Source: an optimization exercise on an open RTL-to-GDS flow (aim: small area). Production flows keep margins and buffers that such runs may drop.
In this exercise RTL edits were held to simulation tests only and were not proved equivalent to the original.
Some runs may be left out. An edit can pass the tests and still lose a function that they never use.

===== flow/config.mk =====
export PLATFORM = sky130hd
export DESIGN_NAME = lif_neuron
export DESIGN_NICKNAME = lif_neuron
export VERILOG_FILES = /design/flow/design.v
export SDC_FILE = /design/flow/constraint.sdc
export NUM_CORES = 4
export LEC_CHECK = 0
export CAP_MARGIN = 5
export CORE_MARGIN = 2
export CORE_UTILIZATION = 55
export GPL_TIMING_DRIVEN = 0
export SLEW_MARGIN = 5
export SYNTH_HIERARCHICAL = 1
export SYNTH_MINIMUM_KEEP_SIZE = 0

===== flow/constraint.sdc =====
create_clock -name core_clock -period 14.0 [get_ports {clk}]
set_input_delay 2.8000 -clock core_clock [delete_from_list [all_inputs] [get_ports {clk}]]
set_output_delay 2.8000 -clock core_clock [all_outputs]
set_load 0.01 [all_outputs]

===== flow/design.v =====
module lif_neuron (
    input  wire        clk,
    input  wire        rst,
    input  wire [15:0] threshold,
    input  wire [15:0] leak_rate,
    input  wire [7:0]  refractory,
    input  wire        leaky_enable,
    input  wire        reset_on_spike,
    input  wire [15:0] input_neuron_id,
    input  wire [7:0]  synapse_weight,
    input  wire        spike_in_valid,
    output wire        spike_in_ready,
    output reg  [15:0] output_neuron_id,
    output reg         spike_out_valid,
    input  wire        spike_out_ready,
    input  wire [15:0] neuron_id,
    output reg  [15:0] membrane_potential,
    output wire        in_refractory,
    output reg  [7:0]  refract_counter
);
    localparam S_IDLE = 2'd0, S_INT = 2'd1, S_SPK = 2'd2, S_REF = 2'd3;
    reg  [1:0] state;
    wire [15:0] m = membrane_potential;
    wire [7:0]  cnt = refract_counter;
    wire is_ref  = |cnt;
    wire st_idle = (state == S_IDLE);
    wire st_int  = (state == S_INT);
    wire st_spk  = (state == S_SPK);
    wire fire  = st_spk & spike_out_ready;          
    wire leak  = st_idle & leaky_enable;            
    wire nleak = ~leak;
    wire [15:0] nt = ~threshold;
    wire [16:0] gc;
    assign gc[0] = 1'b1;
    genvar gi;
    generate
        for (gi = 0; gi < 15; gi = gi + 1) begin : g_cmp
            lif_maj u_cmp (.a(m[gi]), .b(nt[gi]), .c(gc[gi]), .y(gc[gi + 1]));
        end
    endgenerate
    assign gc[16] = (~m[15] & threshold[15]) | (~m[15] & gc[15]) | (threshold[15] & gc[15]);
    wire ge = gc[16];
    wire take = st_int & ge;                        
    wire [14:0] xa, xb;
    wire nc;
    lif_leak u_leak (.m(m[14:0]), .l(leak_rate), .xa(xa), .xb(xb), .nc(nc));
    wire [15:0] wext = {{8{synapse_weight[7]}}, synapse_weight};
    wire [15:0] nx, ny, nz;
    wire [16:0] nci;
    lif_aoi22 u_nx0 (.a(leak), .b(xa[0]), .c(nleak), .d(m[0]), .y(nx[0]));
    lif_aoi222 u_ny0 (.a(st_int), .b(wext[0]), .c(fire), .d(nt[0]), .e(leak), .f(xb[0]), .y(ny[0]));
    lif_aoi22 u_nx1 (.a(leak), .b(xa[1]), .c(nleak), .d(m[1]), .y(nx[1]));
    lif_aoi222 u_ny1 (.a(st_int), .b(wext[1]), .c(fire), .d(nt[1]), .e(leak), .f(xb[1]), .y(ny[1]));
    lif_aoi22 u_nx2 (.a(leak), .b(xa[2]), .c(nleak), .d(m[2]), .y(nx[2]));
    lif_aoi222 u_ny2 (.a(st_int), .b(wext[2]), .c(fire), .d(nt[2]), .e(leak), .f(xb[2]), .y(ny[2]));
    lif_aoi22 u_nx3 (.a(leak), .b(xa[3]), .c(nleak), .d(m[3]), .y(nx[3]));
    lif_aoi222 u_ny3 (.a(st_int), .b(wext[3]), .c(fire), .d(nt[3]), .e(leak), .f(xb[3]), .y(ny[3]));
    lif_aoi22 u_nx4 (.a(leak), .b(xa[4]), .c(nleak), .d(m[4]), .y(nx[4]));
    lif_aoi222 u_ny4 (.a(st_int), .b(wext[4]), .c(fire), .d(nt[4]), .e(leak), .f(xb[4]), .y(ny[4]));
    lif_aoi22 u_nx5 (.a(leak), .b(xa[5]), .c(nleak), .d(m[5]), .y(nx[5]));
    lif_aoi222 u_ny5 (.a(st_int), .b(wext[5]), .c(fire), .d(nt[5]), .e(leak), .f(xb[5]), .y(ny[5]));
    lif_aoi22 u_nx6 (.a(leak), .b(xa[6]), .c(nleak), .d(m[6]), .y(nx[6]));
    lif_aoi222 u_ny6 (.a(st_int), .b(wext[6]), .c(fire), .d(nt[6]), .e(leak), .f(xb[6]), .y(ny[6]));
    lif_aoi22 u_nx7 (.a(leak), .b(xa[7]), .c(nleak), .d(m[7]), .y(nx[7]));
    lif_aoi222 u_ny7 (.a(st_int), .b(wext[7]), .c(fire), .d(nt[7]), .e(leak), .f(xb[7]), .y(ny[7]));
    lif_aoi22 u_nx8 (.a(leak), .b(xa[8]), .c(nleak), .d(m[8]), .y(nx[8]));
    lif_aoi222 u_ny8 (.a(st_int), .b(wext[8]), .c(fire), .d(nt[8]), .e(leak), .f(xb[8]), .y(ny[8]));
    lif_aoi22 u_nx9 (.a(leak), .b(xa[9]), .c(nleak), .d(m[9]), .y(nx[9]));
    lif_aoi222 u_ny9 (.a(st_int), .b(wext[9]), .c(fire), .d(nt[9]), .e(leak), .f(xb[9]), .y(ny[9]));
    lif_aoi22 u_nx10 (.a(leak), .b(xa[10]), .c(nleak), .d(m[10]), .y(nx[10]));
    lif_aoi222 u_ny10 (.a(st_int), .b(wext[10]), .c(fire), .d(nt[10]), .e(leak), .f(xb[10]), .y(ny[10]));
    lif_aoi22 u_nx11 (.a(leak), .b(xa[11]), .c(nleak), .d(m[11]), .y(nx[11]));
    lif_aoi222 u_ny11 (.a(st_int), .b(wext[11]), .c(fire), .d(nt[11]), .e(leak), .f(xb[11]), .y(ny[11]));
    lif_aoi22 u_nx12 (.a(leak), .b(xa[12]), .c(nleak), .d(m[12]), .y(nx[12]));
    lif_aoi222 u_ny12 (.a(st_int), .b(wext[12]), .c(fire), .d(nt[12]), .e(leak), .f(xb[12]), .y(ny[12]));
    lif_aoi22 u_nx13 (.a(leak), .b(xa[13]), .c(nleak), .d(m[13]), .y(nx[13]));
    lif_aoi222 u_ny13 (.a(st_int), .b(wext[13]), .c(fire), .d(nt[13]), .e(leak), .f(xb[13]), .y(ny[13]));
    lif_aoi22 u_nx14 (.a(leak), .b(xa[14]), .c(nleak), .d(m[14]), .y(nx[14]));
    lif_aoi222 u_ny14 (.a(st_int), .b(wext[14]), .c(fire), .d(nt[14]), .e(leak), .f(xb[14]), .y(ny[14]));
    lif_inv u_nx15 (.a(m[15]), .y(nx[15]));
    lif_aoi22 u_ny15 (.a(st_int), .b(wext[15]), .c(fire), .d(nt[15]), .y(ny[15]));
    lif_aoi21 u_nci (.a(leak), .b(nc), .c(fire), .y(nci[0]));
    generate
        for (gi = 0; gi < 16; gi = gi + 1) begin : g_add
            lif_fa u_fa (.a(nx[gi]), .b(ny[gi]), .c(nci[gi]), .s(nz[gi]), .co(nci[gi + 1]));
        end
    endgenerate
    wire clr = rst | (leak & m[15]) | (fire & reset_on_spike);
    wire clr15 = clr | leak;
    wire [15:0] m_next;
    generate
        for (gi = 0; gi < 15; gi = gi + 1) begin : g_mn
            lif_nor2 u_mn (.a(clr), .b(nz[gi]), .y(m_next[gi]));
        end
    endgenerate
    lif_nor2 u_mn15 (.a(clr15), .b(nz[15]), .y(m_next[15]));
    wire k_id_ld = ~rst & take;
    wire k_id_hd = ~rst & ~take;
    wire [15:0] id_next;
    generate
        for (gi = 0; gi < 16; gi = gi + 1) begin : g_id
            lif_ao22 u_id (.a(k_id_ld), .b(neuron_id[gi]), .c(k_id_hd), .d(output_neuron_id[gi]), .y(id_next[gi]));
        end
    endgenerate
    wire [7:0] dec = cnt - {7'd0, is_ref};
    wire k_c_ld = ~rst & fire;
    wire k_c_dn = ~rst & ~fire;
    wire [7:0] cnt_next;
    generate
        for (gi = 0; gi < 8; gi = gi + 1) begin : g_cn
            lif_ao22 u_cn (.a(k_c_ld), .b(refractory[gi]), .c(k_c_dn), .d(dec[gi]), .y(cnt_next[gi]));
        end
    endgenerate
    reg [1:0] state_next;
    always @(*) begin
        case (state)
            S_IDLE:  state_next = spike_in_valid ? S_INT : S_IDLE;
            S_INT:   state_next = ge ? S_SPK : S_IDLE;
            S_SPK:   state_next = spike_out_ready ? S_REF : S_SPK;
            default: state_next = is_ref ? S_REF : S_IDLE;
        endcase
    end
    always @(posedge clk) begin
        membrane_potential <= m_next;
        output_neuron_id <= id_next;
        refract_counter <= cnt_next;
        spike_out_valid <= ~rst & st_spk & ~spike_out_ready;
        state <= rst ? S_IDLE : state_next;
    end
    assign spike_in_ready = ~is_ref & ~st_spk;
    assign in_refractory = is_ref;
endmodule
module lif_leak (
    input  wire [14:0] m,
    input  wire [15:0] l,
    output wire [14:0] xa,
    output wire [14:0] xb,
    output wire        nc
);
    wire b1_0_0, b2_0_0;
    lif_benc0 u_be_0_0 (.hi(m[1]), .mid(m[0]), .one(b1_0_0), .two(b2_0_0));
    wire bn_0_0;
    lif_inv u_bn_0_0 (.a(m[1]), .y(bn_0_0));
    wire bs_0_0 = ~(b1_0_0 & l[0]);
    wire bp_0_0;
    lif_xnor2 u_bp_0_0 (.a(bs_0_0), .b(bn_0_0), .y(bp_0_0));
    wire bs_0_1;
    lif_aoi22 u_bs_0_1 (.a(b1_0_0), .b(l[1]), .c(b2_0_0), .d(l[0]), .y(bs_0_1));
    wire bp_0_1;
    lif_xnor2 u_bp_0_1 (.a(bs_0_1), .b(bn_0_0), .y(bp_0_1));
    wire bs_0_2;
    lif_aoi22 u_bs_0_2 (.a(b1_0_0), .b(l[2]), .c(b2_0_0), .d(l[1]), .y(bs_0_2));
    wire bp_0_2;
    lif_xnor2 u_bp_0_2 (.a(bs_0_2), .b(bn_0_0), .y(bp_0_2));
    wire bs_0_3;
    lif_aoi22 u_bs_0_3 (.a(b1_0_0), .b(l[3]), .c(b2_0_0), .d(l[2]), .y(bs_0_3));
    wire bp_0_3;
    lif_xnor2 u_bp_0_3 (.a(bs_0_3), .b(bn_0_0), .y(bp_0_3));
    wire bs_0_4;
    lif_aoi22 u_bs_0_4 (.a(b1_0_0), .b(l[4]), .c(b2_0_0), .d(l[3]), .y(bs_0_4));
    wire bp_0_4;
    lif_xnor2 u_bp_0_4 (.a(bs_0_4), .b(bn_0_0), .y(bp_0_4));
    wire bs_0_5;
    lif_aoi22 u_bs_0_5 (.a(b1_0_0), .b(l[5]), .c(b2_0_0), .d(l[4]), .y(bs_0_5));
    wire bp_0_5;
    lif_xnor2 u_bp_0_5 (.a(bs_0_5), .b(bn_0_0), .y(bp_0_5));
    wire bs_0_6;
    lif_aoi22 u_bs_0_6 (.a(b1_0_0), .b(l[6]), .c(b2_0_0), .d(l[5]), .y(bs_0_6));
    wire bp_0_6;
    lif_xnor2 u_bp_0_6 (.a(bs_0_6), .b(bn_0_0), .y(bp_0_6));
    wire bs_0_7;
    lif_aoi22 u_bs_0_7 (.a(b1_0_0), .b(l[7]), .c(b2_0_0), .d(l[6]), .y(bs_0_7));
    wire bp_0_7;
    lif_xnor2 u_bp_0_7 (.a(bs_0_7), .b(bn_0_0), .y(bp_0_7));
    wire bn_0_1;
    lif_inv u_bn_0_1 (.a(m[1]), .y(bn_0_1));
    wire bs_0_8;
    lif_aoi22 u_bs_0_8 (.a(b1_0_0), .b(l[8]), .c(b2_0_0), .d(l[7]), .y(bs_0_8));
    wire bp_0_8;
    lif_xnor2 u_bp_0_8 (.a(bs_0_8), .b(bn_0_1), .y(bp_0_8));
    wire bs_0_9;
    lif_aoi22 u_bs_0_9 (.a(b1_0_0), .b(l[9]), .c(b2_0_0), .d(l[8]), .y(bs_0_9));
    wire bp_0_9;
    lif_xnor2 u_bp_0_9 (.a(bs_0_9), .b(bn_0_1), .y(bp_0_9));
    wire bs_0_10;
    lif_aoi22 u_bs_0_10 (.a(b1_0_0), .b(l[10]), .c(b2_0_0), .d(l[9]), .y(bs_0_10));
    wire bp_0_10;
    lif_xnor2 u_bp_0_10 (.a(bs_0_10), .b(bn_0_1), .y(bp_0_10));
    wire bs_0_11;
    lif_aoi22 u_bs_0_11 (.a(b1_0_0), .b(l[11]), .c(b2_0_0), .d(l[10]), .y(bs_0_11));
    wire bp_0_11;
    lif_xnor2 u_bp_0_11 (.a(bs_0_11), .b(bn_0_1), .y(bp_0_11));
    wire bs_0_12;
    lif_aoi22 u_bs_0_12 (.a(b1_0_0), .b(l[12]), .c(b2_0_0), .d(l[11]), .y(bs_0_12));
    wire bp_0_12;
    lif_xnor2 u_bp_0_12 (.a(bs_0_12), .b(bn_0_1), .y(bp_0_12));
    wire bs_0_13;
    lif_aoi22 u_bs_0_13 (.a(b1_0_0), .b(l[13]), .c(b2_0_0), .d(l[12]), .y(bs_0_13));
    wire bp_0_13;
    lif_xnor2 u_bp_0_13 (.a(bs_0_13), .b(bn_0_1), .y(bp_0_13));
    wire bs_0_14;
    lif_aoi22 u_bs_0_14 (.a(b1_0_0), .b(l[14]), .c(b2_0_0), .d(l[13]), .y(bs_0_14));
    wire bp_0_14;
    lif_xnor2 u_bp_0_14 (.a(bs_0_14), .b(bn_0_1), .y(bp_0_14));
    wire bs_0_15;
    lif_aoi22 u_bs_0_15 (.a(b1_0_0), .b(l[15]), .c(b2_0_0), .d(l[14]), .y(bs_0_15));
    wire bp_0_15;
    lif_xnor2 u_bp_0_15 (.a(bs_0_15), .b(bn_0_1), .y(bp_0_15));
    wire bs_0_16 = ~(b2_0_0 & l[15]);
    wire bp_0_16;
    lif_xnor2 u_bp_0_16 (.a(bs_0_16), .b(bn_0_1), .y(bp_0_16));
    wire b1_1_0, b2_1_0;
    lif_benc u_be_1_0 (.hi(m[3]), .mid(m[2]), .lo(m[1]), .one(b1_1_0), .two(b2_1_0));
    wire bn_1_0;
    lif_inv u_bn_1_0 (.a(m[3]), .y(bn_1_0));
    wire bs_1_0 = ~(b1_1_0 & l[0]);
    wire bp_1_0;
    lif_xnor2 u_bp_1_0 (.a(bs_1_0), .b(bn_1_0), .y(bp_1_0));
    wire bs_1_1;
    lif_aoi22 u_bs_1_1 (.a(b1_1_0), .b(l[1]), .c(b2_1_0), .d(l[0]), .y(bs_1_1));
    wire bp_1_1;
    lif_xnor2 u_bp_1_1 (.a(bs_1_1), .b(bn_1_0), .y(bp_1_1));
    wire bs_1_2;
    lif_aoi22 u_bs_1_2 (.a(b1_1_0), .b(l[2]), .c(b2_1_0), .d(l[1]), .y(bs_1_2));
    wire bp_1_2;
    lif_xnor2 u_bp_1_2 (.a(bs_1_2), .b(bn_1_0), .y(bp_1_2));
    wire bs_1_3;
    lif_aoi22 u_bs_1_3 (.a(b1_1_0), .b(l[3]), .c(b2_1_0), .d(l[2]), .y(bs_1_3));
    wire bp_1_3;
    lif_xnor2 u_bp_1_3 (.a(bs_1_3), .b(bn_1_0), .y(bp_1_3));
    wire bs_1_4;
    lif_aoi22 u_bs_1_4 (.a(b1_1_0), .b(l[4]), .c(b2_1_0), .d(l[3]), .y(bs_1_4));
    wire bp_1_4;
    lif_xnor2 u_bp_1_4 (.a(bs_1_4), .b(bn_1_0), .y(bp_1_4));
    wire bs_1_5;
    lif_aoi22 u_bs_1_5 (.a(b1_1_0), .b(l[5]), .c(b2_1_0), .d(l[4]), .y(bs_1_5));
    wire bp_1_5;
    lif_xnor2 u_bp_1_5 (.a(bs_1_5), .b(bn_1_0), .y(bp_1_5));
    wire bs_1_6;
    lif_aoi22 u_bs_1_6 (.a(b1_1_0), .b(l[6]), .c(b2_1_0), .d(l[5]), .y(bs_1_6));
    wire bp_1_6;
    lif_xnor2 u_bp_1_6 (.a(bs_1_6), .b(bn_1_0), .y(bp_1_6));
    wire bs_1_7;
    lif_aoi22 u_bs_1_7 (.a(b1_1_0), .b(l[7]), .c(b2_1_0), .d(l[6]), .y(bs_1_7));
    wire bp_1_7;
    lif_xnor2 u_bp_1_7 (.a(bs_1_7), .b(bn_1_0), .y(bp_1_7));
    wire bn_1_1;
    lif_inv u_bn_1_1 (.a(m[3]), .y(bn_1_1));
    wire bs_1_8;
    lif_aoi22 u_bs_1_8 (.a(b1_1_0), .b(l[8]), .c(b2_1_0), .d(l[7]), .y(bs_1_8));
    wire bp_1_8;
    lif_xnor2 u_bp_1_8 (.a(bs_1_8), .b(bn_1_1), .y(bp_1_8));
    wire bs_1_9;
    lif_aoi22 u_bs_1_9 (.a(b1_1_0), .b(l[9]), .c(b2_1_0), .d(l[8]), .y(bs_1_9));
    wire bp_1_9;
    lif_xnor2 u_bp_1_9 (.a(bs_1_9), .b(bn_1_1), .y(bp_1_9));
    wire bs_1_10;
    lif_aoi22 u_bs_1_10 (.a(b1_1_0), .b(l[10]), .c(b2_1_0), .d(l[9]), .y(bs_1_10));
    wire bp_1_10;
    lif_xnor2 u_bp_1_10 (.a(bs_1_10), .b(bn_1_1), .y(bp_1_10));
    wire bs_1_11;
    lif_aoi22 u_bs_1_11 (.a(b1_1_0), .b(l[11]), .c(b2_1_0), .d(l[10]), .y(bs_1_11));
    wire bp_1_11;
    lif_xnor2 u_bp_1_11 (.a(bs_1_11), .b(bn_1_1), .y(bp_1_11));
    wire bs_1_12;
    lif_aoi22 u_bs_1_12 (.a(b1_1_0), .b(l[12]), .c(b2_1_0), .d(l[11]), .y(bs_1_12));
    wire bp_1_12;
    lif_xnor2 u_bp_1_12 (.a(bs_1_12), .b(bn_1_1), .y(bp_1_12));
    wire bs_1_13;
    lif_aoi22 u_bs_1_13 (.a(b1_1_0), .b(l[13]), .c(b2_1_0), .d(l[12]), .y(bs_1_13));
    wire bp_1_13;
    lif_xnor2 u_bp_1_13 (.a(bs_1_13), .b(bn_1_1), .y(bp_1_13));
    wire bs_1_14;
    lif_aoi22 u_bs_1_14 (.a(b1_1_0), .b(l[14]), .c(b2_1_0), .d(l[13]), .y(bs_1_14));
    wire bp_1_14;
    lif_xnor2 u_bp_1_14 (.a(bs_1_14), .b(bn_1_1), .y(bp_1_14));
    wire bs_1_15;
    lif_aoi22 u_bs_1_15 (.a(b1_1_0), .b(l[15]), .c(b2_1_0), .d(l[14]), .y(bs_1_15));
    wire bp_1_15;
    lif_xnor2 u_bp_1_15 (.a(bs_1_15), .b(bn_1_1), .y(bp_1_15));
    wire bs_1_16 = ~(b2_1_0 & l[15]);
    wire bp_1_16;
    lif_xnor2 u_bp_1_16 (.a(bs_1_16), .b(bn_1_1), .y(bp_1_16));
    wire b1_2_0, b2_2_0;
    lif_benc u_be_2_0 (.hi(m[5]), .mid(m[4]), .lo(m[3]), .one(b1_2_0), .two(b2_2_0));
    wire bn_2_0;
    lif_inv u_bn_2_0 (.a(m[5]), .y(bn_2_0));
    wire bs_2_0 = ~(b1_2_0 & l[0]);
    wire bp_2_0;
    lif_xnor2 u_bp_2_0 (.a(bs_2_0), .b(bn_2_0), .y(bp_2_0));
    wire bs_2_1;
    lif_aoi22 u_bs_2_1 (.a(b1_2_0), .b(l[1]), .c(b2_2_0), .d(l[0]), .y(bs_2_1));
    wire bp_2_1;
    lif_xnor2 u_bp_2_1 (.a(bs_2_1), .b(bn_2_0), .y(bp_2_1));
    wire bs_2_2;
    lif_aoi22 u_bs_2_2 (.a(b1_2_0), .b(l[2]), .c(b2_2_0), .d(l[1]), .y(bs_2_2));
    wire bp_2_2;
    lif_xnor2 u_bp_2_2 (.a(bs_2_2), .b(bn_2_0), .y(bp_2_2));
    wire bs_2_3;
    lif_aoi22 u_bs_2_3 (.a(b1_2_0), .b(l[3]), .c(b2_2_0), .d(l[2]), .y(bs_2_3));
    wire bp_2_3;
    lif_xnor2 u_bp_2_3 (.a(bs_2_3), .b(bn_2_0), .y(bp_2_3));
    wire bs_2_4;
    lif_aoi22 u_bs_2_4 (.a(b1_2_0), .b(l[4]), .c(b2_2_0), .d(l[3]), .y(bs_2_4));
    wire bp_2_4;
    lif_xnor2 u_bp_2_4 (.a(bs_2_4), .b(bn_2_0), .y(bp_2_4));
    wire bs_2_5;
    lif_aoi22 u_bs_2_5 (.a(b1_2_0), .b(l[5]), .c(b2_2_0), .d(l[4]), .y(bs_2_5));
    wire bp_2_5;
    lif_xnor2 u_bp_2_5 (.a(bs_2_5), .b(bn_2_0), .y(bp_2_5));
    wire bs_2_6;
    lif_aoi22 u_bs_2_6 (.a(b1_2_0), .b(l[6]), .c(b2_2_0), .d(l[5]), .y(bs_2_6));
    wire bp_2_6;
    lif_xnor2 u_bp_2_6 (.a(bs_2_6), .b(bn_2_0), .y(bp_2_6));
    wire bs_2_7;
    lif_aoi22 u_bs_2_7 (.a(b1_2_0), .b(l[7]), .c(b2_2_0), .d(l[6]), .y(bs_2_7));
    wire bp_2_7;
    lif_xnor2 u_bp_2_7 (.a(bs_2_7), .b(bn_2_0), .y(bp_2_7));
    wire bn_2_1;
    lif_inv u_bn_2_1 (.a(m[5]), .y(bn_2_1));
    wire bs_2_8;
    lif_aoi22 u_bs_2_8 (.a(b1_2_0), .b(l[8]), .c(b2_2_0), .d(l[7]), .y(bs_2_8));
    wire bp_2_8;
    lif_xnor2 u_bp_2_8 (.a(bs_2_8), .b(bn_2_1), .y(bp_2_8));
    wire bs_2_9;
    lif_aoi22 u_bs_2_9 (.a(b1_2_0), .b(l[9]), .c(b2_2_0), .d(l[8]), .y(bs_2_9));
    wire bp_2_9;
    lif_xnor2 u_bp_2_9 (.a(bs_2_9), .b(bn_2_1), .y(bp_2_9));
    wire bs_2_10;
    lif_aoi22 u_bs_2_10 (.a(b1_2_0), .b(l[10]), .c(b2_2_0), .d(l[9]), .y(bs_2_10));
    wire bp_2_10;
    lif_xnor2 u_bp_2_10 (.a(bs_2_10), .b(bn_2_1), .y(bp_2_10));
    wire bs_2_11;
    lif_aoi22 u_bs_2_11 (.a(b1_2_0), .b(l[11]), .c(b2_2_0), .d(l[10]), .y(bs_2_11));
    wire bp_2_11;
    lif_xnor2 u_bp_2_11 (.a(bs_2_11), .b(bn_2_1), .y(bp_2_11));
    wire bs_2_12;
    lif_aoi22 u_bs_2_12 (.a(b1_2_0), .b(l[12]), .c(b2_2_0), .d(l[11]), .y(bs_2_12));
    wire bp_2_12;
    lif_xnor2 u_bp_2_12 (.a(bs_2_12), .b(bn_2_1), .y(bp_2_12));
    wire bs_2_13;
    lif_aoi22 u_bs_2_13 (.a(b1_2_0), .b(l[13]), .c(b2_2_0), .d(l[12]), .y(bs_2_13));
    wire bp_2_13;
    lif_xnor2 u_bp_2_13 (.a(bs_2_13), .b(bn_2_1), .y(bp_2_13));
    wire bs_2_14;
    lif_aoi22 u_bs_2_14 (.a(b1_2_0), .b(l[14]), .c(b2_2_0), .d(l[13]), .y(bs_2_14));
    wire bp_2_14;
    lif_xnor2 u_bp_2_14 (.a(bs_2_14), .b(bn_2_1), .y(bp_2_14));
    wire bs_2_15;
    lif_aoi22 u_bs_2_15 (.a(b1_2_0), .b(l[15]), .c(b2_2_0), .d(l[14]), .y(bs_2_15));
    wire bp_2_15;
    lif_xnor2 u_bp_2_15 (.a(bs_2_15), .b(bn_2_1), .y(bp_2_15));
    wire bs_2_16 = ~(b2_2_0 & l[15]);
    wire bp_2_16;
    lif_xnor2 u_bp_2_16 (.a(bs_2_16), .b(bn_2_1), .y(bp_2_16));
    wire b1_3_0, b2_3_0;
    lif_benc u_be_3_0 (.hi(m[7]), .mid(m[6]), .lo(m[5]), .one(b1_3_0), .two(b2_3_0));
    wire bn_3_0;
    lif_inv u_bn_3_0 (.a(m[7]), .y(bn_3_0));
    wire bs_3_0 = ~(b1_3_0 & l[0]);
    wire bp_3_0;
    lif_xnor2 u_bp_3_0 (.a(bs_3_0), .b(bn_3_0), .y(bp_3_0));
    wire bs_3_1;
    lif_aoi22 u_bs_3_1 (.a(b1_3_0), .b(l[1]), .c(b2_3_0), .d(l[0]), .y(bs_3_1));
    wire bp_3_1;
    lif_xnor2 u_bp_3_1 (.a(bs_3_1), .b(bn_3_0), .y(bp_3_1));
    wire bs_3_2;
    lif_aoi22 u_bs_3_2 (.a(b1_3_0), .b(l[2]), .c(b2_3_0), .d(l[1]), .y(bs_3_2));
    wire bp_3_2;
    lif_xnor2 u_bp_3_2 (.a(bs_3_2), .b(bn_3_0), .y(bp_3_2));
    wire bs_3_3;
    lif_aoi22 u_bs_3_3 (.a(b1_3_0), .b(l[3]), .c(b2_3_0), .d(l[2]), .y(bs_3_3));
    wire bp_3_3;
    lif_xnor2 u_bp_3_3 (.a(bs_3_3), .b(bn_3_0), .y(bp_3_3));
    wire bs_3_4;
    lif_aoi22 u_bs_3_4 (.a(b1_3_0), .b(l[4]), .c(b2_3_0), .d(l[3]), .y(bs_3_4));
    wire bp_3_4;
    lif_xnor2 u_bp_3_4 (.a(bs_3_4), .b(bn_3_0), .y(bp_3_4));
    wire bs_3_5;
    lif_aoi22 u_bs_3_5 (.a(b1_3_0), .b(l[5]), .c(b2_3_0), .d(l[4]), .y(bs_3_5));
    wire bp_3_5;
    lif_xnor2 u_bp_3_5 (.a(bs_3_5), .b(bn_3_0), .y(bp_3_5));
    wire bs_3_6;
    lif_aoi22 u_bs_3_6 (.a(b1_3_0), .b(l[6]), .c(b2_3_0), .d(l[5]), .y(bs_3_6));
    wire bp_3_6;
    lif_xnor2 u_bp_3_6 (.a(bs_3_6), .b(bn_3_0), .y(bp_3_6));
    wire bs_3_7;
    lif_aoi22 u_bs_3_7 (.a(b1_3_0), .b(l[7]), .c(b2_3_0), .d(l[6]), .y(bs_3_7));
    wire bp_3_7;
    lif_xnor2 u_bp_3_7 (.a(bs_3_7), .b(bn_3_0), .y(bp_3_7));
    wire bn_3_1;
    lif_inv u_bn_3_1 (.a(m[7]), .y(bn_3_1));
    wire bs_3_8;
    lif_aoi22 u_bs_3_8 (.a(b1_3_0), .b(l[8]), .c(b2_3_0), .d(l[7]), .y(bs_3_8));
    wire bp_3_8;
    lif_xnor2 u_bp_3_8 (.a(bs_3_8), .b(bn_3_1), .y(bp_3_8));
    wire bs_3_9;
    lif_aoi22 u_bs_3_9 (.a(b1_3_0), .b(l[9]), .c(b2_3_0), .d(l[8]), .y(bs_3_9));
    wire bp_3_9;
    lif_xnor2 u_bp_3_9 (.a(bs_3_9), .b(bn_3_1), .y(bp_3_9));
    wire bs_3_10;
    lif_aoi22 u_bs_3_10 (.a(b1_3_0), .b(l[10]), .c(b2_3_0), .d(l[9]), .y(bs_3_10));
    wire bp_3_10;
    lif_xnor2 u_bp_3_10 (.a(bs_3_10), .b(bn_3_1), .y(bp_3_10));
    wire bs_3_11;
    lif_aoi22 u_bs_3_11 (.a(b1_3_0), .b(l[11]), .c(b2_3_0), .d(l[10]), .y(bs_3_11));
    wire bp_3_11;
    lif_xnor2 u_bp_3_11 (.a(bs_3_11), .b(bn_3_1), .y(bp_3_11));
    wire bs_3_12;
    lif_aoi22 u_bs_3_12 (.a(b1_3_0), .b(l[12]), .c(b2_3_0), .d(l[11]), .y(bs_3_12));
    wire bp_3_12;
    lif_xnor2 u_bp_3_12 (.a(bs_3_12), .b(bn_3_1), .y(bp_3_12));
    wire bs_3_13;
    lif_aoi22 u_bs_3_13 (.a(b1_3_0), .b(l[13]), .c(b2_3_0), .d(l[12]), .y(bs_3_13));
    wire bp_3_13;
    lif_xnor2 u_bp_3_13 (.a(bs_3_13), .b(bn_3_1), .y(bp_3_13));
    wire bs_3_14;
    lif_aoi22 u_bs_3_14 (.a(b1_3_0), .b(l[14]), .c(b2_3_0), .d(l[13]), .y(bs_3_14));
    wire bp_3_14;
    lif_xnor2 u_bp_3_14 (.a(bs_3_14), .b(bn_3_1), .y(bp_3_14));
    wire bs_3_15;
    lif_aoi22 u_bs_3_15 (.a(b1_3_0), .b(l[15]), .c(b2_3_0), .d(l[14]), .y(bs_3_15));
    wire bp_3_15;
    lif_xnor2 u_bp_3_15 (.a(bs_3_15), .b(bn_3_1), .y(bp_3_15));
    wire bs_3_16 = ~(b2_3_0 & l[15]);
    wire bp_3_16;
    lif_xnor2 u_bp_3_16 (.a(bs_3_16), .b(bn_3_1), .y(bp_3_16));
    wire b1_4_0, b2_4_0;
    lif_benc u_be_4_0 (.hi(m[9]), .mid(m[8]), .lo(m[7]), .one(b1_4_0), .two(b2_4_0));
    wire bn_4_0;
    lif_inv u_bn_4_0 (.a(m[9]), .y(bn_4_0));
    wire bs_4_0 = ~(b1_4_0 & l[0]);
    wire bp_4_0;
    lif_xnor2 u_bp_4_0 (.a(bs_4_0), .b(bn_4_0), .y(bp_4_0));
    wire bs_4_1;
    lif_aoi22 u_bs_4_1 (.a(b1_4_0), .b(l[1]), .c(b2_4_0), .d(l[0]), .y(bs_4_1));
    wire bp_4_1;
    lif_xnor2 u_bp_4_1 (.a(bs_4_1), .b(bn_4_0), .y(bp_4_1));
    wire bs_4_2;
    lif_aoi22 u_bs_4_2 (.a(b1_4_0), .b(l[2]), .c(b2_4_0), .d(l[1]), .y(bs_4_2));
    wire bp_4_2;
    lif_xnor2 u_bp_4_2 (.a(bs_4_2), .b(bn_4_0), .y(bp_4_2));
    wire bs_4_3;
    lif_aoi22 u_bs_4_3 (.a(b1_4_0), .b(l[3]), .c(b2_4_0), .d(l[2]), .y(bs_4_3));
    wire bp_4_3;
    lif_xnor2 u_bp_4_3 (.a(bs_4_3), .b(bn_4_0), .y(bp_4_3));
    wire bs_4_4;
    lif_aoi22 u_bs_4_4 (.a(b1_4_0), .b(l[4]), .c(b2_4_0), .d(l[3]), .y(bs_4_4));
    wire bp_4_4;
    lif_xnor2 u_bp_4_4 (.a(bs_4_4), .b(bn_4_0), .y(bp_4_4));
    wire bs_4_5;
    lif_aoi22 u_bs_4_5 (.a(b1_4_0), .b(l[5]), .c(b2_4_0), .d(l[4]), .y(bs_4_5));
    wire bp_4_5;
    lif_xnor2 u_bp_4_5 (.a(bs_4_5), .b(bn_4_0), .y(bp_4_5));
    wire bs_4_6;
    lif_aoi22 u_bs_4_6 (.a(b1_4_0), .b(l[6]), .c(b2_4_0), .d(l[5]), .y(bs_4_6));
    wire bp_4_6;
    lif_xnor2 u_bp_4_6 (.a(bs_4_6), .b(bn_4_0), .y(bp_4_6));
    wire bs_4_7;
    lif_aoi22 u_bs_4_7 (.a(b1_4_0), .b(l[7]), .c(b2_4_0), .d(l[6]), .y(bs_4_7));
    wire bp_4_7;
    lif_xnor2 u_bp_4_7 (.a(bs_4_7), .b(bn_4_0), .y(bp_4_7));
    wire bn_4_1;
    lif_inv u_bn_4_1 (.a(m[9]), .y(bn_4_1));
    wire bs_4_8;
    lif_aoi22 u_bs_4_8 (.a(b1_4_0), .b(l[8]), .c(b2_4_0), .d(l[7]), .y(bs_4_8));
    wire bp_4_8;
    lif_xnor2 u_bp_4_8 (.a(bs_4_8), .b(bn_4_1), .y(bp_4_8));
    wire bs_4_9;
    lif_aoi22 u_bs_4_9 (.a(b1_4_0), .b(l[9]), .c(b2_4_0), .d(l[8]), .y(bs_4_9));
    wire bp_4_9;
    lif_xnor2 u_bp_4_9 (.a(bs_4_9), .b(bn_4_1), .y(bp_4_9));
    wire bs_4_10;
    lif_aoi22 u_bs_4_10 (.a(b1_4_0), .b(l[10]), .c(b2_4_0), .d(l[9]), .y(bs_4_10));
    wire bp_4_10;
    lif_xnor2 u_bp_4_10 (.a(bs_4_10), .b(bn_4_1), .y(bp_4_10));
    wire bs_4_11;
    lif_aoi22 u_bs_4_11 (.a(b1_4_0), .b(l[11]), .c(b2_4_0), .d(l[10]), .y(bs_4_11));
    wire bp_4_11;
    lif_xnor2 u_bp_4_11 (.a(bs_4_11), .b(bn_4_1), .y(bp_4_11));
    wire bs_4_12;
    lif_aoi22 u_bs_4_12 (.a(b1_4_0), .b(l[12]), .c(b2_4_0), .d(l[11]), .y(bs_4_12));
    wire bp_4_12;
    lif_xnor2 u_bp_4_12 (.a(bs_4_12), .b(bn_4_1), .y(bp_4_12));
    wire bs_4_13;
    lif_aoi22 u_bs_4_13 (.a(b1_4_0), .b(l[13]), .c(b2_4_0), .d(l[12]), .y(bs_4_13));
    wire bp_4_13;
    lif_xnor2 u_bp_4_13 (.a(bs_4_13), .b(bn_4_1), .y(bp_4_13));
    wire bs_4_14;
    lif_aoi22 u_bs_4_14 (.a(b1_4_0), .b(l[14]), .c(b2_4_0), .d(l[13]), .y(bs_4_14));
    wire bp_4_14;
    lif_xnor2 u_bp_4_14 (.a(bs_4_14), .b(bn_4_1), .y(bp_4_14));
    wire bs_4_15;
    lif_aoi22 u_bs_4_15 (.a(b1_4_0), .b(l[15]), .c(b2_4_0), .d(l[14]), .y(bs_4_15));
    wire bp_4_15;
    lif_xnor2 u_bp_4_15 (.a(bs_4_15), .b(bn_4_1), .y(bp_4_15));
    wire bs_4_16 = ~(b2_4_0 & l[15]);
    wire bp_4_16;
    lif_xnor2 u_bp_4_16 (.a(bs_4_16), .b(bn_4_1), .y(bp_4_16));
    wire b1_5_0, b2_5_0;
    lif_benc u_be_5_0 (.hi(m[11]), .mid(m[10]), .lo(m[9]), .one(b1_5_0), .two(b2_5_0));
    wire bn_5_0;
    lif_inv u_bn_5_0 (.a(m[11]), .y(bn_5_0));
    wire bs_5_0 = ~(b1_5_0 & l[0]);
    wire bp_5_0;
    lif_xnor2 u_bp_5_0 (.a(bs_5_0), .b(bn_5_0), .y(bp_5_0));
    wire bs_5_1;
    lif_aoi22 u_bs_5_1 (.a(b1_5_0), .b(l[1]), .c(b2_5_0), .d(l[0]), .y(bs_5_1));
    wire bp_5_1;
    lif_xnor2 u_bp_5_1 (.a(bs_5_1), .b(bn_5_0), .y(bp_5_1));
    wire bs_5_2;
    lif_aoi22 u_bs_5_2 (.a(b1_5_0), .b(l[2]), .c(b2_5_0), .d(l[1]), .y(bs_5_2));
    wire bp_5_2;
    lif_xnor2 u_bp_5_2 (.a(bs_5_2), .b(bn_5_0), .y(bp_5_2));
    wire bs_5_3;
    lif_aoi22 u_bs_5_3 (.a(b1_5_0), .b(l[3]), .c(b2_5_0), .d(l[2]), .y(bs_5_3));
    wire bp_5_3;
    lif_xnor2 u_bp_5_3 (.a(bs_5_3), .b(bn_5_0), .y(bp_5_3));
    wire bs_5_4;
    lif_aoi22 u_bs_5_4 (.a(b1_5_0), .b(l[4]), .c(b2_5_0), .d(l[3]), .y(bs_5_4));
    wire bp_5_4;
    lif_xnor2 u_bp_5_4 (.a(bs_5_4), .b(bn_5_0), .y(bp_5_4));
    wire bs_5_5;
    lif_aoi22 u_bs_5_5 (.a(b1_5_0), .b(l[5]), .c(b2_5_0), .d(l[4]), .y(bs_5_5));
    wire bp_5_5;
    lif_xnor2 u_bp_5_5 (.a(bs_5_5), .b(bn_5_0), .y(bp_5_5));
    wire bs_5_6;
    lif_aoi22 u_bs_5_6 (.a(b1_5_0), .b(l[6]), .c(b2_5_0), .d(l[5]), .y(bs_5_6));
    wire bp_5_6;
    lif_xnor2 u_bp_5_6 (.a(bs_5_6), .b(bn_5_0), .y(bp_5_6));
    wire bs_5_7;
    lif_aoi22 u_bs_5_7 (.a(b1_5_0), .b(l[7]), .c(b2_5_0), .d(l[6]), .y(bs_5_7));
    wire bp_5_7;
    lif_xnor2 u_bp_5_7 (.a(bs_5_7), .b(bn_5_0), .y(bp_5_7));
    wire bn_5_1;
    lif_inv u_bn_5_1 (.a(m[11]), .y(bn_5_1));
    wire bs_5_8;
    lif_aoi22 u_bs_5_8 (.a(b1_5_0), .b(l[8]), .c(b2_5_0), .d(l[7]), .y(bs_5_8));
    wire bp_5_8;
    lif_xnor2 u_bp_5_8 (.a(bs_5_8), .b(bn_5_1), .y(bp_5_8));
    wire bs_5_9;
    lif_aoi22 u_bs_5_9 (.a(b1_5_0), .b(l[9]), .c(b2_5_0), .d(l[8]), .y(bs_5_9));
    wire bp_5_9;
    lif_xnor2 u_bp_5_9 (.a(bs_5_9), .b(bn_5_1), .y(bp_5_9));
    wire bs_5_10;
    lif_aoi22 u_bs_5_10 (.a(b1_5_0), .b(l[10]), .c(b2_5_0), .d(l[9]), .y(bs_5_10));
    wire bp_5_10;
    lif_xnor2 u_bp_5_10 (.a(bs_5_10), .b(bn_5_1), .y(bp_5_10));
    wire bs_5_11;
    lif_aoi22 u_bs_5_11 (.a(b1_5_0), .b(l[11]), .c(b2_5_0), .d(l[10]), .y(bs_5_11));
    wire bp_5_11;
    lif_xnor2 u_bp_5_11 (.a(bs_5_11), .b(bn_5_1), .y(bp_5_11));
    wire bs_5_12;
    lif_aoi22 u_bs_5_12 (.a(b1_5_0), .b(l[12]), .c(b2_5_0), .d(l[11]), .y(bs_5_12));
    wire bp_5_12;
    lif_xnor2 u_bp_5_12 (.a(bs_5_12), .b(bn_5_1), .y(bp_5_12));
    wire bs_5_13;
    lif_aoi22 u_bs_5_13 (.a(b1_5_0), .b(l[13]), .c(b2_5_0), .d(l[12]), .y(bs_5_13));
    wire bp_5_13;
    lif_xnor2 u_bp_5_13 (.a(bs_5_13), .b(bn_5_1), .y(bp_5_13));
    wire bs_5_14;
    lif_aoi22 u_bs_5_14 (.a(b1_5_0), .b(l[14]), .c(b2_5_0), .d(l[13]), .y(bs_5_14));
    wire bp_5_14;
    lif_xnor2 u_bp_5_14 (.a(bs_5_14), .b(bn_5_1), .y(bp_5_14));
    wire bs_5_15;
    lif_aoi22 u_bs_5_15 (.a(b1_5_0), .b(l[15]), .c(b2_5_0), .d(l[14]), .y(bs_5_15));
    wire bp_5_15;
    lif_xnor2 u_bp_5_15 (.a(bs_5_15), .b(bn_5_1), .y(bp_5_15));
    wire bs_5_16 = ~(b2_5_0 & l[15]);
    wire bp_5_16;
    lif_xnor2 u_bp_5_16 (.a(bs_5_16), .b(bn_5_1), .y(bp_5_16));
    wire b1_6_0, b2_6_0;
    lif_benc u_be_6_0 (.hi(m[13]), .mid(m[12]), .lo(m[11]), .one(b1_6_0), .two(b2_6_0));
    wire bn_6_0;
    lif_inv u_bn_6_0 (.a(m[13]), .y(bn_6_0));
    wire bs_6_0 = ~(b1_6_0 & l[0]);
    wire bp_6_0;
    lif_xnor2 u_bp_6_0 (.a(bs_6_0), .b(bn_6_0), .y(bp_6_0));
    wire bs_6_1;
    lif_aoi22 u_bs_6_1 (.a(b1_6_0), .b(l[1]), .c(b2_6_0), .d(l[0]), .y(bs_6_1));
    wire bp_6_1;
    lif_xnor2 u_bp_6_1 (.a(bs_6_1), .b(bn_6_0), .y(bp_6_1));
    wire bs_6_2;
    lif_aoi22 u_bs_6_2 (.a(b1_6_0), .b(l[2]), .c(b2_6_0), .d(l[1]), .y(bs_6_2));
    wire bp_6_2;
    lif_xnor2 u_bp_6_2 (.a(bs_6_2), .b(bn_6_0), .y(bp_6_2));
    wire bs_6_3;
    lif_aoi22 u_bs_6_3 (.a(b1_6_0), .b(l[3]), .c(b2_6_0), .d(l[2]), .y(bs_6_3));
    wire bp_6_3;
    lif_xnor2 u_bp_6_3 (.a(bs_6_3), .b(bn_6_0), .y(bp_6_3));
    wire bs_6_4;
    lif_aoi22 u_bs_6_4 (.a(b1_6_0), .b(l[4]), .c(b2_6_0), .d(l[3]), .y(bs_6_4));
    wire bp_6_4;
    lif_xnor2 u_bp_6_4 (.a(bs_6_4), .b(bn_6_0), .y(bp_6_4));
    wire bs_6_5;
    lif_aoi22 u_bs_6_5 (.a(b1_6_0), .b(l[5]), .c(b2_6_0), .d(l[4]), .y(bs_6_5));
    wire bp_6_5;
    lif_xnor2 u_bp_6_5 (.a(bs_6_5), .b(bn_6_0), .y(bp_6_5));
    wire bs_6_6;
    lif_aoi22 u_bs_6_6 (.a(b1_6_0), .b(l[6]), .c(b2_6_0), .d(l[5]), .y(bs_6_6));
    wire bp_6_6;
    lif_xnor2 u_bp_6_6 (.a(bs_6_6), .b(bn_6_0), .y(bp_6_6));
    wire bs_6_7;
    lif_aoi22 u_bs_6_7 (.a(b1_6_0), .b(l[7]), .c(b2_6_0), .d(l[6]), .y(bs_6_7));
    wire bp_6_7;
    lif_xnor2 u_bp_6_7 (.a(bs_6_7), .b(bn_6_0), .y(bp_6_7));
    wire bn_6_1;
    lif_inv u_bn_6_1 (.a(m[13]), .y(bn_6_1));
    wire bs_6_8;
    lif_aoi22 u_bs_6_8 (.a(b1_6_0), .b(l[8]), .c(b2_6_0), .d(l[7]), .y(bs_6_8));
    wire bp_6_8;
    lif_xnor2 u_bp_6_8 (.a(bs_6_8), .b(bn_6_1), .y(bp_6_8));
    wire bs_6_9;
    lif_aoi22 u_bs_6_9 (.a(b1_6_0), .b(l[9]), .c(b2_6_0), .d(l[8]), .y(bs_6_9));
    wire bp_6_9;
    lif_xnor2 u_bp_6_9 (.a(bs_6_9), .b(bn_6_1), .y(bp_6_9));
    wire bs_6_10;
    lif_aoi22 u_bs_6_10 (.a(b1_6_0), .b(l[10]), .c(b2_6_0), .d(l[9]), .y(bs_6_10));
    wire bp_6_10;
    lif_xnor2 u_bp_6_10 (.a(bs_6_10), .b(bn_6_1), .y(bp_6_10));
    wire bs_6_11;
    lif_aoi22 u_bs_6_11 (.a(b1_6_0), .b(l[11]), .c(b2_6_0), .d(l[10]), .y(bs_6_11));
    wire bp_6_11;
    lif_xnor2 u_bp_6_11 (.a(bs_6_11), .b(bn_6_1), .y(bp_6_11));
    wire bs_6_12;
    lif_aoi22 u_bs_6_12 (.a(b1_6_0), .b(l[12]), .c(b2_6_0), .d(l[11]), .y(bs_6_12));
    wire bp_6_12;
    lif_xnor2 u_bp_6_12 (.a(bs_6_12), .b(bn_6_1), .y(bp_6_12));
    wire bs_6_13;
    lif_aoi22 u_bs_6_13 (.a(b1_6_0), .b(l[13]), .c(b2_6_0), .d(l[12]), .y(bs_6_13));
    wire bp_6_13;
    lif_xnor2 u_bp_6_13 (.a(bs_6_13), .b(bn_6_1), .y(bp_6_13));
    wire bs_6_14;
    lif_aoi22 u_bs_6_14 (.a(b1_6_0), .b(l[14]), .c(b2_6_0), .d(l[13]), .y(bs_6_14));
    wire bp_6_14;
    lif_xnor2 u_bp_6_14 (.a(bs_6_14), .b(bn_6_1), .y(bp_6_14));
    wire bs_6_15;
    lif_aoi22 u_bs_6_15 (.a(b1_6_0), .b(l[15]), .c(b2_6_0), .d(l[14]), .y(bs_6_15));
    wire bp_6_15;
    lif_xnor2 u_bp_6_15 (.a(bs_6_15), .b(bn_6_1), .y(bp_6_15));
    wire bs_6_16 = ~(b2_6_0 & l[15]);
    wire bp_6_16;
    lif_xnor2 u_bp_6_16 (.a(bs_6_16), .b(bn_6_1), .y(bp_6_16));
    wire b1_7_0, b2_7_0;
    lif_benc7 u_be_7_0 (.mid(m[14]), .lo(m[13]), .one(b1_7_0), .two(b2_7_0));
    wire bs_7_0 = ~(b1_7_0 & l[0]);
    wire bs_7_1;
    lif_aoi22 u_bs_7_1 (.a(b1_7_0), .b(l[1]), .c(b2_7_0), .d(l[0]), .y(bs_7_1));
    wire bs_7_2;
    lif_aoi22 u_bs_7_2 (.a(b1_7_0), .b(l[2]), .c(b2_7_0), .d(l[1]), .y(bs_7_2));
    wire bs_7_3;
    lif_aoi22 u_bs_7_3 (.a(b1_7_0), .b(l[3]), .c(b2_7_0), .d(l[2]), .y(bs_7_3));
    wire bs_7_4;
    lif_aoi22 u_bs_7_4 (.a(b1_7_0), .b(l[4]), .c(b2_7_0), .d(l[3]), .y(bs_7_4));
    wire bs_7_5;
    lif_aoi22 u_bs_7_5 (.a(b1_7_0), .b(l[5]), .c(b2_7_0), .d(l[4]), .y(bs_7_5));
    wire bs_7_6;
    lif_aoi22 u_bs_7_6 (.a(b1_7_0), .b(l[6]), .c(b2_7_0), .d(l[5]), .y(bs_7_6));
    wire bs_7_7;
    lif_aoi22 u_bs_7_7 (.a(b1_7_0), .b(l[7]), .c(b2_7_0), .d(l[6]), .y(bs_7_7));
    wire bs_7_8;
    lif_aoi22 u_bs_7_8 (.a(b1_7_0), .b(l[8]), .c(b2_7_0), .d(l[7]), .y(bs_7_8));
    wire bs_7_9;
    lif_aoi22 u_bs_7_9 (.a(b1_7_0), .b(l[9]), .c(b2_7_0), .d(l[8]), .y(bs_7_9));
    wire bs_7_10;
    lif_aoi22 u_bs_7_10 (.a(b1_7_0), .b(l[10]), .c(b2_7_0), .d(l[9]), .y(bs_7_10));
    wire bs_7_11;
    lif_aoi22 u_bs_7_11 (.a(b1_7_0), .b(l[11]), .c(b2_7_0), .d(l[10]), .y(bs_7_11));
    wire bs_7_12;
    lif_aoi22 u_bs_7_12 (.a(b1_7_0), .b(l[12]), .c(b2_7_0), .d(l[11]), .y(bs_7_12));
    wire bs_7_13;
    lif_aoi22 u_bs_7_13 (.a(b1_7_0), .b(l[13]), .c(b2_7_0), .d(l[12]), .y(bs_7_13));
    wire bs_7_14;
    lif_aoi22 u_bs_7_14 (.a(b1_7_0), .b(l[14]), .c(b2_7_0), .d(l[13]), .y(bs_7_14));
    wire bs_7_15;
    lif_aoi22 u_bs_7_15 (.a(b1_7_0), .b(l[15]), .c(b2_7_0), .d(l[14]), .y(bs_7_15));
    wire bs_7_16 = ~(b2_7_0 & l[15]);
    wire fs1, fc2;
    lif_inv u_fs1 (.a(m[2]), .y(fs1));
    assign fc2 = m[2];
    wire fs3, fc4;
    lif_xnor2 u_fs3 (.a(bn_5_0), .b(bp_0_10), .y(fs3));
    lif_or2 u_fc4 (.a(bn_5_0), .b(bp_0_10), .y(fc4));
    wire fs5, fc6;
    lif_xnor2 u_fs5 (.a(bp_0_11), .b(bp_1_9), .y(fs5));
    lif_or2 u_fc6 (.a(bp_0_11), .b(bp_1_9), .y(fc6));
    wire fs7, fc8;
    lif_fa u_fs7 (.a(bn_6_0), .b(bp_0_12), .c(bp_1_10), .s(fs7), .co(fc8));
    wire fs9, fc10;
    lif_xnor2 u_fs9 (.a(bp_2_8), .b(bp_3_6), .y(fs9));
    lif_or2 u_fc10 (.a(bp_2_8), .b(bp_3_6), .y(fc10));
    wire fs11, fc12;
    lif_fa u_fs11 (.a(bp_0_13), .b(bp_1_11), .c(bp_2_9), .s(fs11), .co(fc12));
    wire fs13, fc14;
    lif_xnor2 u_fs13 (.a(bp_3_7), .b(bp_4_5), .y(fs13));
    lif_or2 u_fc14 (.a(bp_3_7), .b(bp_4_5), .y(fc14));
    wire fs15, fc16;
    lif_fa u_fs15 (.a(bs_7_0), .b(bp_0_14), .c(bp_1_12), .s(fs15), .co(fc16));
    wire fs17, fc18;
    lif_fa u_fs17 (.a(bp_2_10), .b(bp_3_8), .c(bp_4_6), .s(fs17), .co(fc18));
    wire fs19, fc20;
    lif_fa u_fs19 (.a(bs_7_1), .b(bp_0_15), .c(bp_1_13), .s(fs19), .co(fc20));
    wire fs21, fc22;
    lif_fa u_fs21 (.a(bp_2_11), .b(bp_3_9), .c(bp_4_7), .s(fs21), .co(fc22));
    wire fs23, fc24;
    lif_fa u_fs23 (.a(m[0]), .b(bs_7_2), .c(bp_0_16), .s(fs23), .co(fc24));
    wire fs25, fc26;
    lif_fa u_fs25 (.a(bp_1_14), .b(bp_2_12), .c(bp_3_10), .s(fs25), .co(fc26));
    wire fs27, fc28;
    lif_xnor2 u_fs27 (.a(bp_4_8), .b(bp_5_6), .y(fs27));
    lif_or2 u_fc28 (.a(bp_4_8), .b(bp_5_6), .y(fc28));
    wire fs29, fc30;
    lif_ha u_fs29 (.a(bs_7_3), .b(bp_1_15), .s(fs29), .co(fc30));
    wire fs31, fc32;
    lif_fa u_fs31 (.a(bp_2_13), .b(bp_3_11), .c(bp_4_9), .s(fs31), .co(fc32));
    wire fs33, fc34;
    lif_xnor2 u_fs33 (.a(bp_5_7), .b(bp_6_5), .y(fs33));
    lif_or2 u_fc34 (.a(bp_5_7), .b(bp_6_5), .y(fc34));
    wire fs35, fc36;
    lif_fa u_fs35 (.a(m[1]), .b(bs_7_4), .c(fs1), .s(fs35), .co(fc36));
    wire fs37, fc38;
    lif_fa u_fs37 (.a(bp_1_16), .b(bp_2_14), .c(bp_3_12), .s(fs37), .co(fc38));
    wire fs39, fc40;
    lif_fa u_fs39 (.a(bp_4_10), .b(bp_5_8), .c(bp_6_6), .s(fs39), .co(fc40));
    wire fs41, fc42;
    lif_fa u_fs41 (.a(fc2), .b(bs_7_5), .c(bp_2_15), .s(fs41), .co(fc42));
    wire fs43, fc44;
    lif_fa u_fs43 (.a(bp_3_13), .b(bp_4_11), .c(bp_5_9), .s(fs43), .co(fc44));
    wire fs45, fc46;
    lif_ha u_fs45 (.a(m[4]), .b(m[3]), .s(fs45), .co(fc46));
    wire fs47, fc48;
    lif_fa u_fs47 (.a(bs_7_6), .b(bp_2_16), .c(bp_3_14), .s(fs47), .co(fc48));
    wire fs49, fc50;
    lif_xnor2 u_fs49 (.a(bp_4_12), .b(bp_5_10), .y(fs49));
    lif_or2 u_fc50 (.a(bp_4_12), .b(bp_5_10), .y(fc50));
    wire fs51, fc52;
    lif_fa u_fs51 (.a(bs_7_7), .b(bp_3_15), .c(bp_4_13), .s(fs51), .co(fc52));
    wire fs53, fc54;
    lif_ha u_fs53 (.a(m[6]), .b(m[5]), .s(fs53), .co(fc54));
    wire fs55, fc56;
    lif_xnor2 u_fs55 (.a(bs_7_8), .b(bp_3_16), .y(fs55));
    lif_or2 u_fc56 (.a(bs_7_8), .b(bp_3_16), .y(fc56));
    wire fs57, fc58;
    lif_inv u_fs57 (.a(m[8]), .y(fs57));
    assign fc58 = m[8];
    wire fs59, fc60;
    lif_xnor2 u_fs59 (.a(bn_3_0), .b(bp_0_6), .y(fs59));
    lif_or2 u_fc60 (.a(bn_3_0), .b(bp_0_6), .y(fc60));
    wire fs61, fc62;
    lif_xnor2 u_fs61 (.a(bp_0_7), .b(bp_1_5), .y(fs61));
    lif_or2 u_fc62 (.a(bp_0_7), .b(bp_1_5), .y(fc62));
    wire fs63, fc64;
    lif_fa u_fs63 (.a(bn_4_0), .b(bp_0_8), .c(bp_1_6), .s(fs63), .co(fc64));
    wire fs65, fc66;
    lif_xnor2 u_fs65 (.a(bp_2_4), .b(bp_3_2), .y(fs65));
    lif_or2 u_fc66 (.a(bp_2_4), .b(bp_3_2), .y(fc66));
    wire fs67, fc68;
    lif_fa u_fs67 (.a(bp_0_9), .b(bp_1_7), .c(bp_2_5), .s(fs67), .co(fc68));
    wire fs69, fc70;
    lif_xnor2 u_fs69 (.a(bp_3_3), .b(bp_4_1), .y(fs69));
    lif_or2 u_fc70 (.a(bp_3_3), .b(bp_4_1), .y(fc70));
    wire fs71, fc72;
    lif_fa u_fs71 (.a(bp_1_8), .b(bp_2_6), .c(bp_3_4), .s(fs71), .co(fc72));
    wire fs73, fc74;
    lif_fa u_fs73 (.a(bp_4_2), .b(bp_5_0), .c(fs3), .s(fs73), .co(fc74));
    wire fs75, fc76;
    lif_fa u_fs75 (.a(bp_2_7), .b(bp_3_5), .c(bp_4_3), .s(fs75), .co(fc76));
    wire fs77, fc78;
    lif_fa u_fs77 (.a(bp_5_1), .b(fs5), .c(fc4), .s(fs77), .co(fc78));
    wire fs79, fc80;
    lif_fa u_fs79 (.a(bp_4_4), .b(bp_5_2), .c(bp_6_0), .s(fs79), .co(fc80));
    wire fs81, fc82;
    lif_fa u_fs81 (.a(fs9), .b(fc6), .c(fs7), .s(fs81), .co(fc82));
    wire fs83, fc84;
    lif_fa u_fs83 (.a(bp_5_3), .b(bp_6_1), .c(fs13), .s(fs83), .co(fc84));
    wire fs85, fc86;
    lif_fa u_fs85 (.a(fc10), .b(fs11), .c(fc8), .s(fs85), .co(fc86));
    wire fs87, fc88;
    lif_fa u_fs87 (.a(bp_5_4), .b(bp_6_2), .c(fc14), .s(fs87), .co(fc88));
    wire fs89, fc90;
    lif_fa u_fs89 (.a(fs15), .b(fs17), .c(fc12), .s(fs89), .co(fc90));
    wire fs91, fc92;
    lif_fa u_fs91 (.a(bp_5_5), .b(bp_6_3), .c(fs19), .s(fs91), .co(fc92));
    wire fs93, fc94;
    lif_fa u_fs93 (.a(fs21), .b(fc16), .c(fc18), .s(fs93), .co(fc94));
    wire fs95, fc96;
    lif_fa u_fs95 (.a(bp_6_4), .b(fs27), .c(fs23), .s(fs95), .co(fc96));
    wire fs97, fc98;
    lif_fa u_fs97 (.a(fs25), .b(fc20), .c(fc22), .s(fs97), .co(fc98));
    wire fs99, fc100;
    lif_fa u_fs99 (.a(fs29), .b(fs33), .c(fc28), .s(fs99), .co(fc100));
    wire fs101, fc102;
    lif_fa u_fs101 (.a(fs31), .b(fc24), .c(fc26), .s(fs101), .co(fc102));
    wire fs103, fc104;
    lif_fa u_fs103 (.a(fs35), .b(fc30), .c(fc34), .s(fs103), .co(fc104));
    wire fs105, fc106;
    lif_fa u_fs105 (.a(fs37), .b(fs39), .c(fc32), .s(fs105), .co(fc106));
    wire fs107, fc108;
    lif_fa u_fs107 (.a(bp_6_7), .b(fc36), .c(fs41), .s(fs107), .co(fc108));
    wire fs109, fc110;
    lif_fa u_fs109 (.a(fs43), .b(fc38), .c(fc40), .s(fs109), .co(fc110));
    wire fs111, fc112;
    lif_fa u_fs111 (.a(fs45), .b(bp_6_8), .c(fs49), .s(fs111), .co(fc112));
    wire fs113, fc114;
    lif_fa u_fs113 (.a(fs47), .b(fc42), .c(fc44), .s(fs113), .co(fc114));
    wire fs115, fc116;
    lif_fa u_fs115 (.a(fc46), .b(bp_5_11), .c(bp_6_9), .s(fs115), .co(fc116));
    wire fs117, fc118;
    lif_fa u_fs117 (.a(fc50), .b(fs51), .c(fc48), .s(fs117), .co(fc118));
    wire fs119, fc120;
    lif_fa u_fs119 (.a(fs53), .b(bp_4_14), .c(bp_5_12), .s(fs119), .co(fc120));
    wire fs121, fc122;
    lif_fa u_fs121 (.a(bp_6_10), .b(fs55), .c(fc52), .s(fs121), .co(fc122));
    wire fs123, fc124;
    lif_fa u_fs123 (.a(bs_7_9), .b(fc54), .c(bp_4_15), .s(fs123), .co(fc124));
    wire fs125, fc126;
    lif_fa u_fs125 (.a(bp_5_13), .b(bp_6_11), .c(fc56), .s(fs125), .co(fc126));
    wire fs127, fc128;
    lif_fa u_fs127 (.a(m[7]), .b(bs_7_10), .c(fs57), .s(fs127), .co(fc128));
    wire fs129, fc130;
    lif_fa u_fs129 (.a(bp_4_16), .b(bp_5_14), .c(bp_6_12), .s(fs129), .co(fc130));
    wire fs131, fc132;
    lif_fa u_fs131 (.a(fc58), .b(bs_7_11), .c(bp_5_15), .s(fs131), .co(fc132));
    wire fs133, fc134;
    lif_ha u_fs133 (.a(m[10]), .b(m[9]), .s(fs133), .co(fc134));
    wire fs135, fc136;
    lif_xnor2 u_fs135 (.a(bs_7_12), .b(bp_5_16), .y(fs135));
    lif_or2 u_fc136 (.a(bs_7_12), .b(bp_5_16), .y(fc136));
    wire fs137, fc138;
    lif_inv u_fs137 (.a(m[12]), .y(fs137));
    assign fc138 = m[12];
    wire fs139, fc140;
    lif_xnor2 u_fs139 (.a(bn_2_0), .b(bp_0_4), .y(fs139));
    lif_or2 u_fc140 (.a(bn_2_0), .b(bp_0_4), .y(fc140));
    wire fs141, fc142;
    lif_xnor2 u_fs141 (.a(bp_0_5), .b(bp_1_3), .y(fs141));
    lif_or2 u_fc142 (.a(bp_0_5), .b(bp_1_3), .y(fc142));
    wire fs143, fc144;
    lif_fa u_fs143 (.a(bp_1_4), .b(bp_2_2), .c(bp_3_0), .s(fs143), .co(fc144));
    wire fs145, fc146;
    lif_fa u_fs145 (.a(bp_2_3), .b(bp_3_1), .c(fs61), .s(fs145), .co(fc146));
    wire fs147, fc148;
    lif_fa u_fs147 (.a(bp_4_0), .b(fs65), .c(fc62), .s(fs147), .co(fc148));
    wire fs149, fc150;
    lif_fa u_fs149 (.a(fs69), .b(fc66), .c(fs67), .s(fs149), .co(fc150));
    wire fs151, fc152;
    lif_fa u_fs151 (.a(fc70), .b(fs71), .c(fc68), .s(fs151), .co(fc152));
    wire fs153, fc154;
    lif_fa u_fs153 (.a(fs75), .b(fc72), .c(fs77), .s(fs153), .co(fc154));
    wire fs155, fc156;
    lif_fa u_fs155 (.a(fs79), .b(fc76), .c(fc78), .s(fs155), .co(fc156));
    wire fs157, fc158;
    lif_fa u_fs157 (.a(fc80), .b(fs83), .c(fs85), .s(fs157), .co(fc158));
    wire fs159, fc160;
    lif_fa u_fs159 (.a(fs87), .b(fc84), .c(fs89), .s(fs159), .co(fc160));
    wire fs161, fc162;
    lif_fa u_fs161 (.a(fc88), .b(fs91), .c(fs93), .s(fs161), .co(fc162));
    wire fs163, fc164;
    lif_fa u_fs163 (.a(fs95), .b(fs97), .c(fc92), .s(fs163), .co(fc164));
    wire fs165, fc166;
    lif_fa u_fs165 (.a(fs99), .b(fs101), .c(fc96), .s(fs165), .co(fc166));
    wire fs167, fc168;
    lif_fa u_fs167 (.a(fs103), .b(fc100), .c(fs105), .s(fs167), .co(fc168));
    wire fs169, fc170;
    lif_fa u_fs169 (.a(fc104), .b(fs107), .c(fs109), .s(fs169), .co(fc170));
    wire fs171, fc172;
    lif_fa u_fs171 (.a(fs111), .b(fs113), .c(fc108), .s(fs171), .co(fc172));
    wire fs173, fc174;
    lif_fa u_fs173 (.a(fs115), .b(fc112), .c(fs117), .s(fs173), .co(fc174));
    wire fs175, fc176;
    lif_fa u_fs175 (.a(fs119), .b(fc116), .c(fs121), .s(fs175), .co(fc176));
    wire fs177, fc178;
    lif_fa u_fs177 (.a(fs123), .b(fc120), .c(fs125), .s(fs177), .co(fc178));
    wire fs179, fc180;
    lif_fa u_fs179 (.a(fs127), .b(fs129), .c(fc124), .s(fs179), .co(fc180));
    wire fs181, fc182;
    lif_fa u_fs181 (.a(bp_6_13), .b(fc128), .c(fs131), .s(fs181), .co(fc182));
    wire fs183, fc184;
    lif_fa u_fs183 (.a(fs133), .b(bp_6_14), .c(fs135), .s(fs183), .co(fc184));
    wire fs185, fc186;
    lif_fa u_fs185 (.a(bs_7_13), .b(fc134), .c(bp_6_15), .s(fs185), .co(fc186));
    wire fs187, fc188;
    lif_fa u_fs187 (.a(m[11]), .b(bs_7_14), .c(fs137), .s(fs187), .co(fc188));
    wire fs189, fc190;
    lif_inv u_fs189 (.a(m[14]), .y(fs189));
    assign fc190 = m[14];
    wire fs191, fc192;
    lif_xnor2 u_fs191 (.a(bn_1_0), .b(bp_0_2), .y(fs191));
    lif_or2 u_fc192 (.a(bn_1_0), .b(bp_0_2), .y(fc192));
    wire fs193, fc194;
    lif_xnor2 u_fs193 (.a(bp_0_3), .b(bp_1_1), .y(fs193));
    lif_or2 u_fc194 (.a(bp_0_3), .b(bp_1_1), .y(fc194));
    wire fs195, fc196;
    lif_fa u_fs195 (.a(bp_1_2), .b(bp_2_0), .c(fs139), .s(fs195), .co(fc196));
    wire fs197, fc198;
    lif_fa u_fs197 (.a(bp_2_1), .b(fs141), .c(fc140), .s(fs197), .co(fc198));
    wire fs199, fc200;
    lif_fa u_fs199 (.a(fs59), .b(fc142), .c(fs143), .s(fs199), .co(fc200));
    wire fs201, fc202;
    lif_fa u_fs201 (.a(fc60), .b(fc144), .c(fs145), .s(fs201), .co(fc202));
    wire fs203, fc204;
    lif_fa u_fs203 (.a(fs63), .b(fs147), .c(fc146), .s(fs203), .co(fc204));
    wire fs205, fc206;
    lif_fa u_fs205 (.a(fc64), .b(fc148), .c(fs149), .s(fs205), .co(fc206));
    wire fs207, fc208;
    lif_fa u_fs207 (.a(fs73), .b(fs151), .c(fc150), .s(fs207), .co(fc208));
    wire fs209, fc210;
    lif_fa u_fs209 (.a(fc74), .b(fc152), .c(fs153), .s(fs209), .co(fc210));
    wire fs211, fc212;
    lif_fa u_fs211 (.a(fs81), .b(fs155), .c(fc154), .s(fs211), .co(fc212));
    wire fs213, fc214;
    lif_fa u_fs213 (.a(fc82), .b(fc156), .c(fs157), .s(fs213), .co(fc214));
    wire fs215, fc216;
    lif_fa u_fs215 (.a(fc86), .b(fs159), .c(fc158), .s(fs215), .co(fc216));
    wire fs217;
    lif_fa u_fs217 (.a(fc90), .b(fs161), .c(fc160), .s(fs217), .co(xb[0]));
    lif_fa u_fs219 (.a(fc94), .b(fs163), .c(fc162), .s(xa[0]), .co(xb[1]));
    lif_fa u_fs221 (.a(fc98), .b(fs165), .c(fc164), .s(xa[1]), .co(xb[2]));
    lif_fa u_fs223 (.a(fc102), .b(fs167), .c(fc166), .s(xa[2]), .co(xb[3]));
    lif_fa u_fs225 (.a(fc106), .b(fs169), .c(fc168), .s(xa[3]), .co(xb[4]));
    lif_fa u_fs227 (.a(fc110), .b(fs171), .c(fc170), .s(xa[4]), .co(xb[5]));
    lif_fa u_fs229 (.a(fc114), .b(fs173), .c(fc172), .s(xa[5]), .co(xb[6]));
    lif_fa u_fs231 (.a(fc118), .b(fs175), .c(fc174), .s(xa[6]), .co(xb[7]));
    lif_fa u_fs233 (.a(fc122), .b(fs177), .c(fc176), .s(xa[7]), .co(xb[8]));
    lif_fa u_fs235 (.a(fc126), .b(fs179), .c(fc178), .s(xa[8]), .co(xb[9]));
    lif_fa u_fs237 (.a(fc130), .b(fs181), .c(fc180), .s(xa[9]), .co(xb[10]));
    lif_fa u_fs239 (.a(fc132), .b(fs183), .c(fc182), .s(xa[10]), .co(xb[11]));
    lif_fa u_fs241 (.a(fc136), .b(fs185), .c(fc184), .s(xa[11]), .co(xb[12]));
    lif_fa u_fs243 (.a(bp_6_16), .b(fs187), .c(fc186), .s(xa[12]), .co(xb[13]));
    lif_fa u_fs245 (.a(fc138), .b(bs_7_15), .c(fc188), .s(xa[13]), .co(xb[14]));
    wire fc248;
    lif_fa u_fs247 (.a(m[13]), .b(bs_7_16), .c(fs189), .s(xa[14]), .co(fc248));
    wire lc249 = (bn_0_0 & bp_0_0) | (bn_0_0 & 1'b1) | (bp_0_0 & 1'b1);
    wire lc250 = (bp_0_1 & 1'b1) | (bp_0_1 & lc249) | (1'b1 & lc249);
    wire lc251 = (bp_1_0 & fs191) | (bp_1_0 & lc250) | (fs191 & lc250);
    wire lc252 = (fs193 & fc192) | (fs193 & lc251) | (fc192 & lc251);
    wire lc253 = (fs195 & fc194) | (fs195 & lc252) | (fc194 & lc252);
    wire lc254 = (fs197 & fc196) | (fs197 & lc253) | (fc196 & lc253);
    wire lc255 = (fs199 & fc198) | (fs199 & lc254) | (fc198 & lc254);
    wire lc256 = (fs201 & fc200) | (fs201 & lc255) | (fc200 & lc255);
    wire lc257 = (fs203 & fc202) | (fs203 & lc256) | (fc202 & lc256);
    wire lc258 = (fs205 & fc204) | (fs205 & lc257) | (fc204 & lc257);
    wire lc259 = (fs207 & fc206) | (fs207 & lc258) | (fc206 & lc258);
    wire lc260 = (fs209 & fc208) | (fs209 & lc259) | (fc208 & lc259);
    wire lc261 = (fs211 & fc210) | (fs211 & lc260) | (fc210 & lc260);
    wire lc262 = (fs213 & fc212) | (fs213 & lc261) | (fc212 & lc261);
    wire lc263 = (fs215 & fc214) | (fs215 & lc262) | (fc214 & lc262);
    wire lc264 = (fs217 & fc216) | (fs217 & lc263) | (fc216 & lc263);
    assign nc = lc264;
endmodule
module lif_fa (
    input  wire a,
    input  wire b,
    input  wire c,
    output wire s,
    output wire co
);
    assign s = a ^ b ^ c;
    assign co = (a & b) | (a & c) | (b & c);
endmodule
module lif_maj (
    input  wire a,
    input  wire b,
    input  wire c,
    output wire y
);
    assign y = (a & b) | (a & c) | (b & c);
endmodule
module lif_ao22 (
    input  wire a,
    input  wire b,
    input  wire c,
    input  wire d,
    output wire y
);
    assign y = (a & b) | (c & d);
endmodule
module lif_aoi22 (
    input  wire a,
    input  wire b,
    input  wire c,
    input  wire d,
    output wire y
);
    assign y = ~((a & b) | (c & d));
endmodule
module lif_aoi221 (
    input  wire a,
    input  wire b,
    input  wire c,
    input  wire d,
    input  wire e,
    output wire y
);
    assign y = ~((a & b) | (c & d) | e);
endmodule
module lif_aoi222 (
    input  wire a,
    input  wire b,
    input  wire c,
    input  wire d,
    input  wire e,
    input  wire f,
    output wire y
);
    assign y = ~((a & b) | (c & d) | (e & f));
endmodule
module lif_aoi21 (
    input  wire a,
    input  wire b,
    input  wire c,
    output wire y
);
    assign y = ~((a & b) | c);
endmodule
module lif_nor2 (
    input  wire a,
    input  wire b,
    output wire y
);
    assign y = ~(a | b);
endmodule
module lif_ha (
    input  wire a,
    input  wire b,
    output wire s,
    output wire co
);
    assign s = a ^ b;
    assign co = a & b;
endmodule
module lif_benc (
    input  wire hi,
    input  wire mid,
    input  wire lo,
    output wire one,
    output wire two
);
    assign one = mid ^ lo;
    assign two = (hi & ~mid & ~lo) | (~hi & mid & lo);
endmodule
module lif_benc0 (
    input  wire hi,
    input  wire mid,
    output wire one,
    output wire two
);
    assign one = mid;
    assign two = hi & ~mid;
endmodule
module lif_benc7 (
    input  wire mid,
    input  wire lo,
    output wire one,
    output wire two
);
    assign one = mid ^ lo;
    assign two = mid & lo;
endmodule
module lif_xor2 (
    input  wire a,
    input  wire b,
    output wire y
);
    assign y = a ^ b;
endmodule
module lif_xnor2 (
    input  wire a,
    input  wire b,
    output wire y
);
    assign y = ~(a ^ b);
endmodule
module lif_or2 (
    input  wire a,
    input  wire b,
    output wire y
);
    assign y = a | b;
endmodule
module lif_inv (
    input  wire a,
    output wire y
);
    assign y = ~a;
endmodule

===== flow/flow/run.sh =====
#!/bin/bash
# Standard ORFS layout (standard.sh: standard synthesis, floorplan,
# placement, CTS, routing) with these changes:
# - after floorplan, flow/downsize.tcl sets combinational cells that synthesis
#   upsized back to drive strength 1 (repair steps size up what needs it);
# - the buffers that buffer_ports puts on every input and output port are the
#   smallest plain buffer (sky130_fd_sc_hd__buf_1) instead of the cell the
#   resizer picks by default;
# - clock tree synthesis uses clkbuf_8 buffers and no dummy loads;
# - synthesis (ABC) buffers are removed at floorplan (REMOVE_ABC_BUFFERS);
# make's whole output goes to make_finish.log; each ORFS step keeps its own
# log under orfs/logs/.
set -euo pipefail
cd "$(dirname "$0")/.."
bash standard.sh \
  "POST_FLOORPLAN_TCL=$PWD/flow/downsize.tcl" \
  "BUFFER_PORTS_ARGS=-buffer_cell sky130_fd_sc_hd__buf_1" \
  "CTS_ARGS=-sink_clustering_enable -repair_clock_nets -dont_use_dummy_load -buf_list sky130_fd_sc_hd__clkbuf_8" \
  "REMOVE_ABC_BUFFERS=1" \
  finish > make_finish.log 2>&1

===== flow/flow/downsize.tcl =====
# Sourced by ORFS at the end of floorplan (POST_FLOORPLAN_TCL).  Synthesis
# (ABC) maps small helper modules on their own and often picks a larger drive
# strength than the layout needs; set every combinational cell that has a
# size-1 variant of the same function back to size 1.  The later repair steps
# (repair_design, repair_timing) size cells up again where timing, slew or
# capacitance need it.  Flip-flops and clock cells are left alone.
set db [ord::get_db]
set block [ord::get_db_block]
set swapped 0
foreach inst [$block getInsts] {
  set master [$inst getMaster]
  set name [$master getName]
  if {![regexp {^(sky130_fd_sc_hd__[a-z0-9]+)_([0-9]+)$} $name -> base size]} { continue }
  if {$size <= 1} { continue }
  if {[regexp {__(df|sdf|edf|dl|clk|dly|conb|tap|fill|decap|diode)} $base]} { continue }
  set small [$db findMaster ${base}_1]
  if {$small eq "NULL" || $small eq ""} { continue }
  if {[$small getWidth] >= [$master getWidth]} { continue }
  $inst swapMaster $small
  incr swapped
}
puts "downsize.tcl: $swapped cells set to drive strength 1"

===== flow/standard.sh =====
#!/bin/bash
# synth_recipe.tcl (not shown) runs the flow's synth.tcl, then flattens the netlist and writes it again
# the make line also repeats each setting of config.mk as NAME=value (left out here)
make -C /OpenROAD-flow-scripts/flow DESIGN_CONFIG=/design/flow/config.mk WORK_HOME=/design/flow/orfs CLKGATE_MAP_FILE= SYNTH_SCRIPT=/design/flow/synth_recipe.tcl "${@:-finish}"

==> impl_results.md, run 1 <==
* Hold Fails Final Rpt at 0
* Worst Hold End: output_neuron_id[7]
* Metal3 WL at 1100 µm
* Flop2flop setup slack at 2.24 ns
* Synth Area in Adders at 0.335
* Crit path max fanout at 16
* Hold buffer count at cts at 0
* Wire length per cell at 21.1 µm
* Fillers at 1294
* Sequential cell count at 43
* Synth Instances at 690
* Layout clock buffers at 5
* WL met2 at 10400 µm
* TritonCTS clock tree: built
* GR peak layer: met2
* Clock skew at 0.0285 ns
* Outcome: finished clean
* CP most frequent cell: fa_1
* Detail Route Antenna Nets at 0
* Tot GR Track Use at 0.275
* Register area share after synthesis at 0.110
* Top cells by area, synth: fa_1 (29%), a22oi_2 (22%), xnor2_1 (15%)
* Largest cell class: multi-input gates
* Antenna cells at 0
* Setup ws final at 0.805 ns
* Met3 usage at 0.0351
* Crit-path slowest cell: buf_1
* Worst-Margin Slew at 1.35 ns
* Final core utilization at 0.564
* RSZ-0062 raised after global routing: no
* First-pass GRT wire length at 32500 µm
* Post-synth EDFFs at 0
* Std cell rows at 43
* Met1 usage at 0.364
* Layout cells sized above 1 at 0.0261
* Slew Limit Fails at 0
* Place WS at 0.568 ns
* Max stage delay on crit path at 0.67 ns
* Nonclk buf count at 114
* Largest net degree at the start of global routing at 33
* Setup repair bufs after CTS at 0
* Cells on worst reg2reg path at 30
* Worst path required time at 14.22 ns
* Max Fclk at 0.0758 GHz
* CTS-repair resized insts at 0
* CTS HTree Levels at 2
* Worst skew pair latency at 0.32 ns
* Post-Synth XOR/XNOR Area at 0.166
* Multi-In Gates at 601
* Family with the most delay on the worst path: adder cells
* Buffers on Ports at 112
* CP Launch Point: leak_rate[9]
* DIE AREA at 15200 µm²
* Worst hold slack at 0.479 ns
* Die height at 123 µm
* List of most frequent post-synthesis cells: xnor2_1 (138), a22oi_2 (136), fa_1 (115)
* Cell Area, Synth at 7810 µm²
* Initial Utilization at 0.562
* Setup CP Type: in -> reg
* Hold-critical path depth at 1
* Non-filler cells, final at 986
* Max layer used: met4
* Maxcap violations at 0
* Via Count at 6137
* Worst path buffer plus inverter count at 1
* Root Buffer: clkbuf_8
* Largest family of logic cells by synthesized area: adder cells
* Largest regs: membrane_potential: 16 flops, output_neuron_id: 16 flops, refract_counter: 8 flops
* Asr flop ratio synth at 0
* Vias/cell at 6.22
* Critical Path Stages at 30
* Fraction of area in multi-input gates at 0.776
* Syn Area/Cell at 11.3 µm²
* Multiplexer share of the synthesized area at 0.00144
* Post-route cell area at 7820 µm²
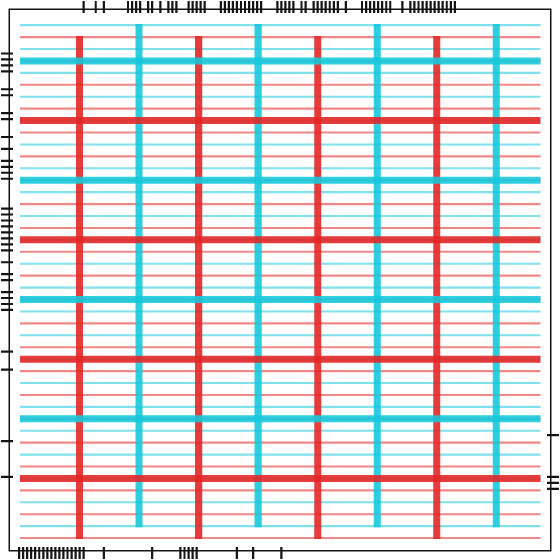
(run_1/pdn.png)
Pins as bars on the die edge.
| color | net |
|---|---|
| cyan | VDD |
| red | VSS |
met4 straps: 8
signal pins: 129

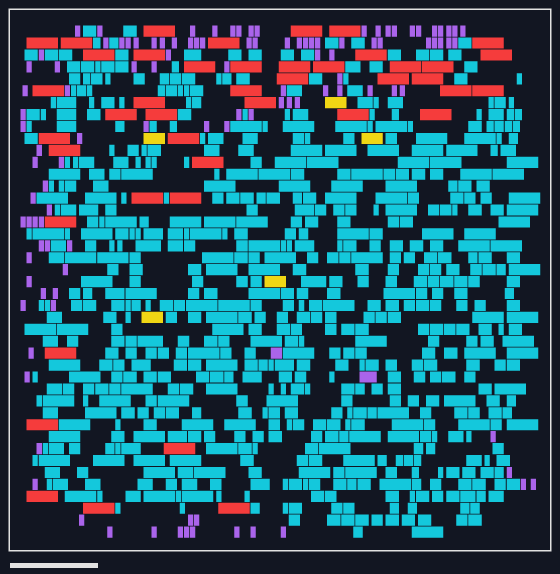
(run_1/cell_classes.png)
The bar under the picture is 20 µm long.
| color | class | cells | share of their area |
|---|---|---|---|
| yellow | cells driving clock nets | 5 | 0.91% |
| purple | other buffers and delay cells | 114 | 5.8% |
| red | flip-flops | 43 | 11% |
| cyan | all other logic | 644 | 82% |

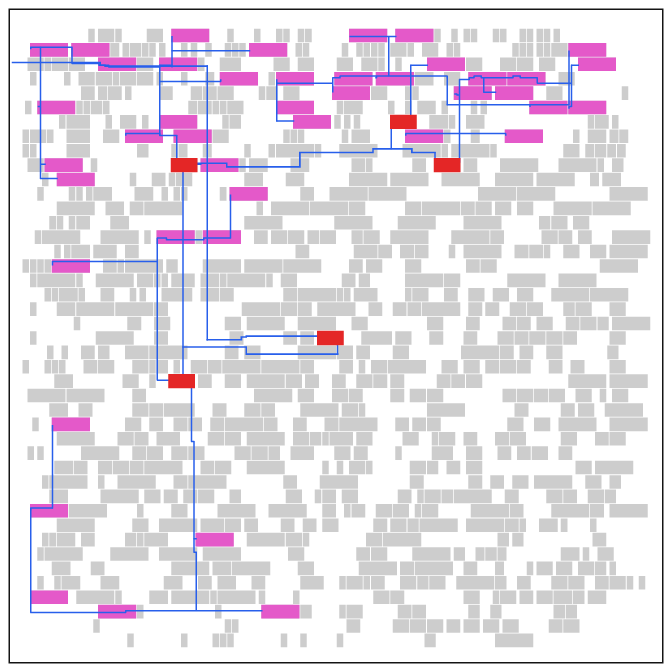
(run_1/clock_map.png)
[magenta] flip-flops | count: 43
[red] cells driving clock nets | count: 5
[blue] clock wires | length: 772 µm
flops lie: widely spread

==> run_1/final_congestion.png <==
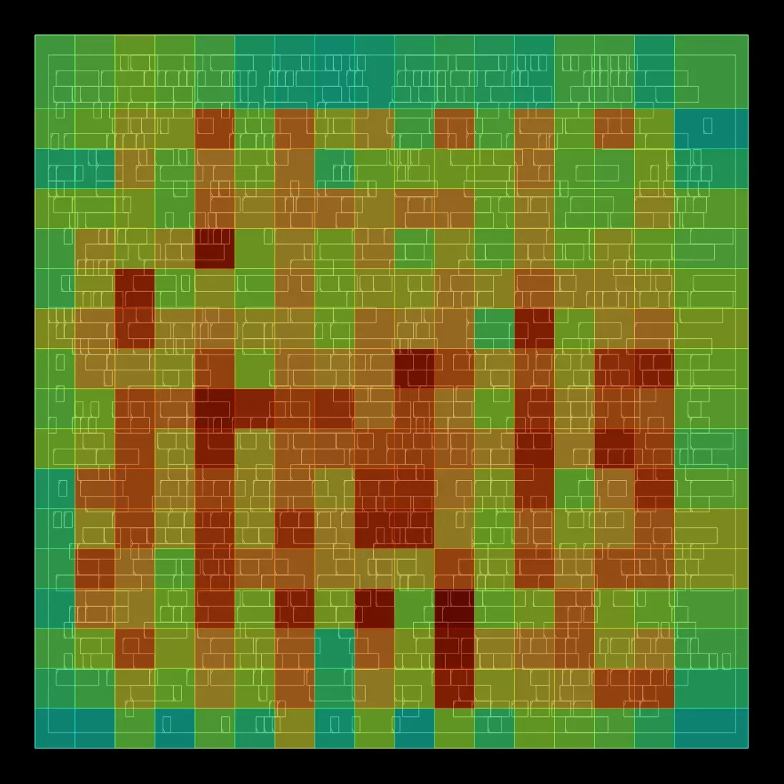

==> run 2, diff against run 1 <==
--- a/flow/config.mk
+++ b/flow/config.mk
@@ -9,6 +9,7 @@
 export CORE_MARGIN = 2
 export CORE_UTILIZATION = 55
 export GPL_TIMING_DRIVEN = 0
+export PLACE_DENSITY = 0.9
 export SLEW_MARGIN = 5
 export SYNTH_HIERARCHICAL = 1
 export SYNTH_MINIMUM_KEEP_SIZE = 0
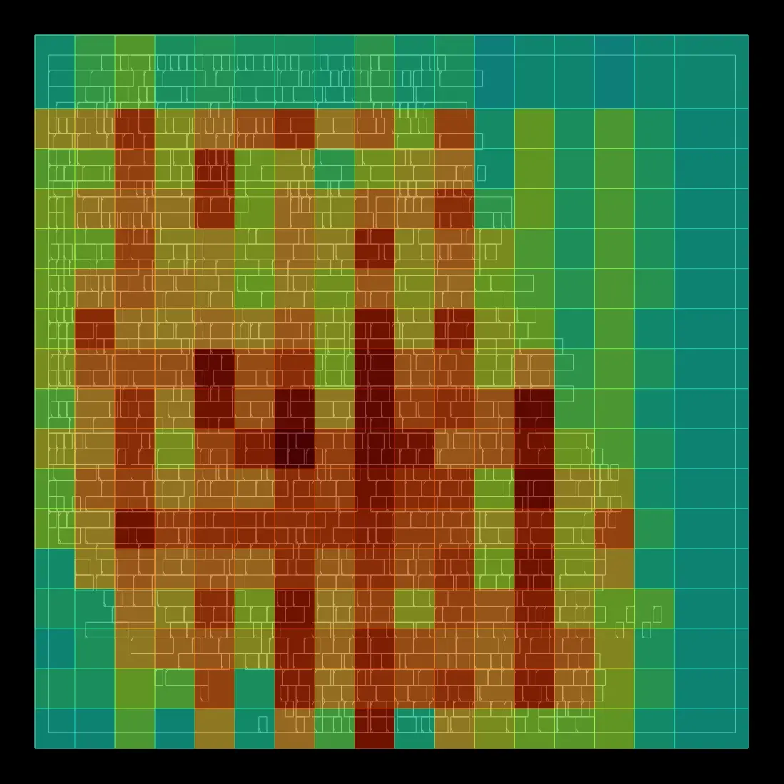
(run_2/final_congestion.png)
met3 usage: 0.0369
wire length per cell: 20.3 µm
met1 usage: 0.334

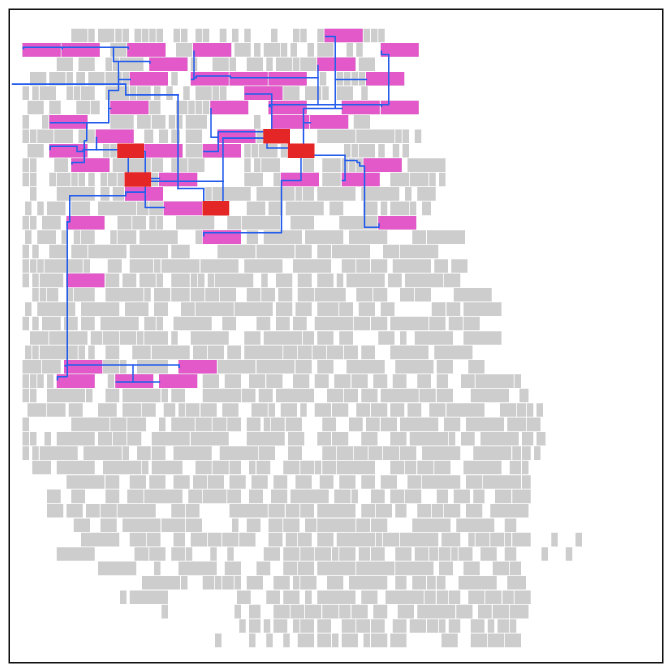
(run_2/clock_map.png)
worst skew pair latency: 0.29 ns

==> run 2 against run 1 <==
Against the previous run: utilization barely moved; hold slack got worse by 0.0023 ns; critical path type unchanged; largest cell class unchanged; routed wire length fell by 3.5%.
==> impl_results.md, run 2 <==
* Register area share after synthesis at 0.110 (unchanged)
* Layout cells sized above 1 at 0.0235 (-0.00254)
* Fillers at 1201 (-7.2%)
* Crit path max fanout at 16 (unchanged)
* Area delta synth->final at 0.176%
* Layout clock buffers at 5 (unchanged)
* Tot GR Track Use at 0.268 (-0.00776)
* Worst hold slack at 0.477 ns (-0.00230 ns)
* CP Launch Point: leak_rate[13]
* Hold Fails Final Rpt at 0 (unchanged)
* CTS-repair resized insts at 0 (unchanged)
* First-pass GRT wire length at 32400 µm (-0.13%)
* Clock skew at 0.0116 ns (-0.0169 ns)
* Largest cell class: multi-input gates
* WL met2 at 10300 µm (-1.4%)
* Setup CP Type: in -> reg
* Family with the most delay on the worst path: adder cells
* Outcome: finished clean
* CP most frequent cell: fa_1
* Cells on worst reg2reg path at 30 (unchanged)
* Worst path required time at 14.18 ns (-0.04 ns)
* Die height at 123 µm (unchanged)
* Syn Area/Cell at 11.3 µm² (unchanged)
* Register area at 861 µm²
* Detail Route Antenna Nets at 0 (unchanged)
* Buffers on Ports at 112 (unchanged)
* Top cells by area, synth: fa_1 (29%), a22oi_2 (22%), xnor2_1 (15%)
* Max layer used: met4
* Asr flop ratio synth at 0 (unchanged)
* Non-filler cells, final at 988 (+0.20%)
* Post-synth EDFFs at 0 (unchanged)
* Post-route cell area at 7820 µm² (about the same)
* TritonCTS clock tree: built
* Std cell rows at 43 (unchanged)
* Hold buffer count at cts at 0 (unchanged)
* Slew Limit Fails at 0 (unchanged)
* Min Clock Period, post-route at 13.18 ns
* Setup repair bufs after CTS at 0 (unchanged)
* Tapcells at 180
* Place WS at 0.550 ns (-0.0183 ns)
* CTS HTree Levels at 2 (unchanged)
* Multiplexer share of the synthesized area at 0.00144 (unchanged)
* RSZ-0062 raised after global routing: no
* Worst path buffer plus inverter count at 1 (unchanged)
* Root Buffer: clkbuf_8
* Critical Path Stages at 30 (unchanged)
* Max Fclk at 0.0759 GHz (+0.11%)
* Max stage delay on crit path at 0.68 ns (about the same)
* DIE AREA at 15200 µm² (unchanged)
* Cell Area, Synth at 7810 µm² (unchanged)
* Setup ws final at 0.819 ns (+0.0141 ns)
* Via Count at 6421 (+4.6%)
* Fraction of area in multi-input gates at 0.773 (-0.00251)
* Post-Synth XOR/XNOR Area at 0.166 (unchanged)
* Maxcap violations at 0 (unchanged)
* GR peak layer: met2
* Worst-Margin Slew at 1.34 ns (-0.0120 ns)
* Hold-critical path depth at 1 (unchanged)
* Clock-cell share of area at 0.00880
* Nonclk buf count at 116 (+1.8%)
* Largest family of logic cells by synthesized area: adder cells
* Worst Hold End: output_neuron_id[4]
==> run_2/pdn.png <==
Pins as bars on the die edge.
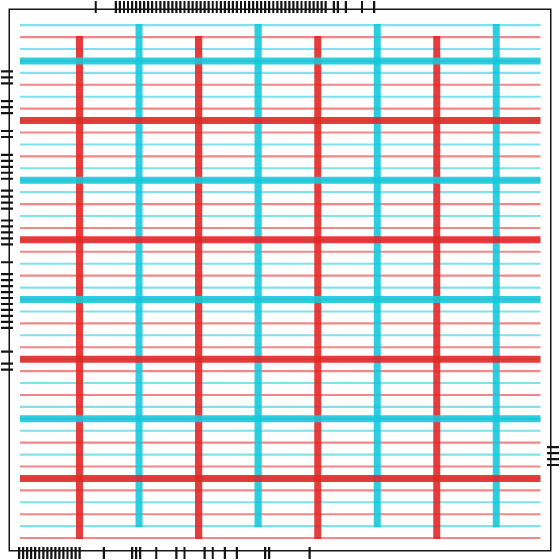

==> run 3, diff against run 2 <==
--- a/flow/config.mk
+++ b/flow/config.mk
@@ -9,7 +9,7 @@
 export CORE_MARGIN = 2
 export CORE_UTILIZATION = 55
 export GPL_TIMING_DRIVEN = 0
-export PLACE_DENSITY = 0.9
+export PLACE_DENSITY = 0.75
 export SLEW_MARGIN = 5
 export SYNTH_HIERARCHICAL = 1
 export SYNTH_MINIMUM_KEEP_SIZE = 0
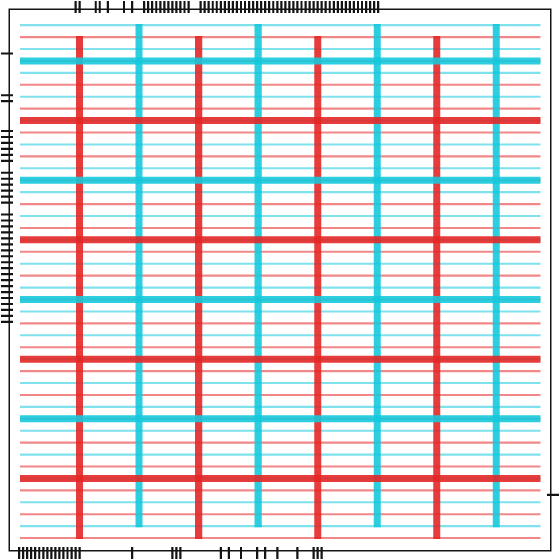
(run_3/pdn.png)
Pins as bars on the die edge.
| color | net |
|---|---|
| red | VSS |
| cyan | VDD |
signal pins: 129
met5 straps: 8
met1 rails: 44

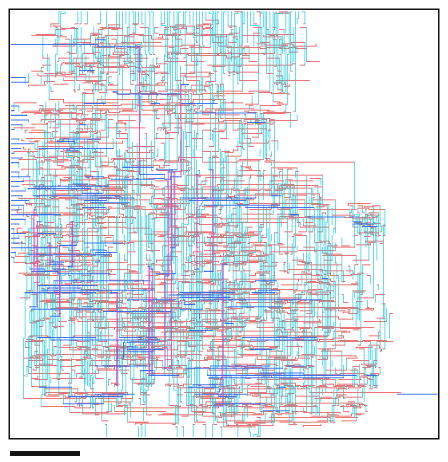
(run_3/metal_stack.png)
The bar under the picture is 20 µm long.
| color | layer | wire length |
|---|---|---|
| cyan | met2 | 9780 µm |
| magenta | met4 | 466 µm |
| red | met1 | 7710 µm |
| blue | met3 | 1390 µm |

==> run 3 against run 2 <==
Against the previous run: routed wire length down 3.4%; critical path depth unchanged; area after synthesis unchanged; final cell count down 0.20%; utilization down 0.21 points; clock skew up 0.0027 ns; critical endpoint unchanged.
==> impl_results.md, run 3 <==
* Post-synth EDFFs at 0 (unchanged)
* Placed insts at 980
* Min-delay src: output_neuron_id[14]
* Hold buffer count at cts at 0 (unchanged)
* Max stage delay on crit path at 0.67 ns (about the same)
* Class of the worst hold path: reg -> reg
* Fraction of area in multi-input gates at 0.775 (+0.00157)
* RSZ-0062 raised after global routing: no
* Die height at 123 µm (unchanged)
* Most common cell after layout, fill and taps aside: xnor2_1
* TritonCTS clock tree: built
* Initial Utilization at 0.562
* CP Launch Point: leak_rate[13]
* Via Count at 6092 (-5.1%)
* Worst path required time at 14.20 ns (+0.02 ns)
* Cells on worst reg2reg path at 31 (+3.3%)
* Multiplexer share of the synthesized area at 0.00144 (unchanged)
* WL met2 at 9780 µm (-4.8%)
* Metal3 WL at 1390 µm
* Outcome: finished clean
* Met1 usage at 0.350 (+0.0159)
* Layout cells sized above 1 at 0.0186 (-0.00490)
* Drt pass-1 iters at 8
* Layout clock buffers at 5 (unchanged)
* Crit path max fanout at 16 (unchanged)
* Worst-Margin Slew at 1.36 ns (+0.0209 ns)
* Detail Route Antenna Nets at 0 (unchanged)
* CTS-repair resized insts at 0 (unchanged)
* Worst path buffer plus inverter count at 1 (unchanged)
* Register area share after synthesis at 0.110 (unchanged)
* Fillers at 1292 (+7.6%)
* Max Fclk at 0.0768 GHz (+1.3%)
* Worst Hold End: output_neuron_id[14]
* Hold Fails Final Rpt at 0 (unchanged)
* First-pass GRT wire length at 31000 µm (-4.5%)
* Hold-critical path depth at 1 (unchanged)
* Syn Area/Cell at 11.3 µm² (unchanged)
* Final-report setup violation count at 0
* Top cells by area, synth: fa_1 (29%), a22oi_2 (22%), xnor2_1 (15%)
* Worst skew pair latency at 0.29 ns (about the same)
* Critical path arrival at 13.22 ns
* Critical Path Stages at 30 (unchanged)
* Largest cell class: multi-input gates
* GR peak layer: met2
* Place WS at 0.615 ns (+0.0654 ns)
* Worst hold slack at 0.473 ns (-0.00412 ns)
* Slew Limit Fails at 0 (unchanged)
* CP most frequent cell: fa_1
* Buffers on Ports at 112 (unchanged)
* Wire length per cell at 19.6 µm (-3.2%)
* Post-route cell area at 7790 µm² (-0.37%)
* Max layer used: met4
* Nonclk buf count at 114 (-1.7%)
* Setup ws final at 0.982 ns (+0.163 ns)
* Non-filler cells, final at 986 (-0.20%)
* Met3 usage at 0.0351 (-0.00185)
* Simple-gate share of the synthesized area at 0.0623
* Post-Synth XOR/XNOR Area at 0.166 (unchanged)
* Register area at 861 µm² (unchanged)
* Clock skew at 0.0143 ns (+0.00269 ns)
* Min Clock Period, post-route at 13.02 ns (-0.163 ns)
* Flop2flop setup slack at 2.40 ns
* Tapcells at 180 (unchanged)
* Family with the most delay on the worst path: adder cells
* M1 WL at 7710 µm
* Setup repair bufs after CTS at 0 (unchanged)
* Maxcap violations at 0 (unchanged)
* Clock-cell share of area at 0.00883 (+0.0000325)
* CTS HTree Levels at 2 (unchanged)
* Cell Area, Synth at 7810 µm² (unchanged)
* Tot GR Track Use at 0.260 (-0.00747)
* Std cell rows at 43 (unchanged)
* Top cell type's share of synthesized area at 0.295
* Synth Area in Adders at 0.335
* Area delta synth->final at -0.192%
* Asr flop ratio synth at 0 (unchanged)
* Setup CP Type: in -> reg
* Root Buffer: clkbuf_8
* DIE AREA at 15200 µm² (unchanged)
* Most frequent cells in the layout: xnor2_1 (138), a22oi_1 (137), fa_1 (115)
* Synth Area in Compound Gates at 0.302
==> run_3/final_all.png <==
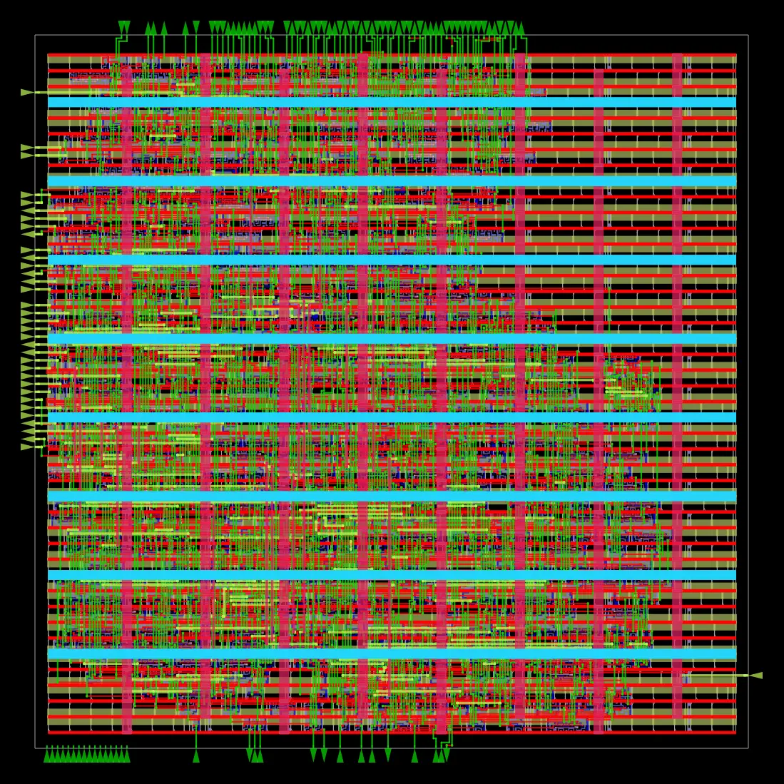

==> run 4, diff against run 3 <==
--- a/flow/config.mk
+++ b/flow/config.mk
@@ -7,9 +7,9 @@
 export LEC_CHECK = 0
 export CAP_MARGIN = 5
 export CORE_MARGIN = 2
-export CORE_UTILIZATION = 55
+export CORE_UTILIZATION = 65
 export GPL_TIMING_DRIVEN = 0
-export PLACE_DENSITY = 0.75
+export PLACE_DENSITY = 0.85
 export SLEW_MARGIN = 5
 export SYNTH_HIERARCHICAL = 1
 export SYNTH_MINIMUM_KEEP_SIZE = 0
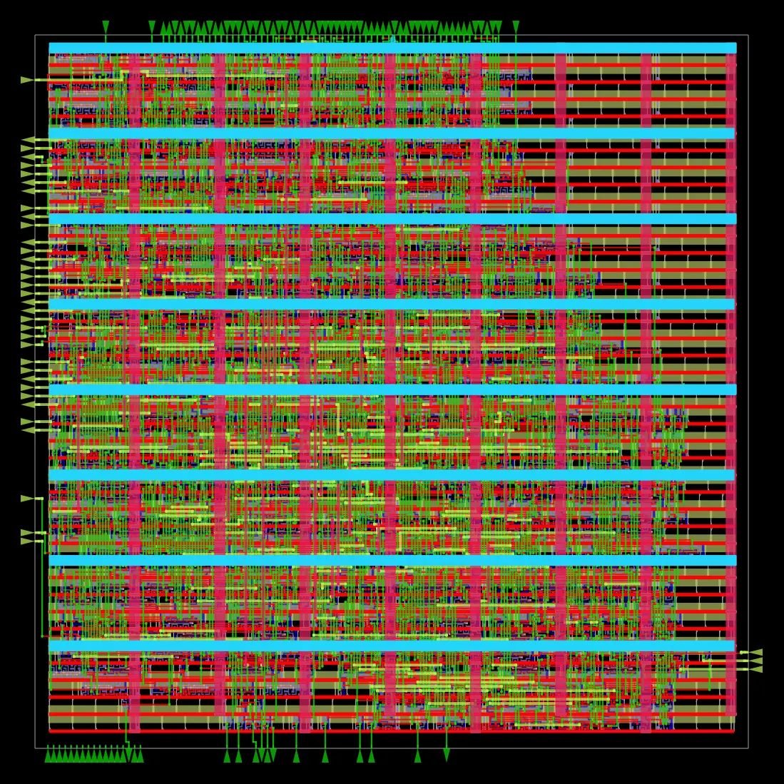
(run_4/final_all.png)
non-filler cells, final: 952
Routed WL: 19500 µm

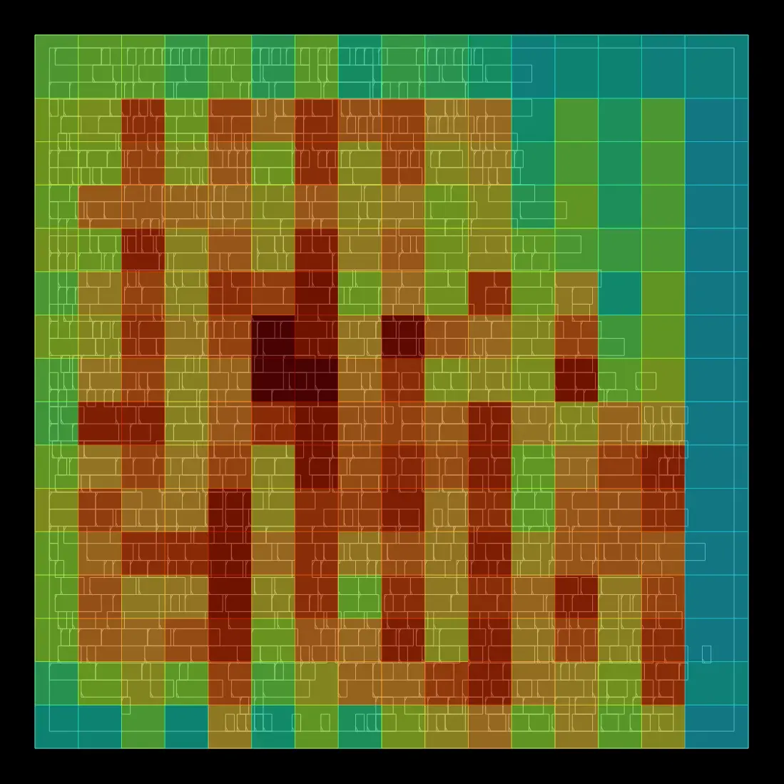
(run_4/final_congestion.png)
GR peak layer: met2
final core utilization: 0.654
met1 usage: 0.397
met3 usage: 0.0515
Global Route met2 Usage: 0.522

==> run 4 against run 3 <==
Against the previous run: now fails the layout checks on max-capacitance violations, max-slew violations; cell area fell by 0.42%; clock skew fell by 0.0012 ns; fmax fell by 1.3%; clock-buffer cell count did not move; flip-flop and latch count did not move; critical path type unchanged; critical endpoint unchanged; highest routed layer unchanged.
==> impl_results.md, run 4 <==
* Outcome: finished with violations
* Violated checks: max-capacitance violations, max-slew violations
* Critical path arrival at 13.38 ns (+0.16 ns)
* Post-Synth XOR/XNOR Area at 0.166 (unchanged)
* Hold-critical path depth at 1 (unchanged)
* DIE AREA at 12900 µm² (-15%)
* Hold buffer count at cts at 0 (unchanged)
* Wire length per cell at 20.5 µm (+4.5%)
* Setup CP Type: in -> reg
* Clock-cell share of area at 0.00887 (+0.0000370)
* RSZ-0062 raised after global routing: no
* Family with the most delay on the worst path: adder cells
* Via Count at 6241 (+2.4%)
* Fillers at 946 (-27%)
* Tot GR Track Use at 0.308 (+0.0478)
* Simple-gate share of the synthesized area at 0.0623 (unchanged)
* Tapcells at 147 (-18%)
* Setup repair bufs after CTS at 0 (unchanged)
* Final-report setup violation count at 0 (unchanged)
* Worst-Margin Slew at 1.50 ns (+0.141 ns)
* WL met2 at 9830 µm (+0.51%)
* Synth Area in Adders at 0.335 (unchanged)
* M1 WL at 7650 µm (-0.78%)
* Std cell rows at 40 (-7.0%)
* Detail Route Antenna Nets at 0 (unchanged)
* Clock skew at 0.0131 ns (-0.00115 ns)
* Class of the worst hold path: reg -> reg
* First-pass GRT wire length at 31900 µm (+2.8%)
* Setup ws final at 0.815 ns (-0.167 ns)
* Min Clock Period, post-route at 13.18 ns (+0.167 ns)
* TritonCTS clock tree: built
* Placed insts at 947 (-3.4%)
* Multiplexer share of the synthesized area at 0.00144 (unchanged)
* CP most frequent cell: fa_1
* CP Launch Point: leak_rate[11]
* Worst Hold End: output_neuron_id[15]
* Max stage delay on crit path at 0.66 ns (about the same)
* Most common cell after layout, fill and taps aside: xnor2_1
* Layout cells sized above 1 at 0.0211 (+0.00251)
* Cell Area, Synth at 7810 µm² (unchanged)
* Top cell type's share of synthesized area at 0.295 (unchanged)
* Slew Limit Fails at 1 (+1)
* Cells on worst reg2reg path at 30 (-3.2%)
* Register area share after synthesis at 0.110 (unchanged)
* Min-delay src: output_neuron_id[15]
* CTS HTree Levels at 2 (unchanged)
* Largest cell class: multi-input gates
* Flop2flop setup slack at 2.12 ns (-0.28 ns)
* Area delta synth->final at -0.609%
* Fraction of area in multi-input gates at 0.780 (+0.00534)
* Root Buffer: clkbuf_8
* Top cells by area, synth: fa_1 (29%), a22oi_2 (22%), xnor2_1 (15%)
* Maxcap violations at 1 (+1)
* Most frequent cells in the layout: xnor2_1 (138), a22oi_1 (137), fa_1 (115)
* Hold Fails Final Rpt at 0 (unchanged)
* Worst path buffer plus inverter count at 1 (unchanged)
* Post-route cell area at 7760 µm² (-0.42%)
* Buffers on Ports at 112 (unchanged)
==> run_4/clock_map.png <==
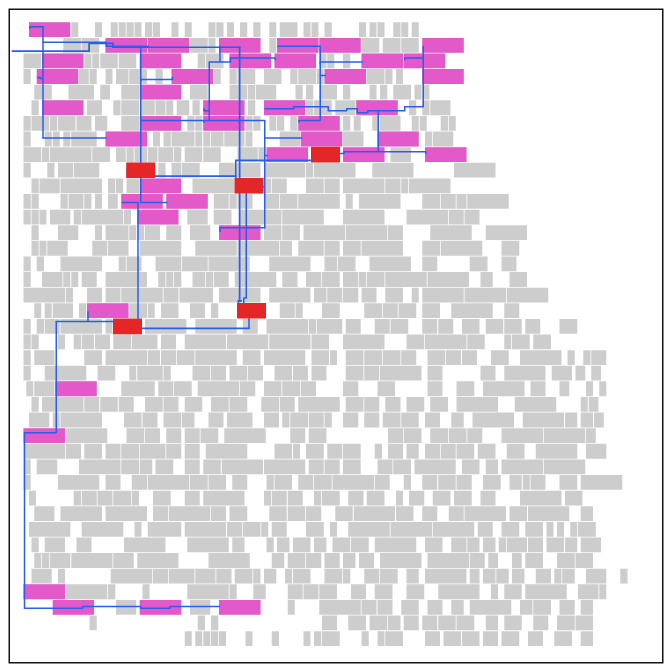

==> run 5, diff against run 4 <==
--- a/flow/design.v
+++ b/flow/design.v
@@ -932,21 +932,33 @@
     lif_fa u_fs247 (.a(m[13]), .b(bs_7_16), .c(fs189), .s(xa[14]), .co(fc248));
     wire lc249 = (bn_0_0 & bp_0_0) | (bn_0_0 & 1'b1) | (bp_0_0 & 1'b1);
     wire lc250 = (bp_0_1 & 1'b1) | (bp_0_1 & lc249) | (1'b1 & lc249);
-    wire lc251 = (bp_1_0 & fs191) | (bp_1_0 & lc250) | (fs191 & lc250);
-    wire lc252 = (fs193 & fc192) | (fs193 & lc251) | (fc192 & lc251);
-    wire lc253 = (fs195 & fc194) | (fs195 & lc252) | (fc194 & lc252);
-    wire lc254 = (fs197 & fc196) | (fs197 & lc253) | (fc196 & lc253);
-    wire lc255 = (fs199 & fc198) | (fs199 & lc254) | (fc198 & lc254);
-    wire lc256 = (fs201 & fc200) | (fs201 & lc255) | (fc200 & lc255);
-    wire lc257 = (fs203 & fc202) | (fs203 & lc256) | (fc202 & lc256);
-    wire lc258 = (fs205 & fc204) | (fs205 & lc257) | (fc204 & lc257);
-    wire lc259 = (fs207 & fc206) | (fs207 & lc258) | (fc206 & lc258);
-    wire lc260 = (fs209 & fc208) | (fs209 & lc259) | (fc208 & lc259);
-    wire lc261 = (fs211 & fc210) | (fs211 & lc260) | (fc210 & lc260);
-    wire lc262 = (fs213 & fc212) | (fs213 & lc261) | (fc212 & lc261);
-    wire lc263 = (fs215 & fc214) | (fs215 & lc262) | (fc214 & lc262);
-    wire lc264 = (fs217 & fc216) | (fs217 & lc263) | (fc216 & lc263);
-    assign nc = lc264;
+    wire lc251;
+    lif_maj u_lc2 (.a(bp_1_0), .b(fs191), .c(lc250), .y(lc251));
+    wire lc252;
+    lif_maj u_lc3 (.a(fs193), .b(fc192), .c(lc251), .y(lc252));
+    wire lc253;
+    lif_maj u_lc4 (.a(fs195), .b(fc194), .c(lc252), .y(lc253));
+    wire lc254;
+    lif_maj u_lc5 (.a(fs197), .b(fc196), .c(lc253), .y(lc254));
+    wire lc255;
+    lif_maj u_lc6 (.a(fs199), .b(fc198), .c(lc254), .y(lc255));
+    wire lc256;
+    lif_maj u_lc7 (.a(fs201), .b(fc200), .c(lc255), .y(lc256));
+    wire lc257;
+    lif_maj u_lc8 (.a(fs203), .b(fc202), .c(lc256), .y(lc257));
+    wire lc258;
+    lif_maj u_lc9 (.a(fs205), .b(fc204), .c(lc257), .y(lc258));
+    wire lc259;
+    lif_maj u_lc10 (.a(fs207), .b(fc206), .c(lc258), .y(lc259));
+    wire lc260;
+    lif_maj u_lc11 (.a(fs209), .b(fc208), .c(lc259), .y(lc260));
+    wire lc261;
+    lif_maj u_lc12 (.a(fs211), .b(fc210), .c(lc260), .y(lc261));
+    wire lc262;
+    lif_maj u_lc13 (.a(fs213), .b(fc212), .c(lc261), .y(lc262));
+    wire lc263;
+    lif_maj u_lc14 (.a(fs215), .b(fc214), .c(lc262), .y(lc263));
+    lif_maj u_lc15 (.a(fs217), .b(fc216), .c(lc263), .y(nc));
 endmodule
 module lif_fa (
     input  wire a,
==> flow/config.mk (replaced) <==
export PLATFORM = sky130hd
export DESIGN_NAME = lif_neuron
export DESIGN_NICKNAME = lif_neuron
export VERILOG_FILES = /design/flow/design.v
export SDC_FILE = /design/flow/constraint.sdc
export NUM_CORES = 4
export LEC_CHECK = 0
export CAP_MARGIN = 2
export CORE_MARGIN = 2
export CORE_UTILIZATION = 55
export GPL_TIMING_DRIVEN = 0
export PLACE_DENSITY = 0.75
export SLEW_MARGIN = 2
export SYNTH_HIERARCHICAL = 1
export SYNTH_MINIMUM_KEEP_SIZE = 0
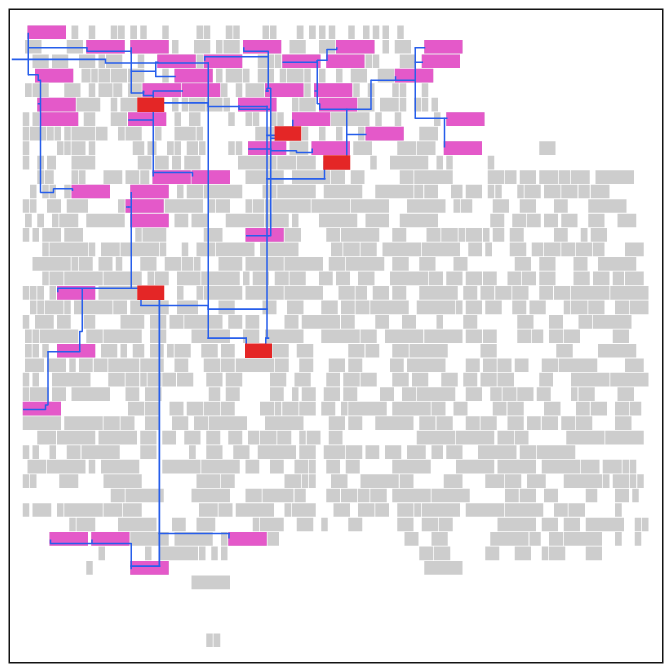
(run_5/clock_map.png)
[magenta] flip-flops | count: 43
[red] cells driving clock nets | count: 5
[blue] clock wires | length: 674 µm
routed clock nets: 6

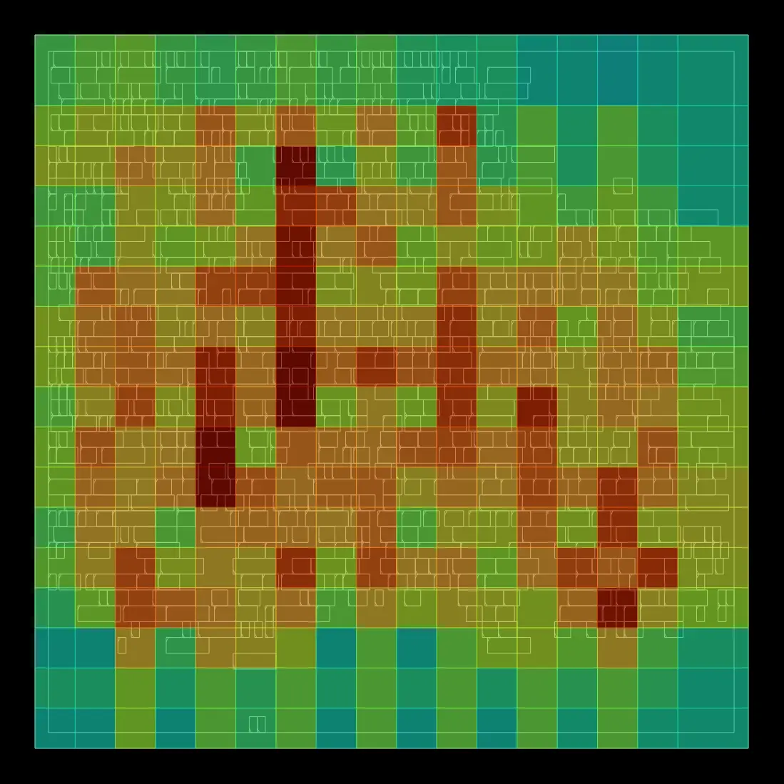
(run_5/final_congestion.png)
met1 usage: 0.330
Global Route met2 Usage: 0.436

==> run 5 against run 4 <==
Against the previous run: the run now finishes clean; cell area decreased by 0.40%; clock skew increased by 0.010 ns; final cell count increased by 1.3%; non-clock buffer count increased by 2; first-iteration DRC count decreased by 14%; via count decreased by 4.6%; global-route usage decreased by 5.6 points; highest routed layer unchanged.
==> impl_results.md, run 5 <==
* Outcome: finished clean
* Min Clock Period, post-route at 13.27 ns (+0.0802 ns)
* Placed insts at 957 (+1.1%)
* Routed WL at 18700 µm (-4.3%)
* CP most frequent cell: fa_1
* GR peak layer: met2
* Tot GR Track Use at 0.252 (-0.0556)
* Buffers on Ports at 112 (unchanged)
* Most common cell after layout, fill and taps aside: xnor2_1
* Area delta synth->final at 0.0486%
* DIE AREA at 15000 µm² (+16%)
* Nonclk buf count at 115
* Post-route cell area at 7730 µm² (-0.40%)
* Top cell type's share of synthesized area at 0.298 (+0.00315)
* Setup ws final at 0.735 ns (-0.0802 ns)
* Cell Area, Synth at 7720 µm² (-1.1%)
* Worst path buffer plus inverter count at 1 (unchanged)
* Synth Area in Adders at 0.353 (+0.0186)
* RSZ-0062 raised after global routing: no
* Hold buffer count at cts at 0 (unchanged)
* Hold-critical path depth at 1 (unchanged)
* First-pass GRT wire length at 29700 µm (-6.7%)
* Asr flop ratio synth at 0
* TritonCTS clock tree: built
* Class of the worst hold path: reg -> reg
* Fraction of area in multi-input gates at 0.771 (-0.00866)
* Post-Synth XOR/XNOR Area at 0.168 (+0.00178)
* Root Buffer: clkbuf_8
* Std cell rows at 43 (+7.5%)
* WL met2 at 9420 µm (-4.2%)
* Final core utilization at 0.561 (-0.0931)
* Critical path arrival at 13.48 ns (+0.10 ns)
* Tapcells at 180 (+22%)
* Top cells by area, synth: fa_1 (30%), a22oi_2 (22%), xnor2_1 (16%)
* Register area share after synthesis at 0.111 (+0.00118)
* Clock skew at 0.0236 ns (+0.0105 ns)
* Setup repair bufs after CTS at 0 (unchanged)
* M1 WL at 7630 µm (-0.31%)
* Final-report setup violation count at 0 (unchanged)
* CP Launch Point: leak_rate[5]
* CTS HTree Levels at 2 (unchanged)
* Flop2flop setup slack at 2.24 ns (+0.12 ns)
* Fillers at 1268 (+34%)
* Clock-cell share of area at 0.00891 (+0.0000359)
* Hold Fails Final Rpt at 0 (unchanged)
* Max stage delay on crit path at 0.63 ns (-0.03 ns)
* Worst Hold End: output_neuron_id[9]
* Most frequent cells in the layout: xnor2_1 (138), a22oi_1 (136), fa_1 (115)
* Family with the most delay on the worst path: adder cells
* Via Count at 5954 (-4.6%)
==> run_5/final_all.png <==
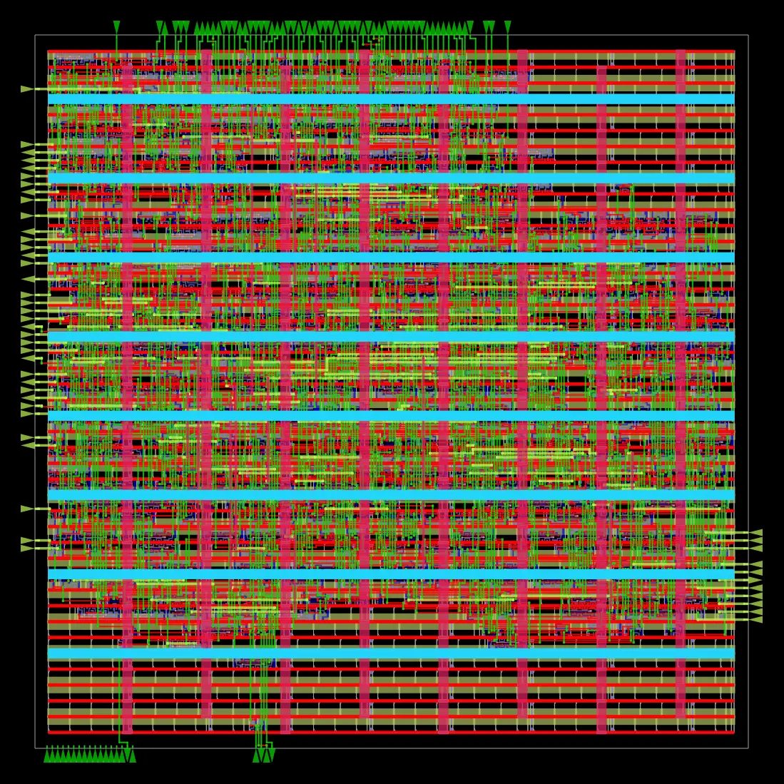

==> run 6, diff against run 5 <==
--- a/flow/config.mk
+++ b/flow/config.mk
@@ -5,11 +5,11 @@
 export SDC_FILE = /design/flow/constraint.sdc
 export NUM_CORES = 4
 export LEC_CHECK = 0
-export CAP_MARGIN = 2
+export CAP_MARGIN = 5
 export CORE_MARGIN = 2
 export CORE_UTILIZATION = 55
 export GPL_TIMING_DRIVEN = 0
 export PLACE_DENSITY = 0.75
-export SLEW_MARGIN = 2
+export SLEW_MARGIN = 5
 export SYNTH_HIERARCHICAL = 1
 export SYNTH_MINIMUM_KEEP_SIZE = 0
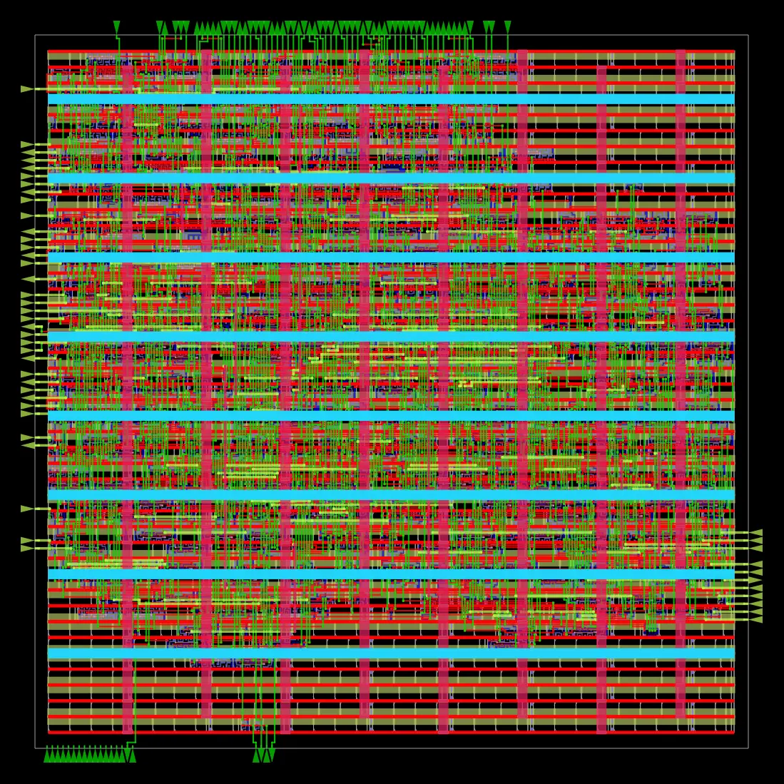
(run_6/final_all.png)
post-route cell area: 7740 µm²
DIE AREA: 15000 µm²
final core utilization: 0.562
Die W: 123 µm
std cell rows: 43

==> run 6 against run 5 <==
Against the previous run: fmax is essentially flat; critical endpoint unchanged; still clean; via count fell by 1.2%; die area did not move; setup slack worse by 0.0016 ns; critical path depth grew 2; routed wire length up 0.47%.
==> impl_results.md, run 6 <==
* Critical path arrival at 13.48 ns (about the same)
* Family with the most delay on the worst path: adder cells
* Iteration-0 DRC Markers at 582
* Met1 usage at 0.342 (+0.0124)
* GR peak layer: met2
* Antenna cells at 0
* Final-report setup violation count at 0 (unchanged)
* CTS HTree Levels at 2 (unchanged)
* Most common cell after layout, fill and taps aside: xnor2_1
* Asr flop ratio synth at 0 (unchanged)
* Clock skew at 0.0254 ns (+0.00180 ns)
* Placed insts at 960 (+0.31%)
* Top cells by area, synth: fa_1 (30%), a22oi_2 (22%), xnor2_1 (16%)
* Cell accounting for the most synthesized area: fa_1
* First-pass GRT wire length at 30000 µm (+0.98%)
* Hold buffer count at cts at 0 (unchanged)
* Outcome: finished clean
* Worst hold slack at 0.469 ns
* CTS-repair resized insts at 0
* Critical Path Stages at 35
* Root Buffer: clkbuf_8
* Cell Area, Synth at 7720 µm² (unchanged)
* Largest net degree at the start of global routing at 33
* Global route total overflow at 0
* Top cell type's share of synthesized area at 0.298 (unchanged)
* Post-Synth XOR/XNOR Area at 0.168 (unchanged)
* Residual DRC at 0
* Largest cell class: multi-input gates
* Worst-Margin Slew at 1.20 ns
* Buffers on Ports at 112 (unchanged)
* Multi-In Gates at 579
* Most used DFF post-synth: dfxtp_1
* Flop2flop setup slack at 2.30 ns (+0.06 ns)
* Worst path buffer plus inverter count at 1 (unchanged)
* Min Clock Period, post-route at 13.27 ns (+0.00160 ns)
* WL met2 at 9500 µm (+0.92%)
* Hold Fails Final Rpt at 0 (unchanged)
* Setup repair bufs after CTS at 0 (unchanged)
* Global Route met2 Usage at 0.435 (-0.00139)
* Clock-cell share of area at 0.00889 (-0.0000115)
* TritonCTS clock tree: built
* Ys Warns at 7
* Maxcap violations at 0
* CP most frequent cell: fa_1
* Via Count at 5884 (-1.2%)
* Final net count at 996
* Crit Reg-Reg Startpoint: membrane_potential[3]
* Register area at 861 µm²
* RSZ-0062 raised after global routing: no
* Area delta synth->final at 0.178%
* Layout clock buffers at 5
* Fraction of area in multi-input gates at 0.772 (about the same)
* Nonclk buf count at 116 (+0.87%)
* Register area share after synthesis at 0.111 (unchanged)
* Class of the worst hold path: reg -> reg
* Tapcells at 180 (unchanged)
* Multiplexer share of the synthesized area at 0.00146
* Hold-critical path depth at 1 (unchanged)
* Largest family of logic cells by synthesized area: adder cells
* Most frequent cells in the layout: xnor2_1 (138), a22oi_1 (136), fa_1 (115)
* CP Launch Point: leak_rate[4]
* Cts bufs inserted at 5
* Worst Hold End: output_neuron_id[9]
* Fillers at 1258 (-0.79%)
* Synth Area in Adders at 0.353 (unchanged)
* Setup ws final at 0.733 ns (-0.00160 ns)
* Startpoint types: primary input
* M1 WL at 7810 µm (+2.4%)
* Max stage delay on crit path at 0.65 ns (+0.02 ns)
* Final period utilization at 0.948
* Vias in the first global route at 5959
* Slew Limit Fails at 0
* Routed WL at 18800 µm (+0.47%)
* Tot GR Track Use at 0.256 (+0.00350)
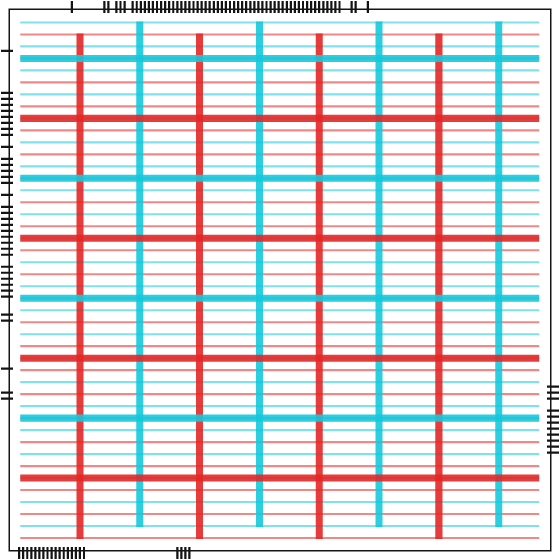
(run_6/pdn.png)
Pins as bars on the die edge.
| color | net |
|---|---|
| red | VSS |
| cyan | VDD |
met5 straps: 8
met1 rails: 44
signal pins: 129
met4 straps: 8
rows: 43


==> layout pictures side by side <==
Routed metal, one color a layer.
The bar under the picture is 20 µm long.
Plate I
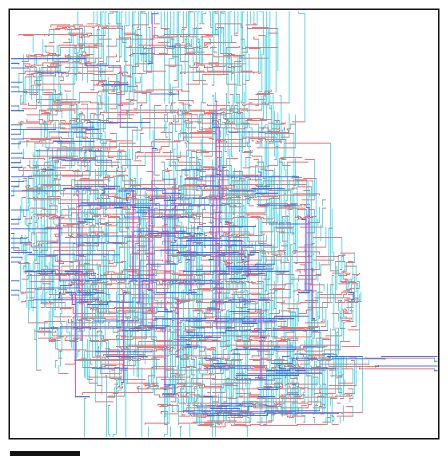
Plate II
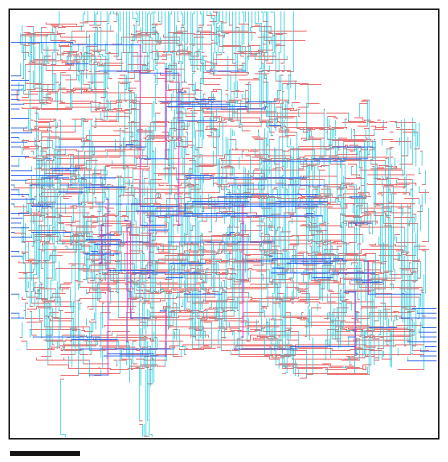
Plate III
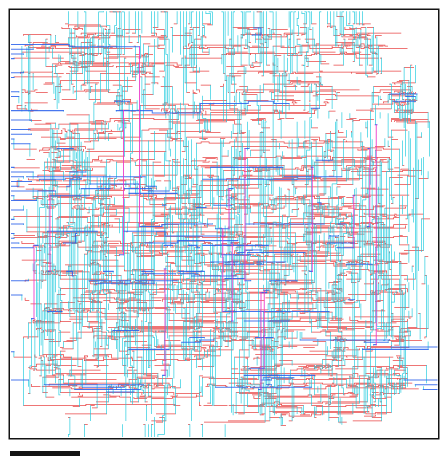
For run 5, see Plate II.
For run 2, see Plate I.
For run 1, see Plate III.

Key to Plate II:
| color | layer | wire length |
|---|---|---|
| red | met1 | 7630 µm |
| cyan | met2 | 9420 µm |
| magenta | met4 | 340 µm |
| blue | met3 | 1310 µm |


==> notes/layouts.md <==
Pictures saved along the way, in no particular order.

Placement by cell class.
The bar under the picture is 20 µm long.
shot_01.png
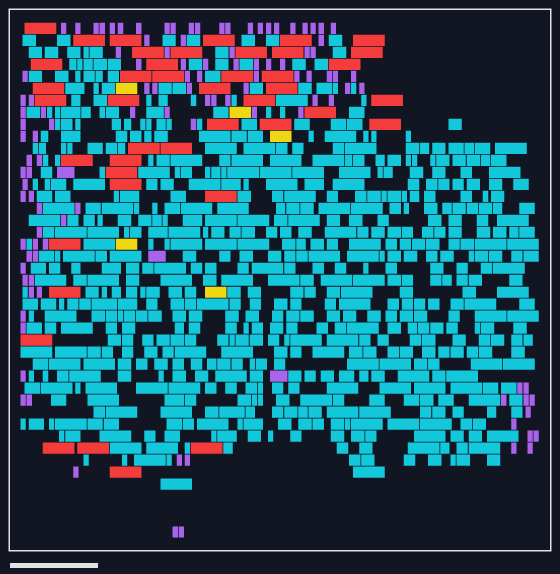
shot_02.png
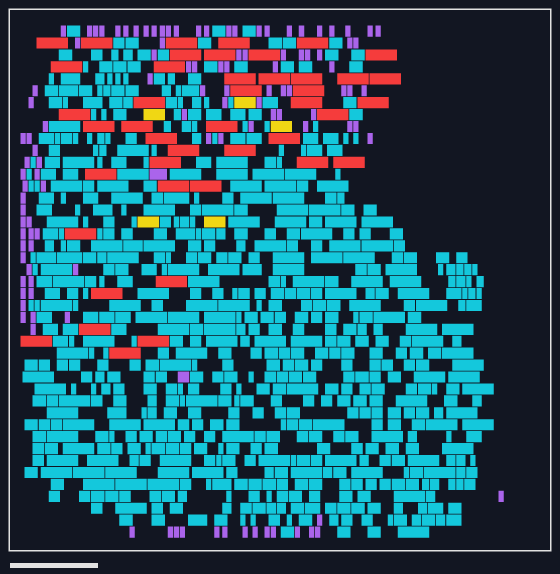
run 3: shot_02.png
run 5: shot_01.png

Key to shot_01.png:
| color | class | cells | share of their area |
|---|---|---|---|
| purple | other buffers and delay cells | 115 | 6.1% |
| cyan | all other logic | 621 | 82% |
| yellow | cells driving clock nets | 5 | 0.92% |
| red | flip-flops | 43 | 11% |

[what the ideal ports hide]
In the flow no input, the clock included, has a driving cell. The finished layouts below were timed again as built, in two steps. Step 1 (the two cells are an assumption about what drives the block):
set clk [get_ports {clk}]
set_driving_cell -lib_cell sky130_fd_sc_hd__clkbuf_16 $clk
set_driving_cell -lib_cell sky130_fd_sc_hd__buf_2 [delete_from_list [all_inputs] $clk]
Step 2 times the ports against the registers' clock, not the clock port: input delays grow and output delays shrink by t, the midpoint of the rising clock arrivals with the driver on. Three values: ideal ports, drivers, drivers and shift; two values: the first two.
| run | shift t [ns] | setup WS [ns] | worst hold slack (ns) |
|---|---|---|---|
| run 1 | 0.347 | 0.805 / 0.814 / 0.468 | 0.479 / 0.479 / 0.479 |
| run 2 | 0.308 | 0.819 / 0.816 / 0.507 | 0.477 / 0.477 / 0.477 |
| run 3 | 0.320 | 0.982 / 0.987 / 0.667 | 0.473 / 0.473 / 0.473 |
| run 4 | 0.325 | 0.815 / 0.821 / 0.496 | 0.472 / 0.472 / 0.472 |
| run 5 | 0.340 | 0.735 / 0.743 / 0.403 | 0.473 / 0.473 / 0.473 |
| run 6 | 0.338 | 0.733 / 0.742 / 0.404 | 0.469 / 0.469 / 0.469 |
For run 1, which loses most, drivers alone change the setup slack by +0.009 ns; drivers and shift together by -0.337 ns.
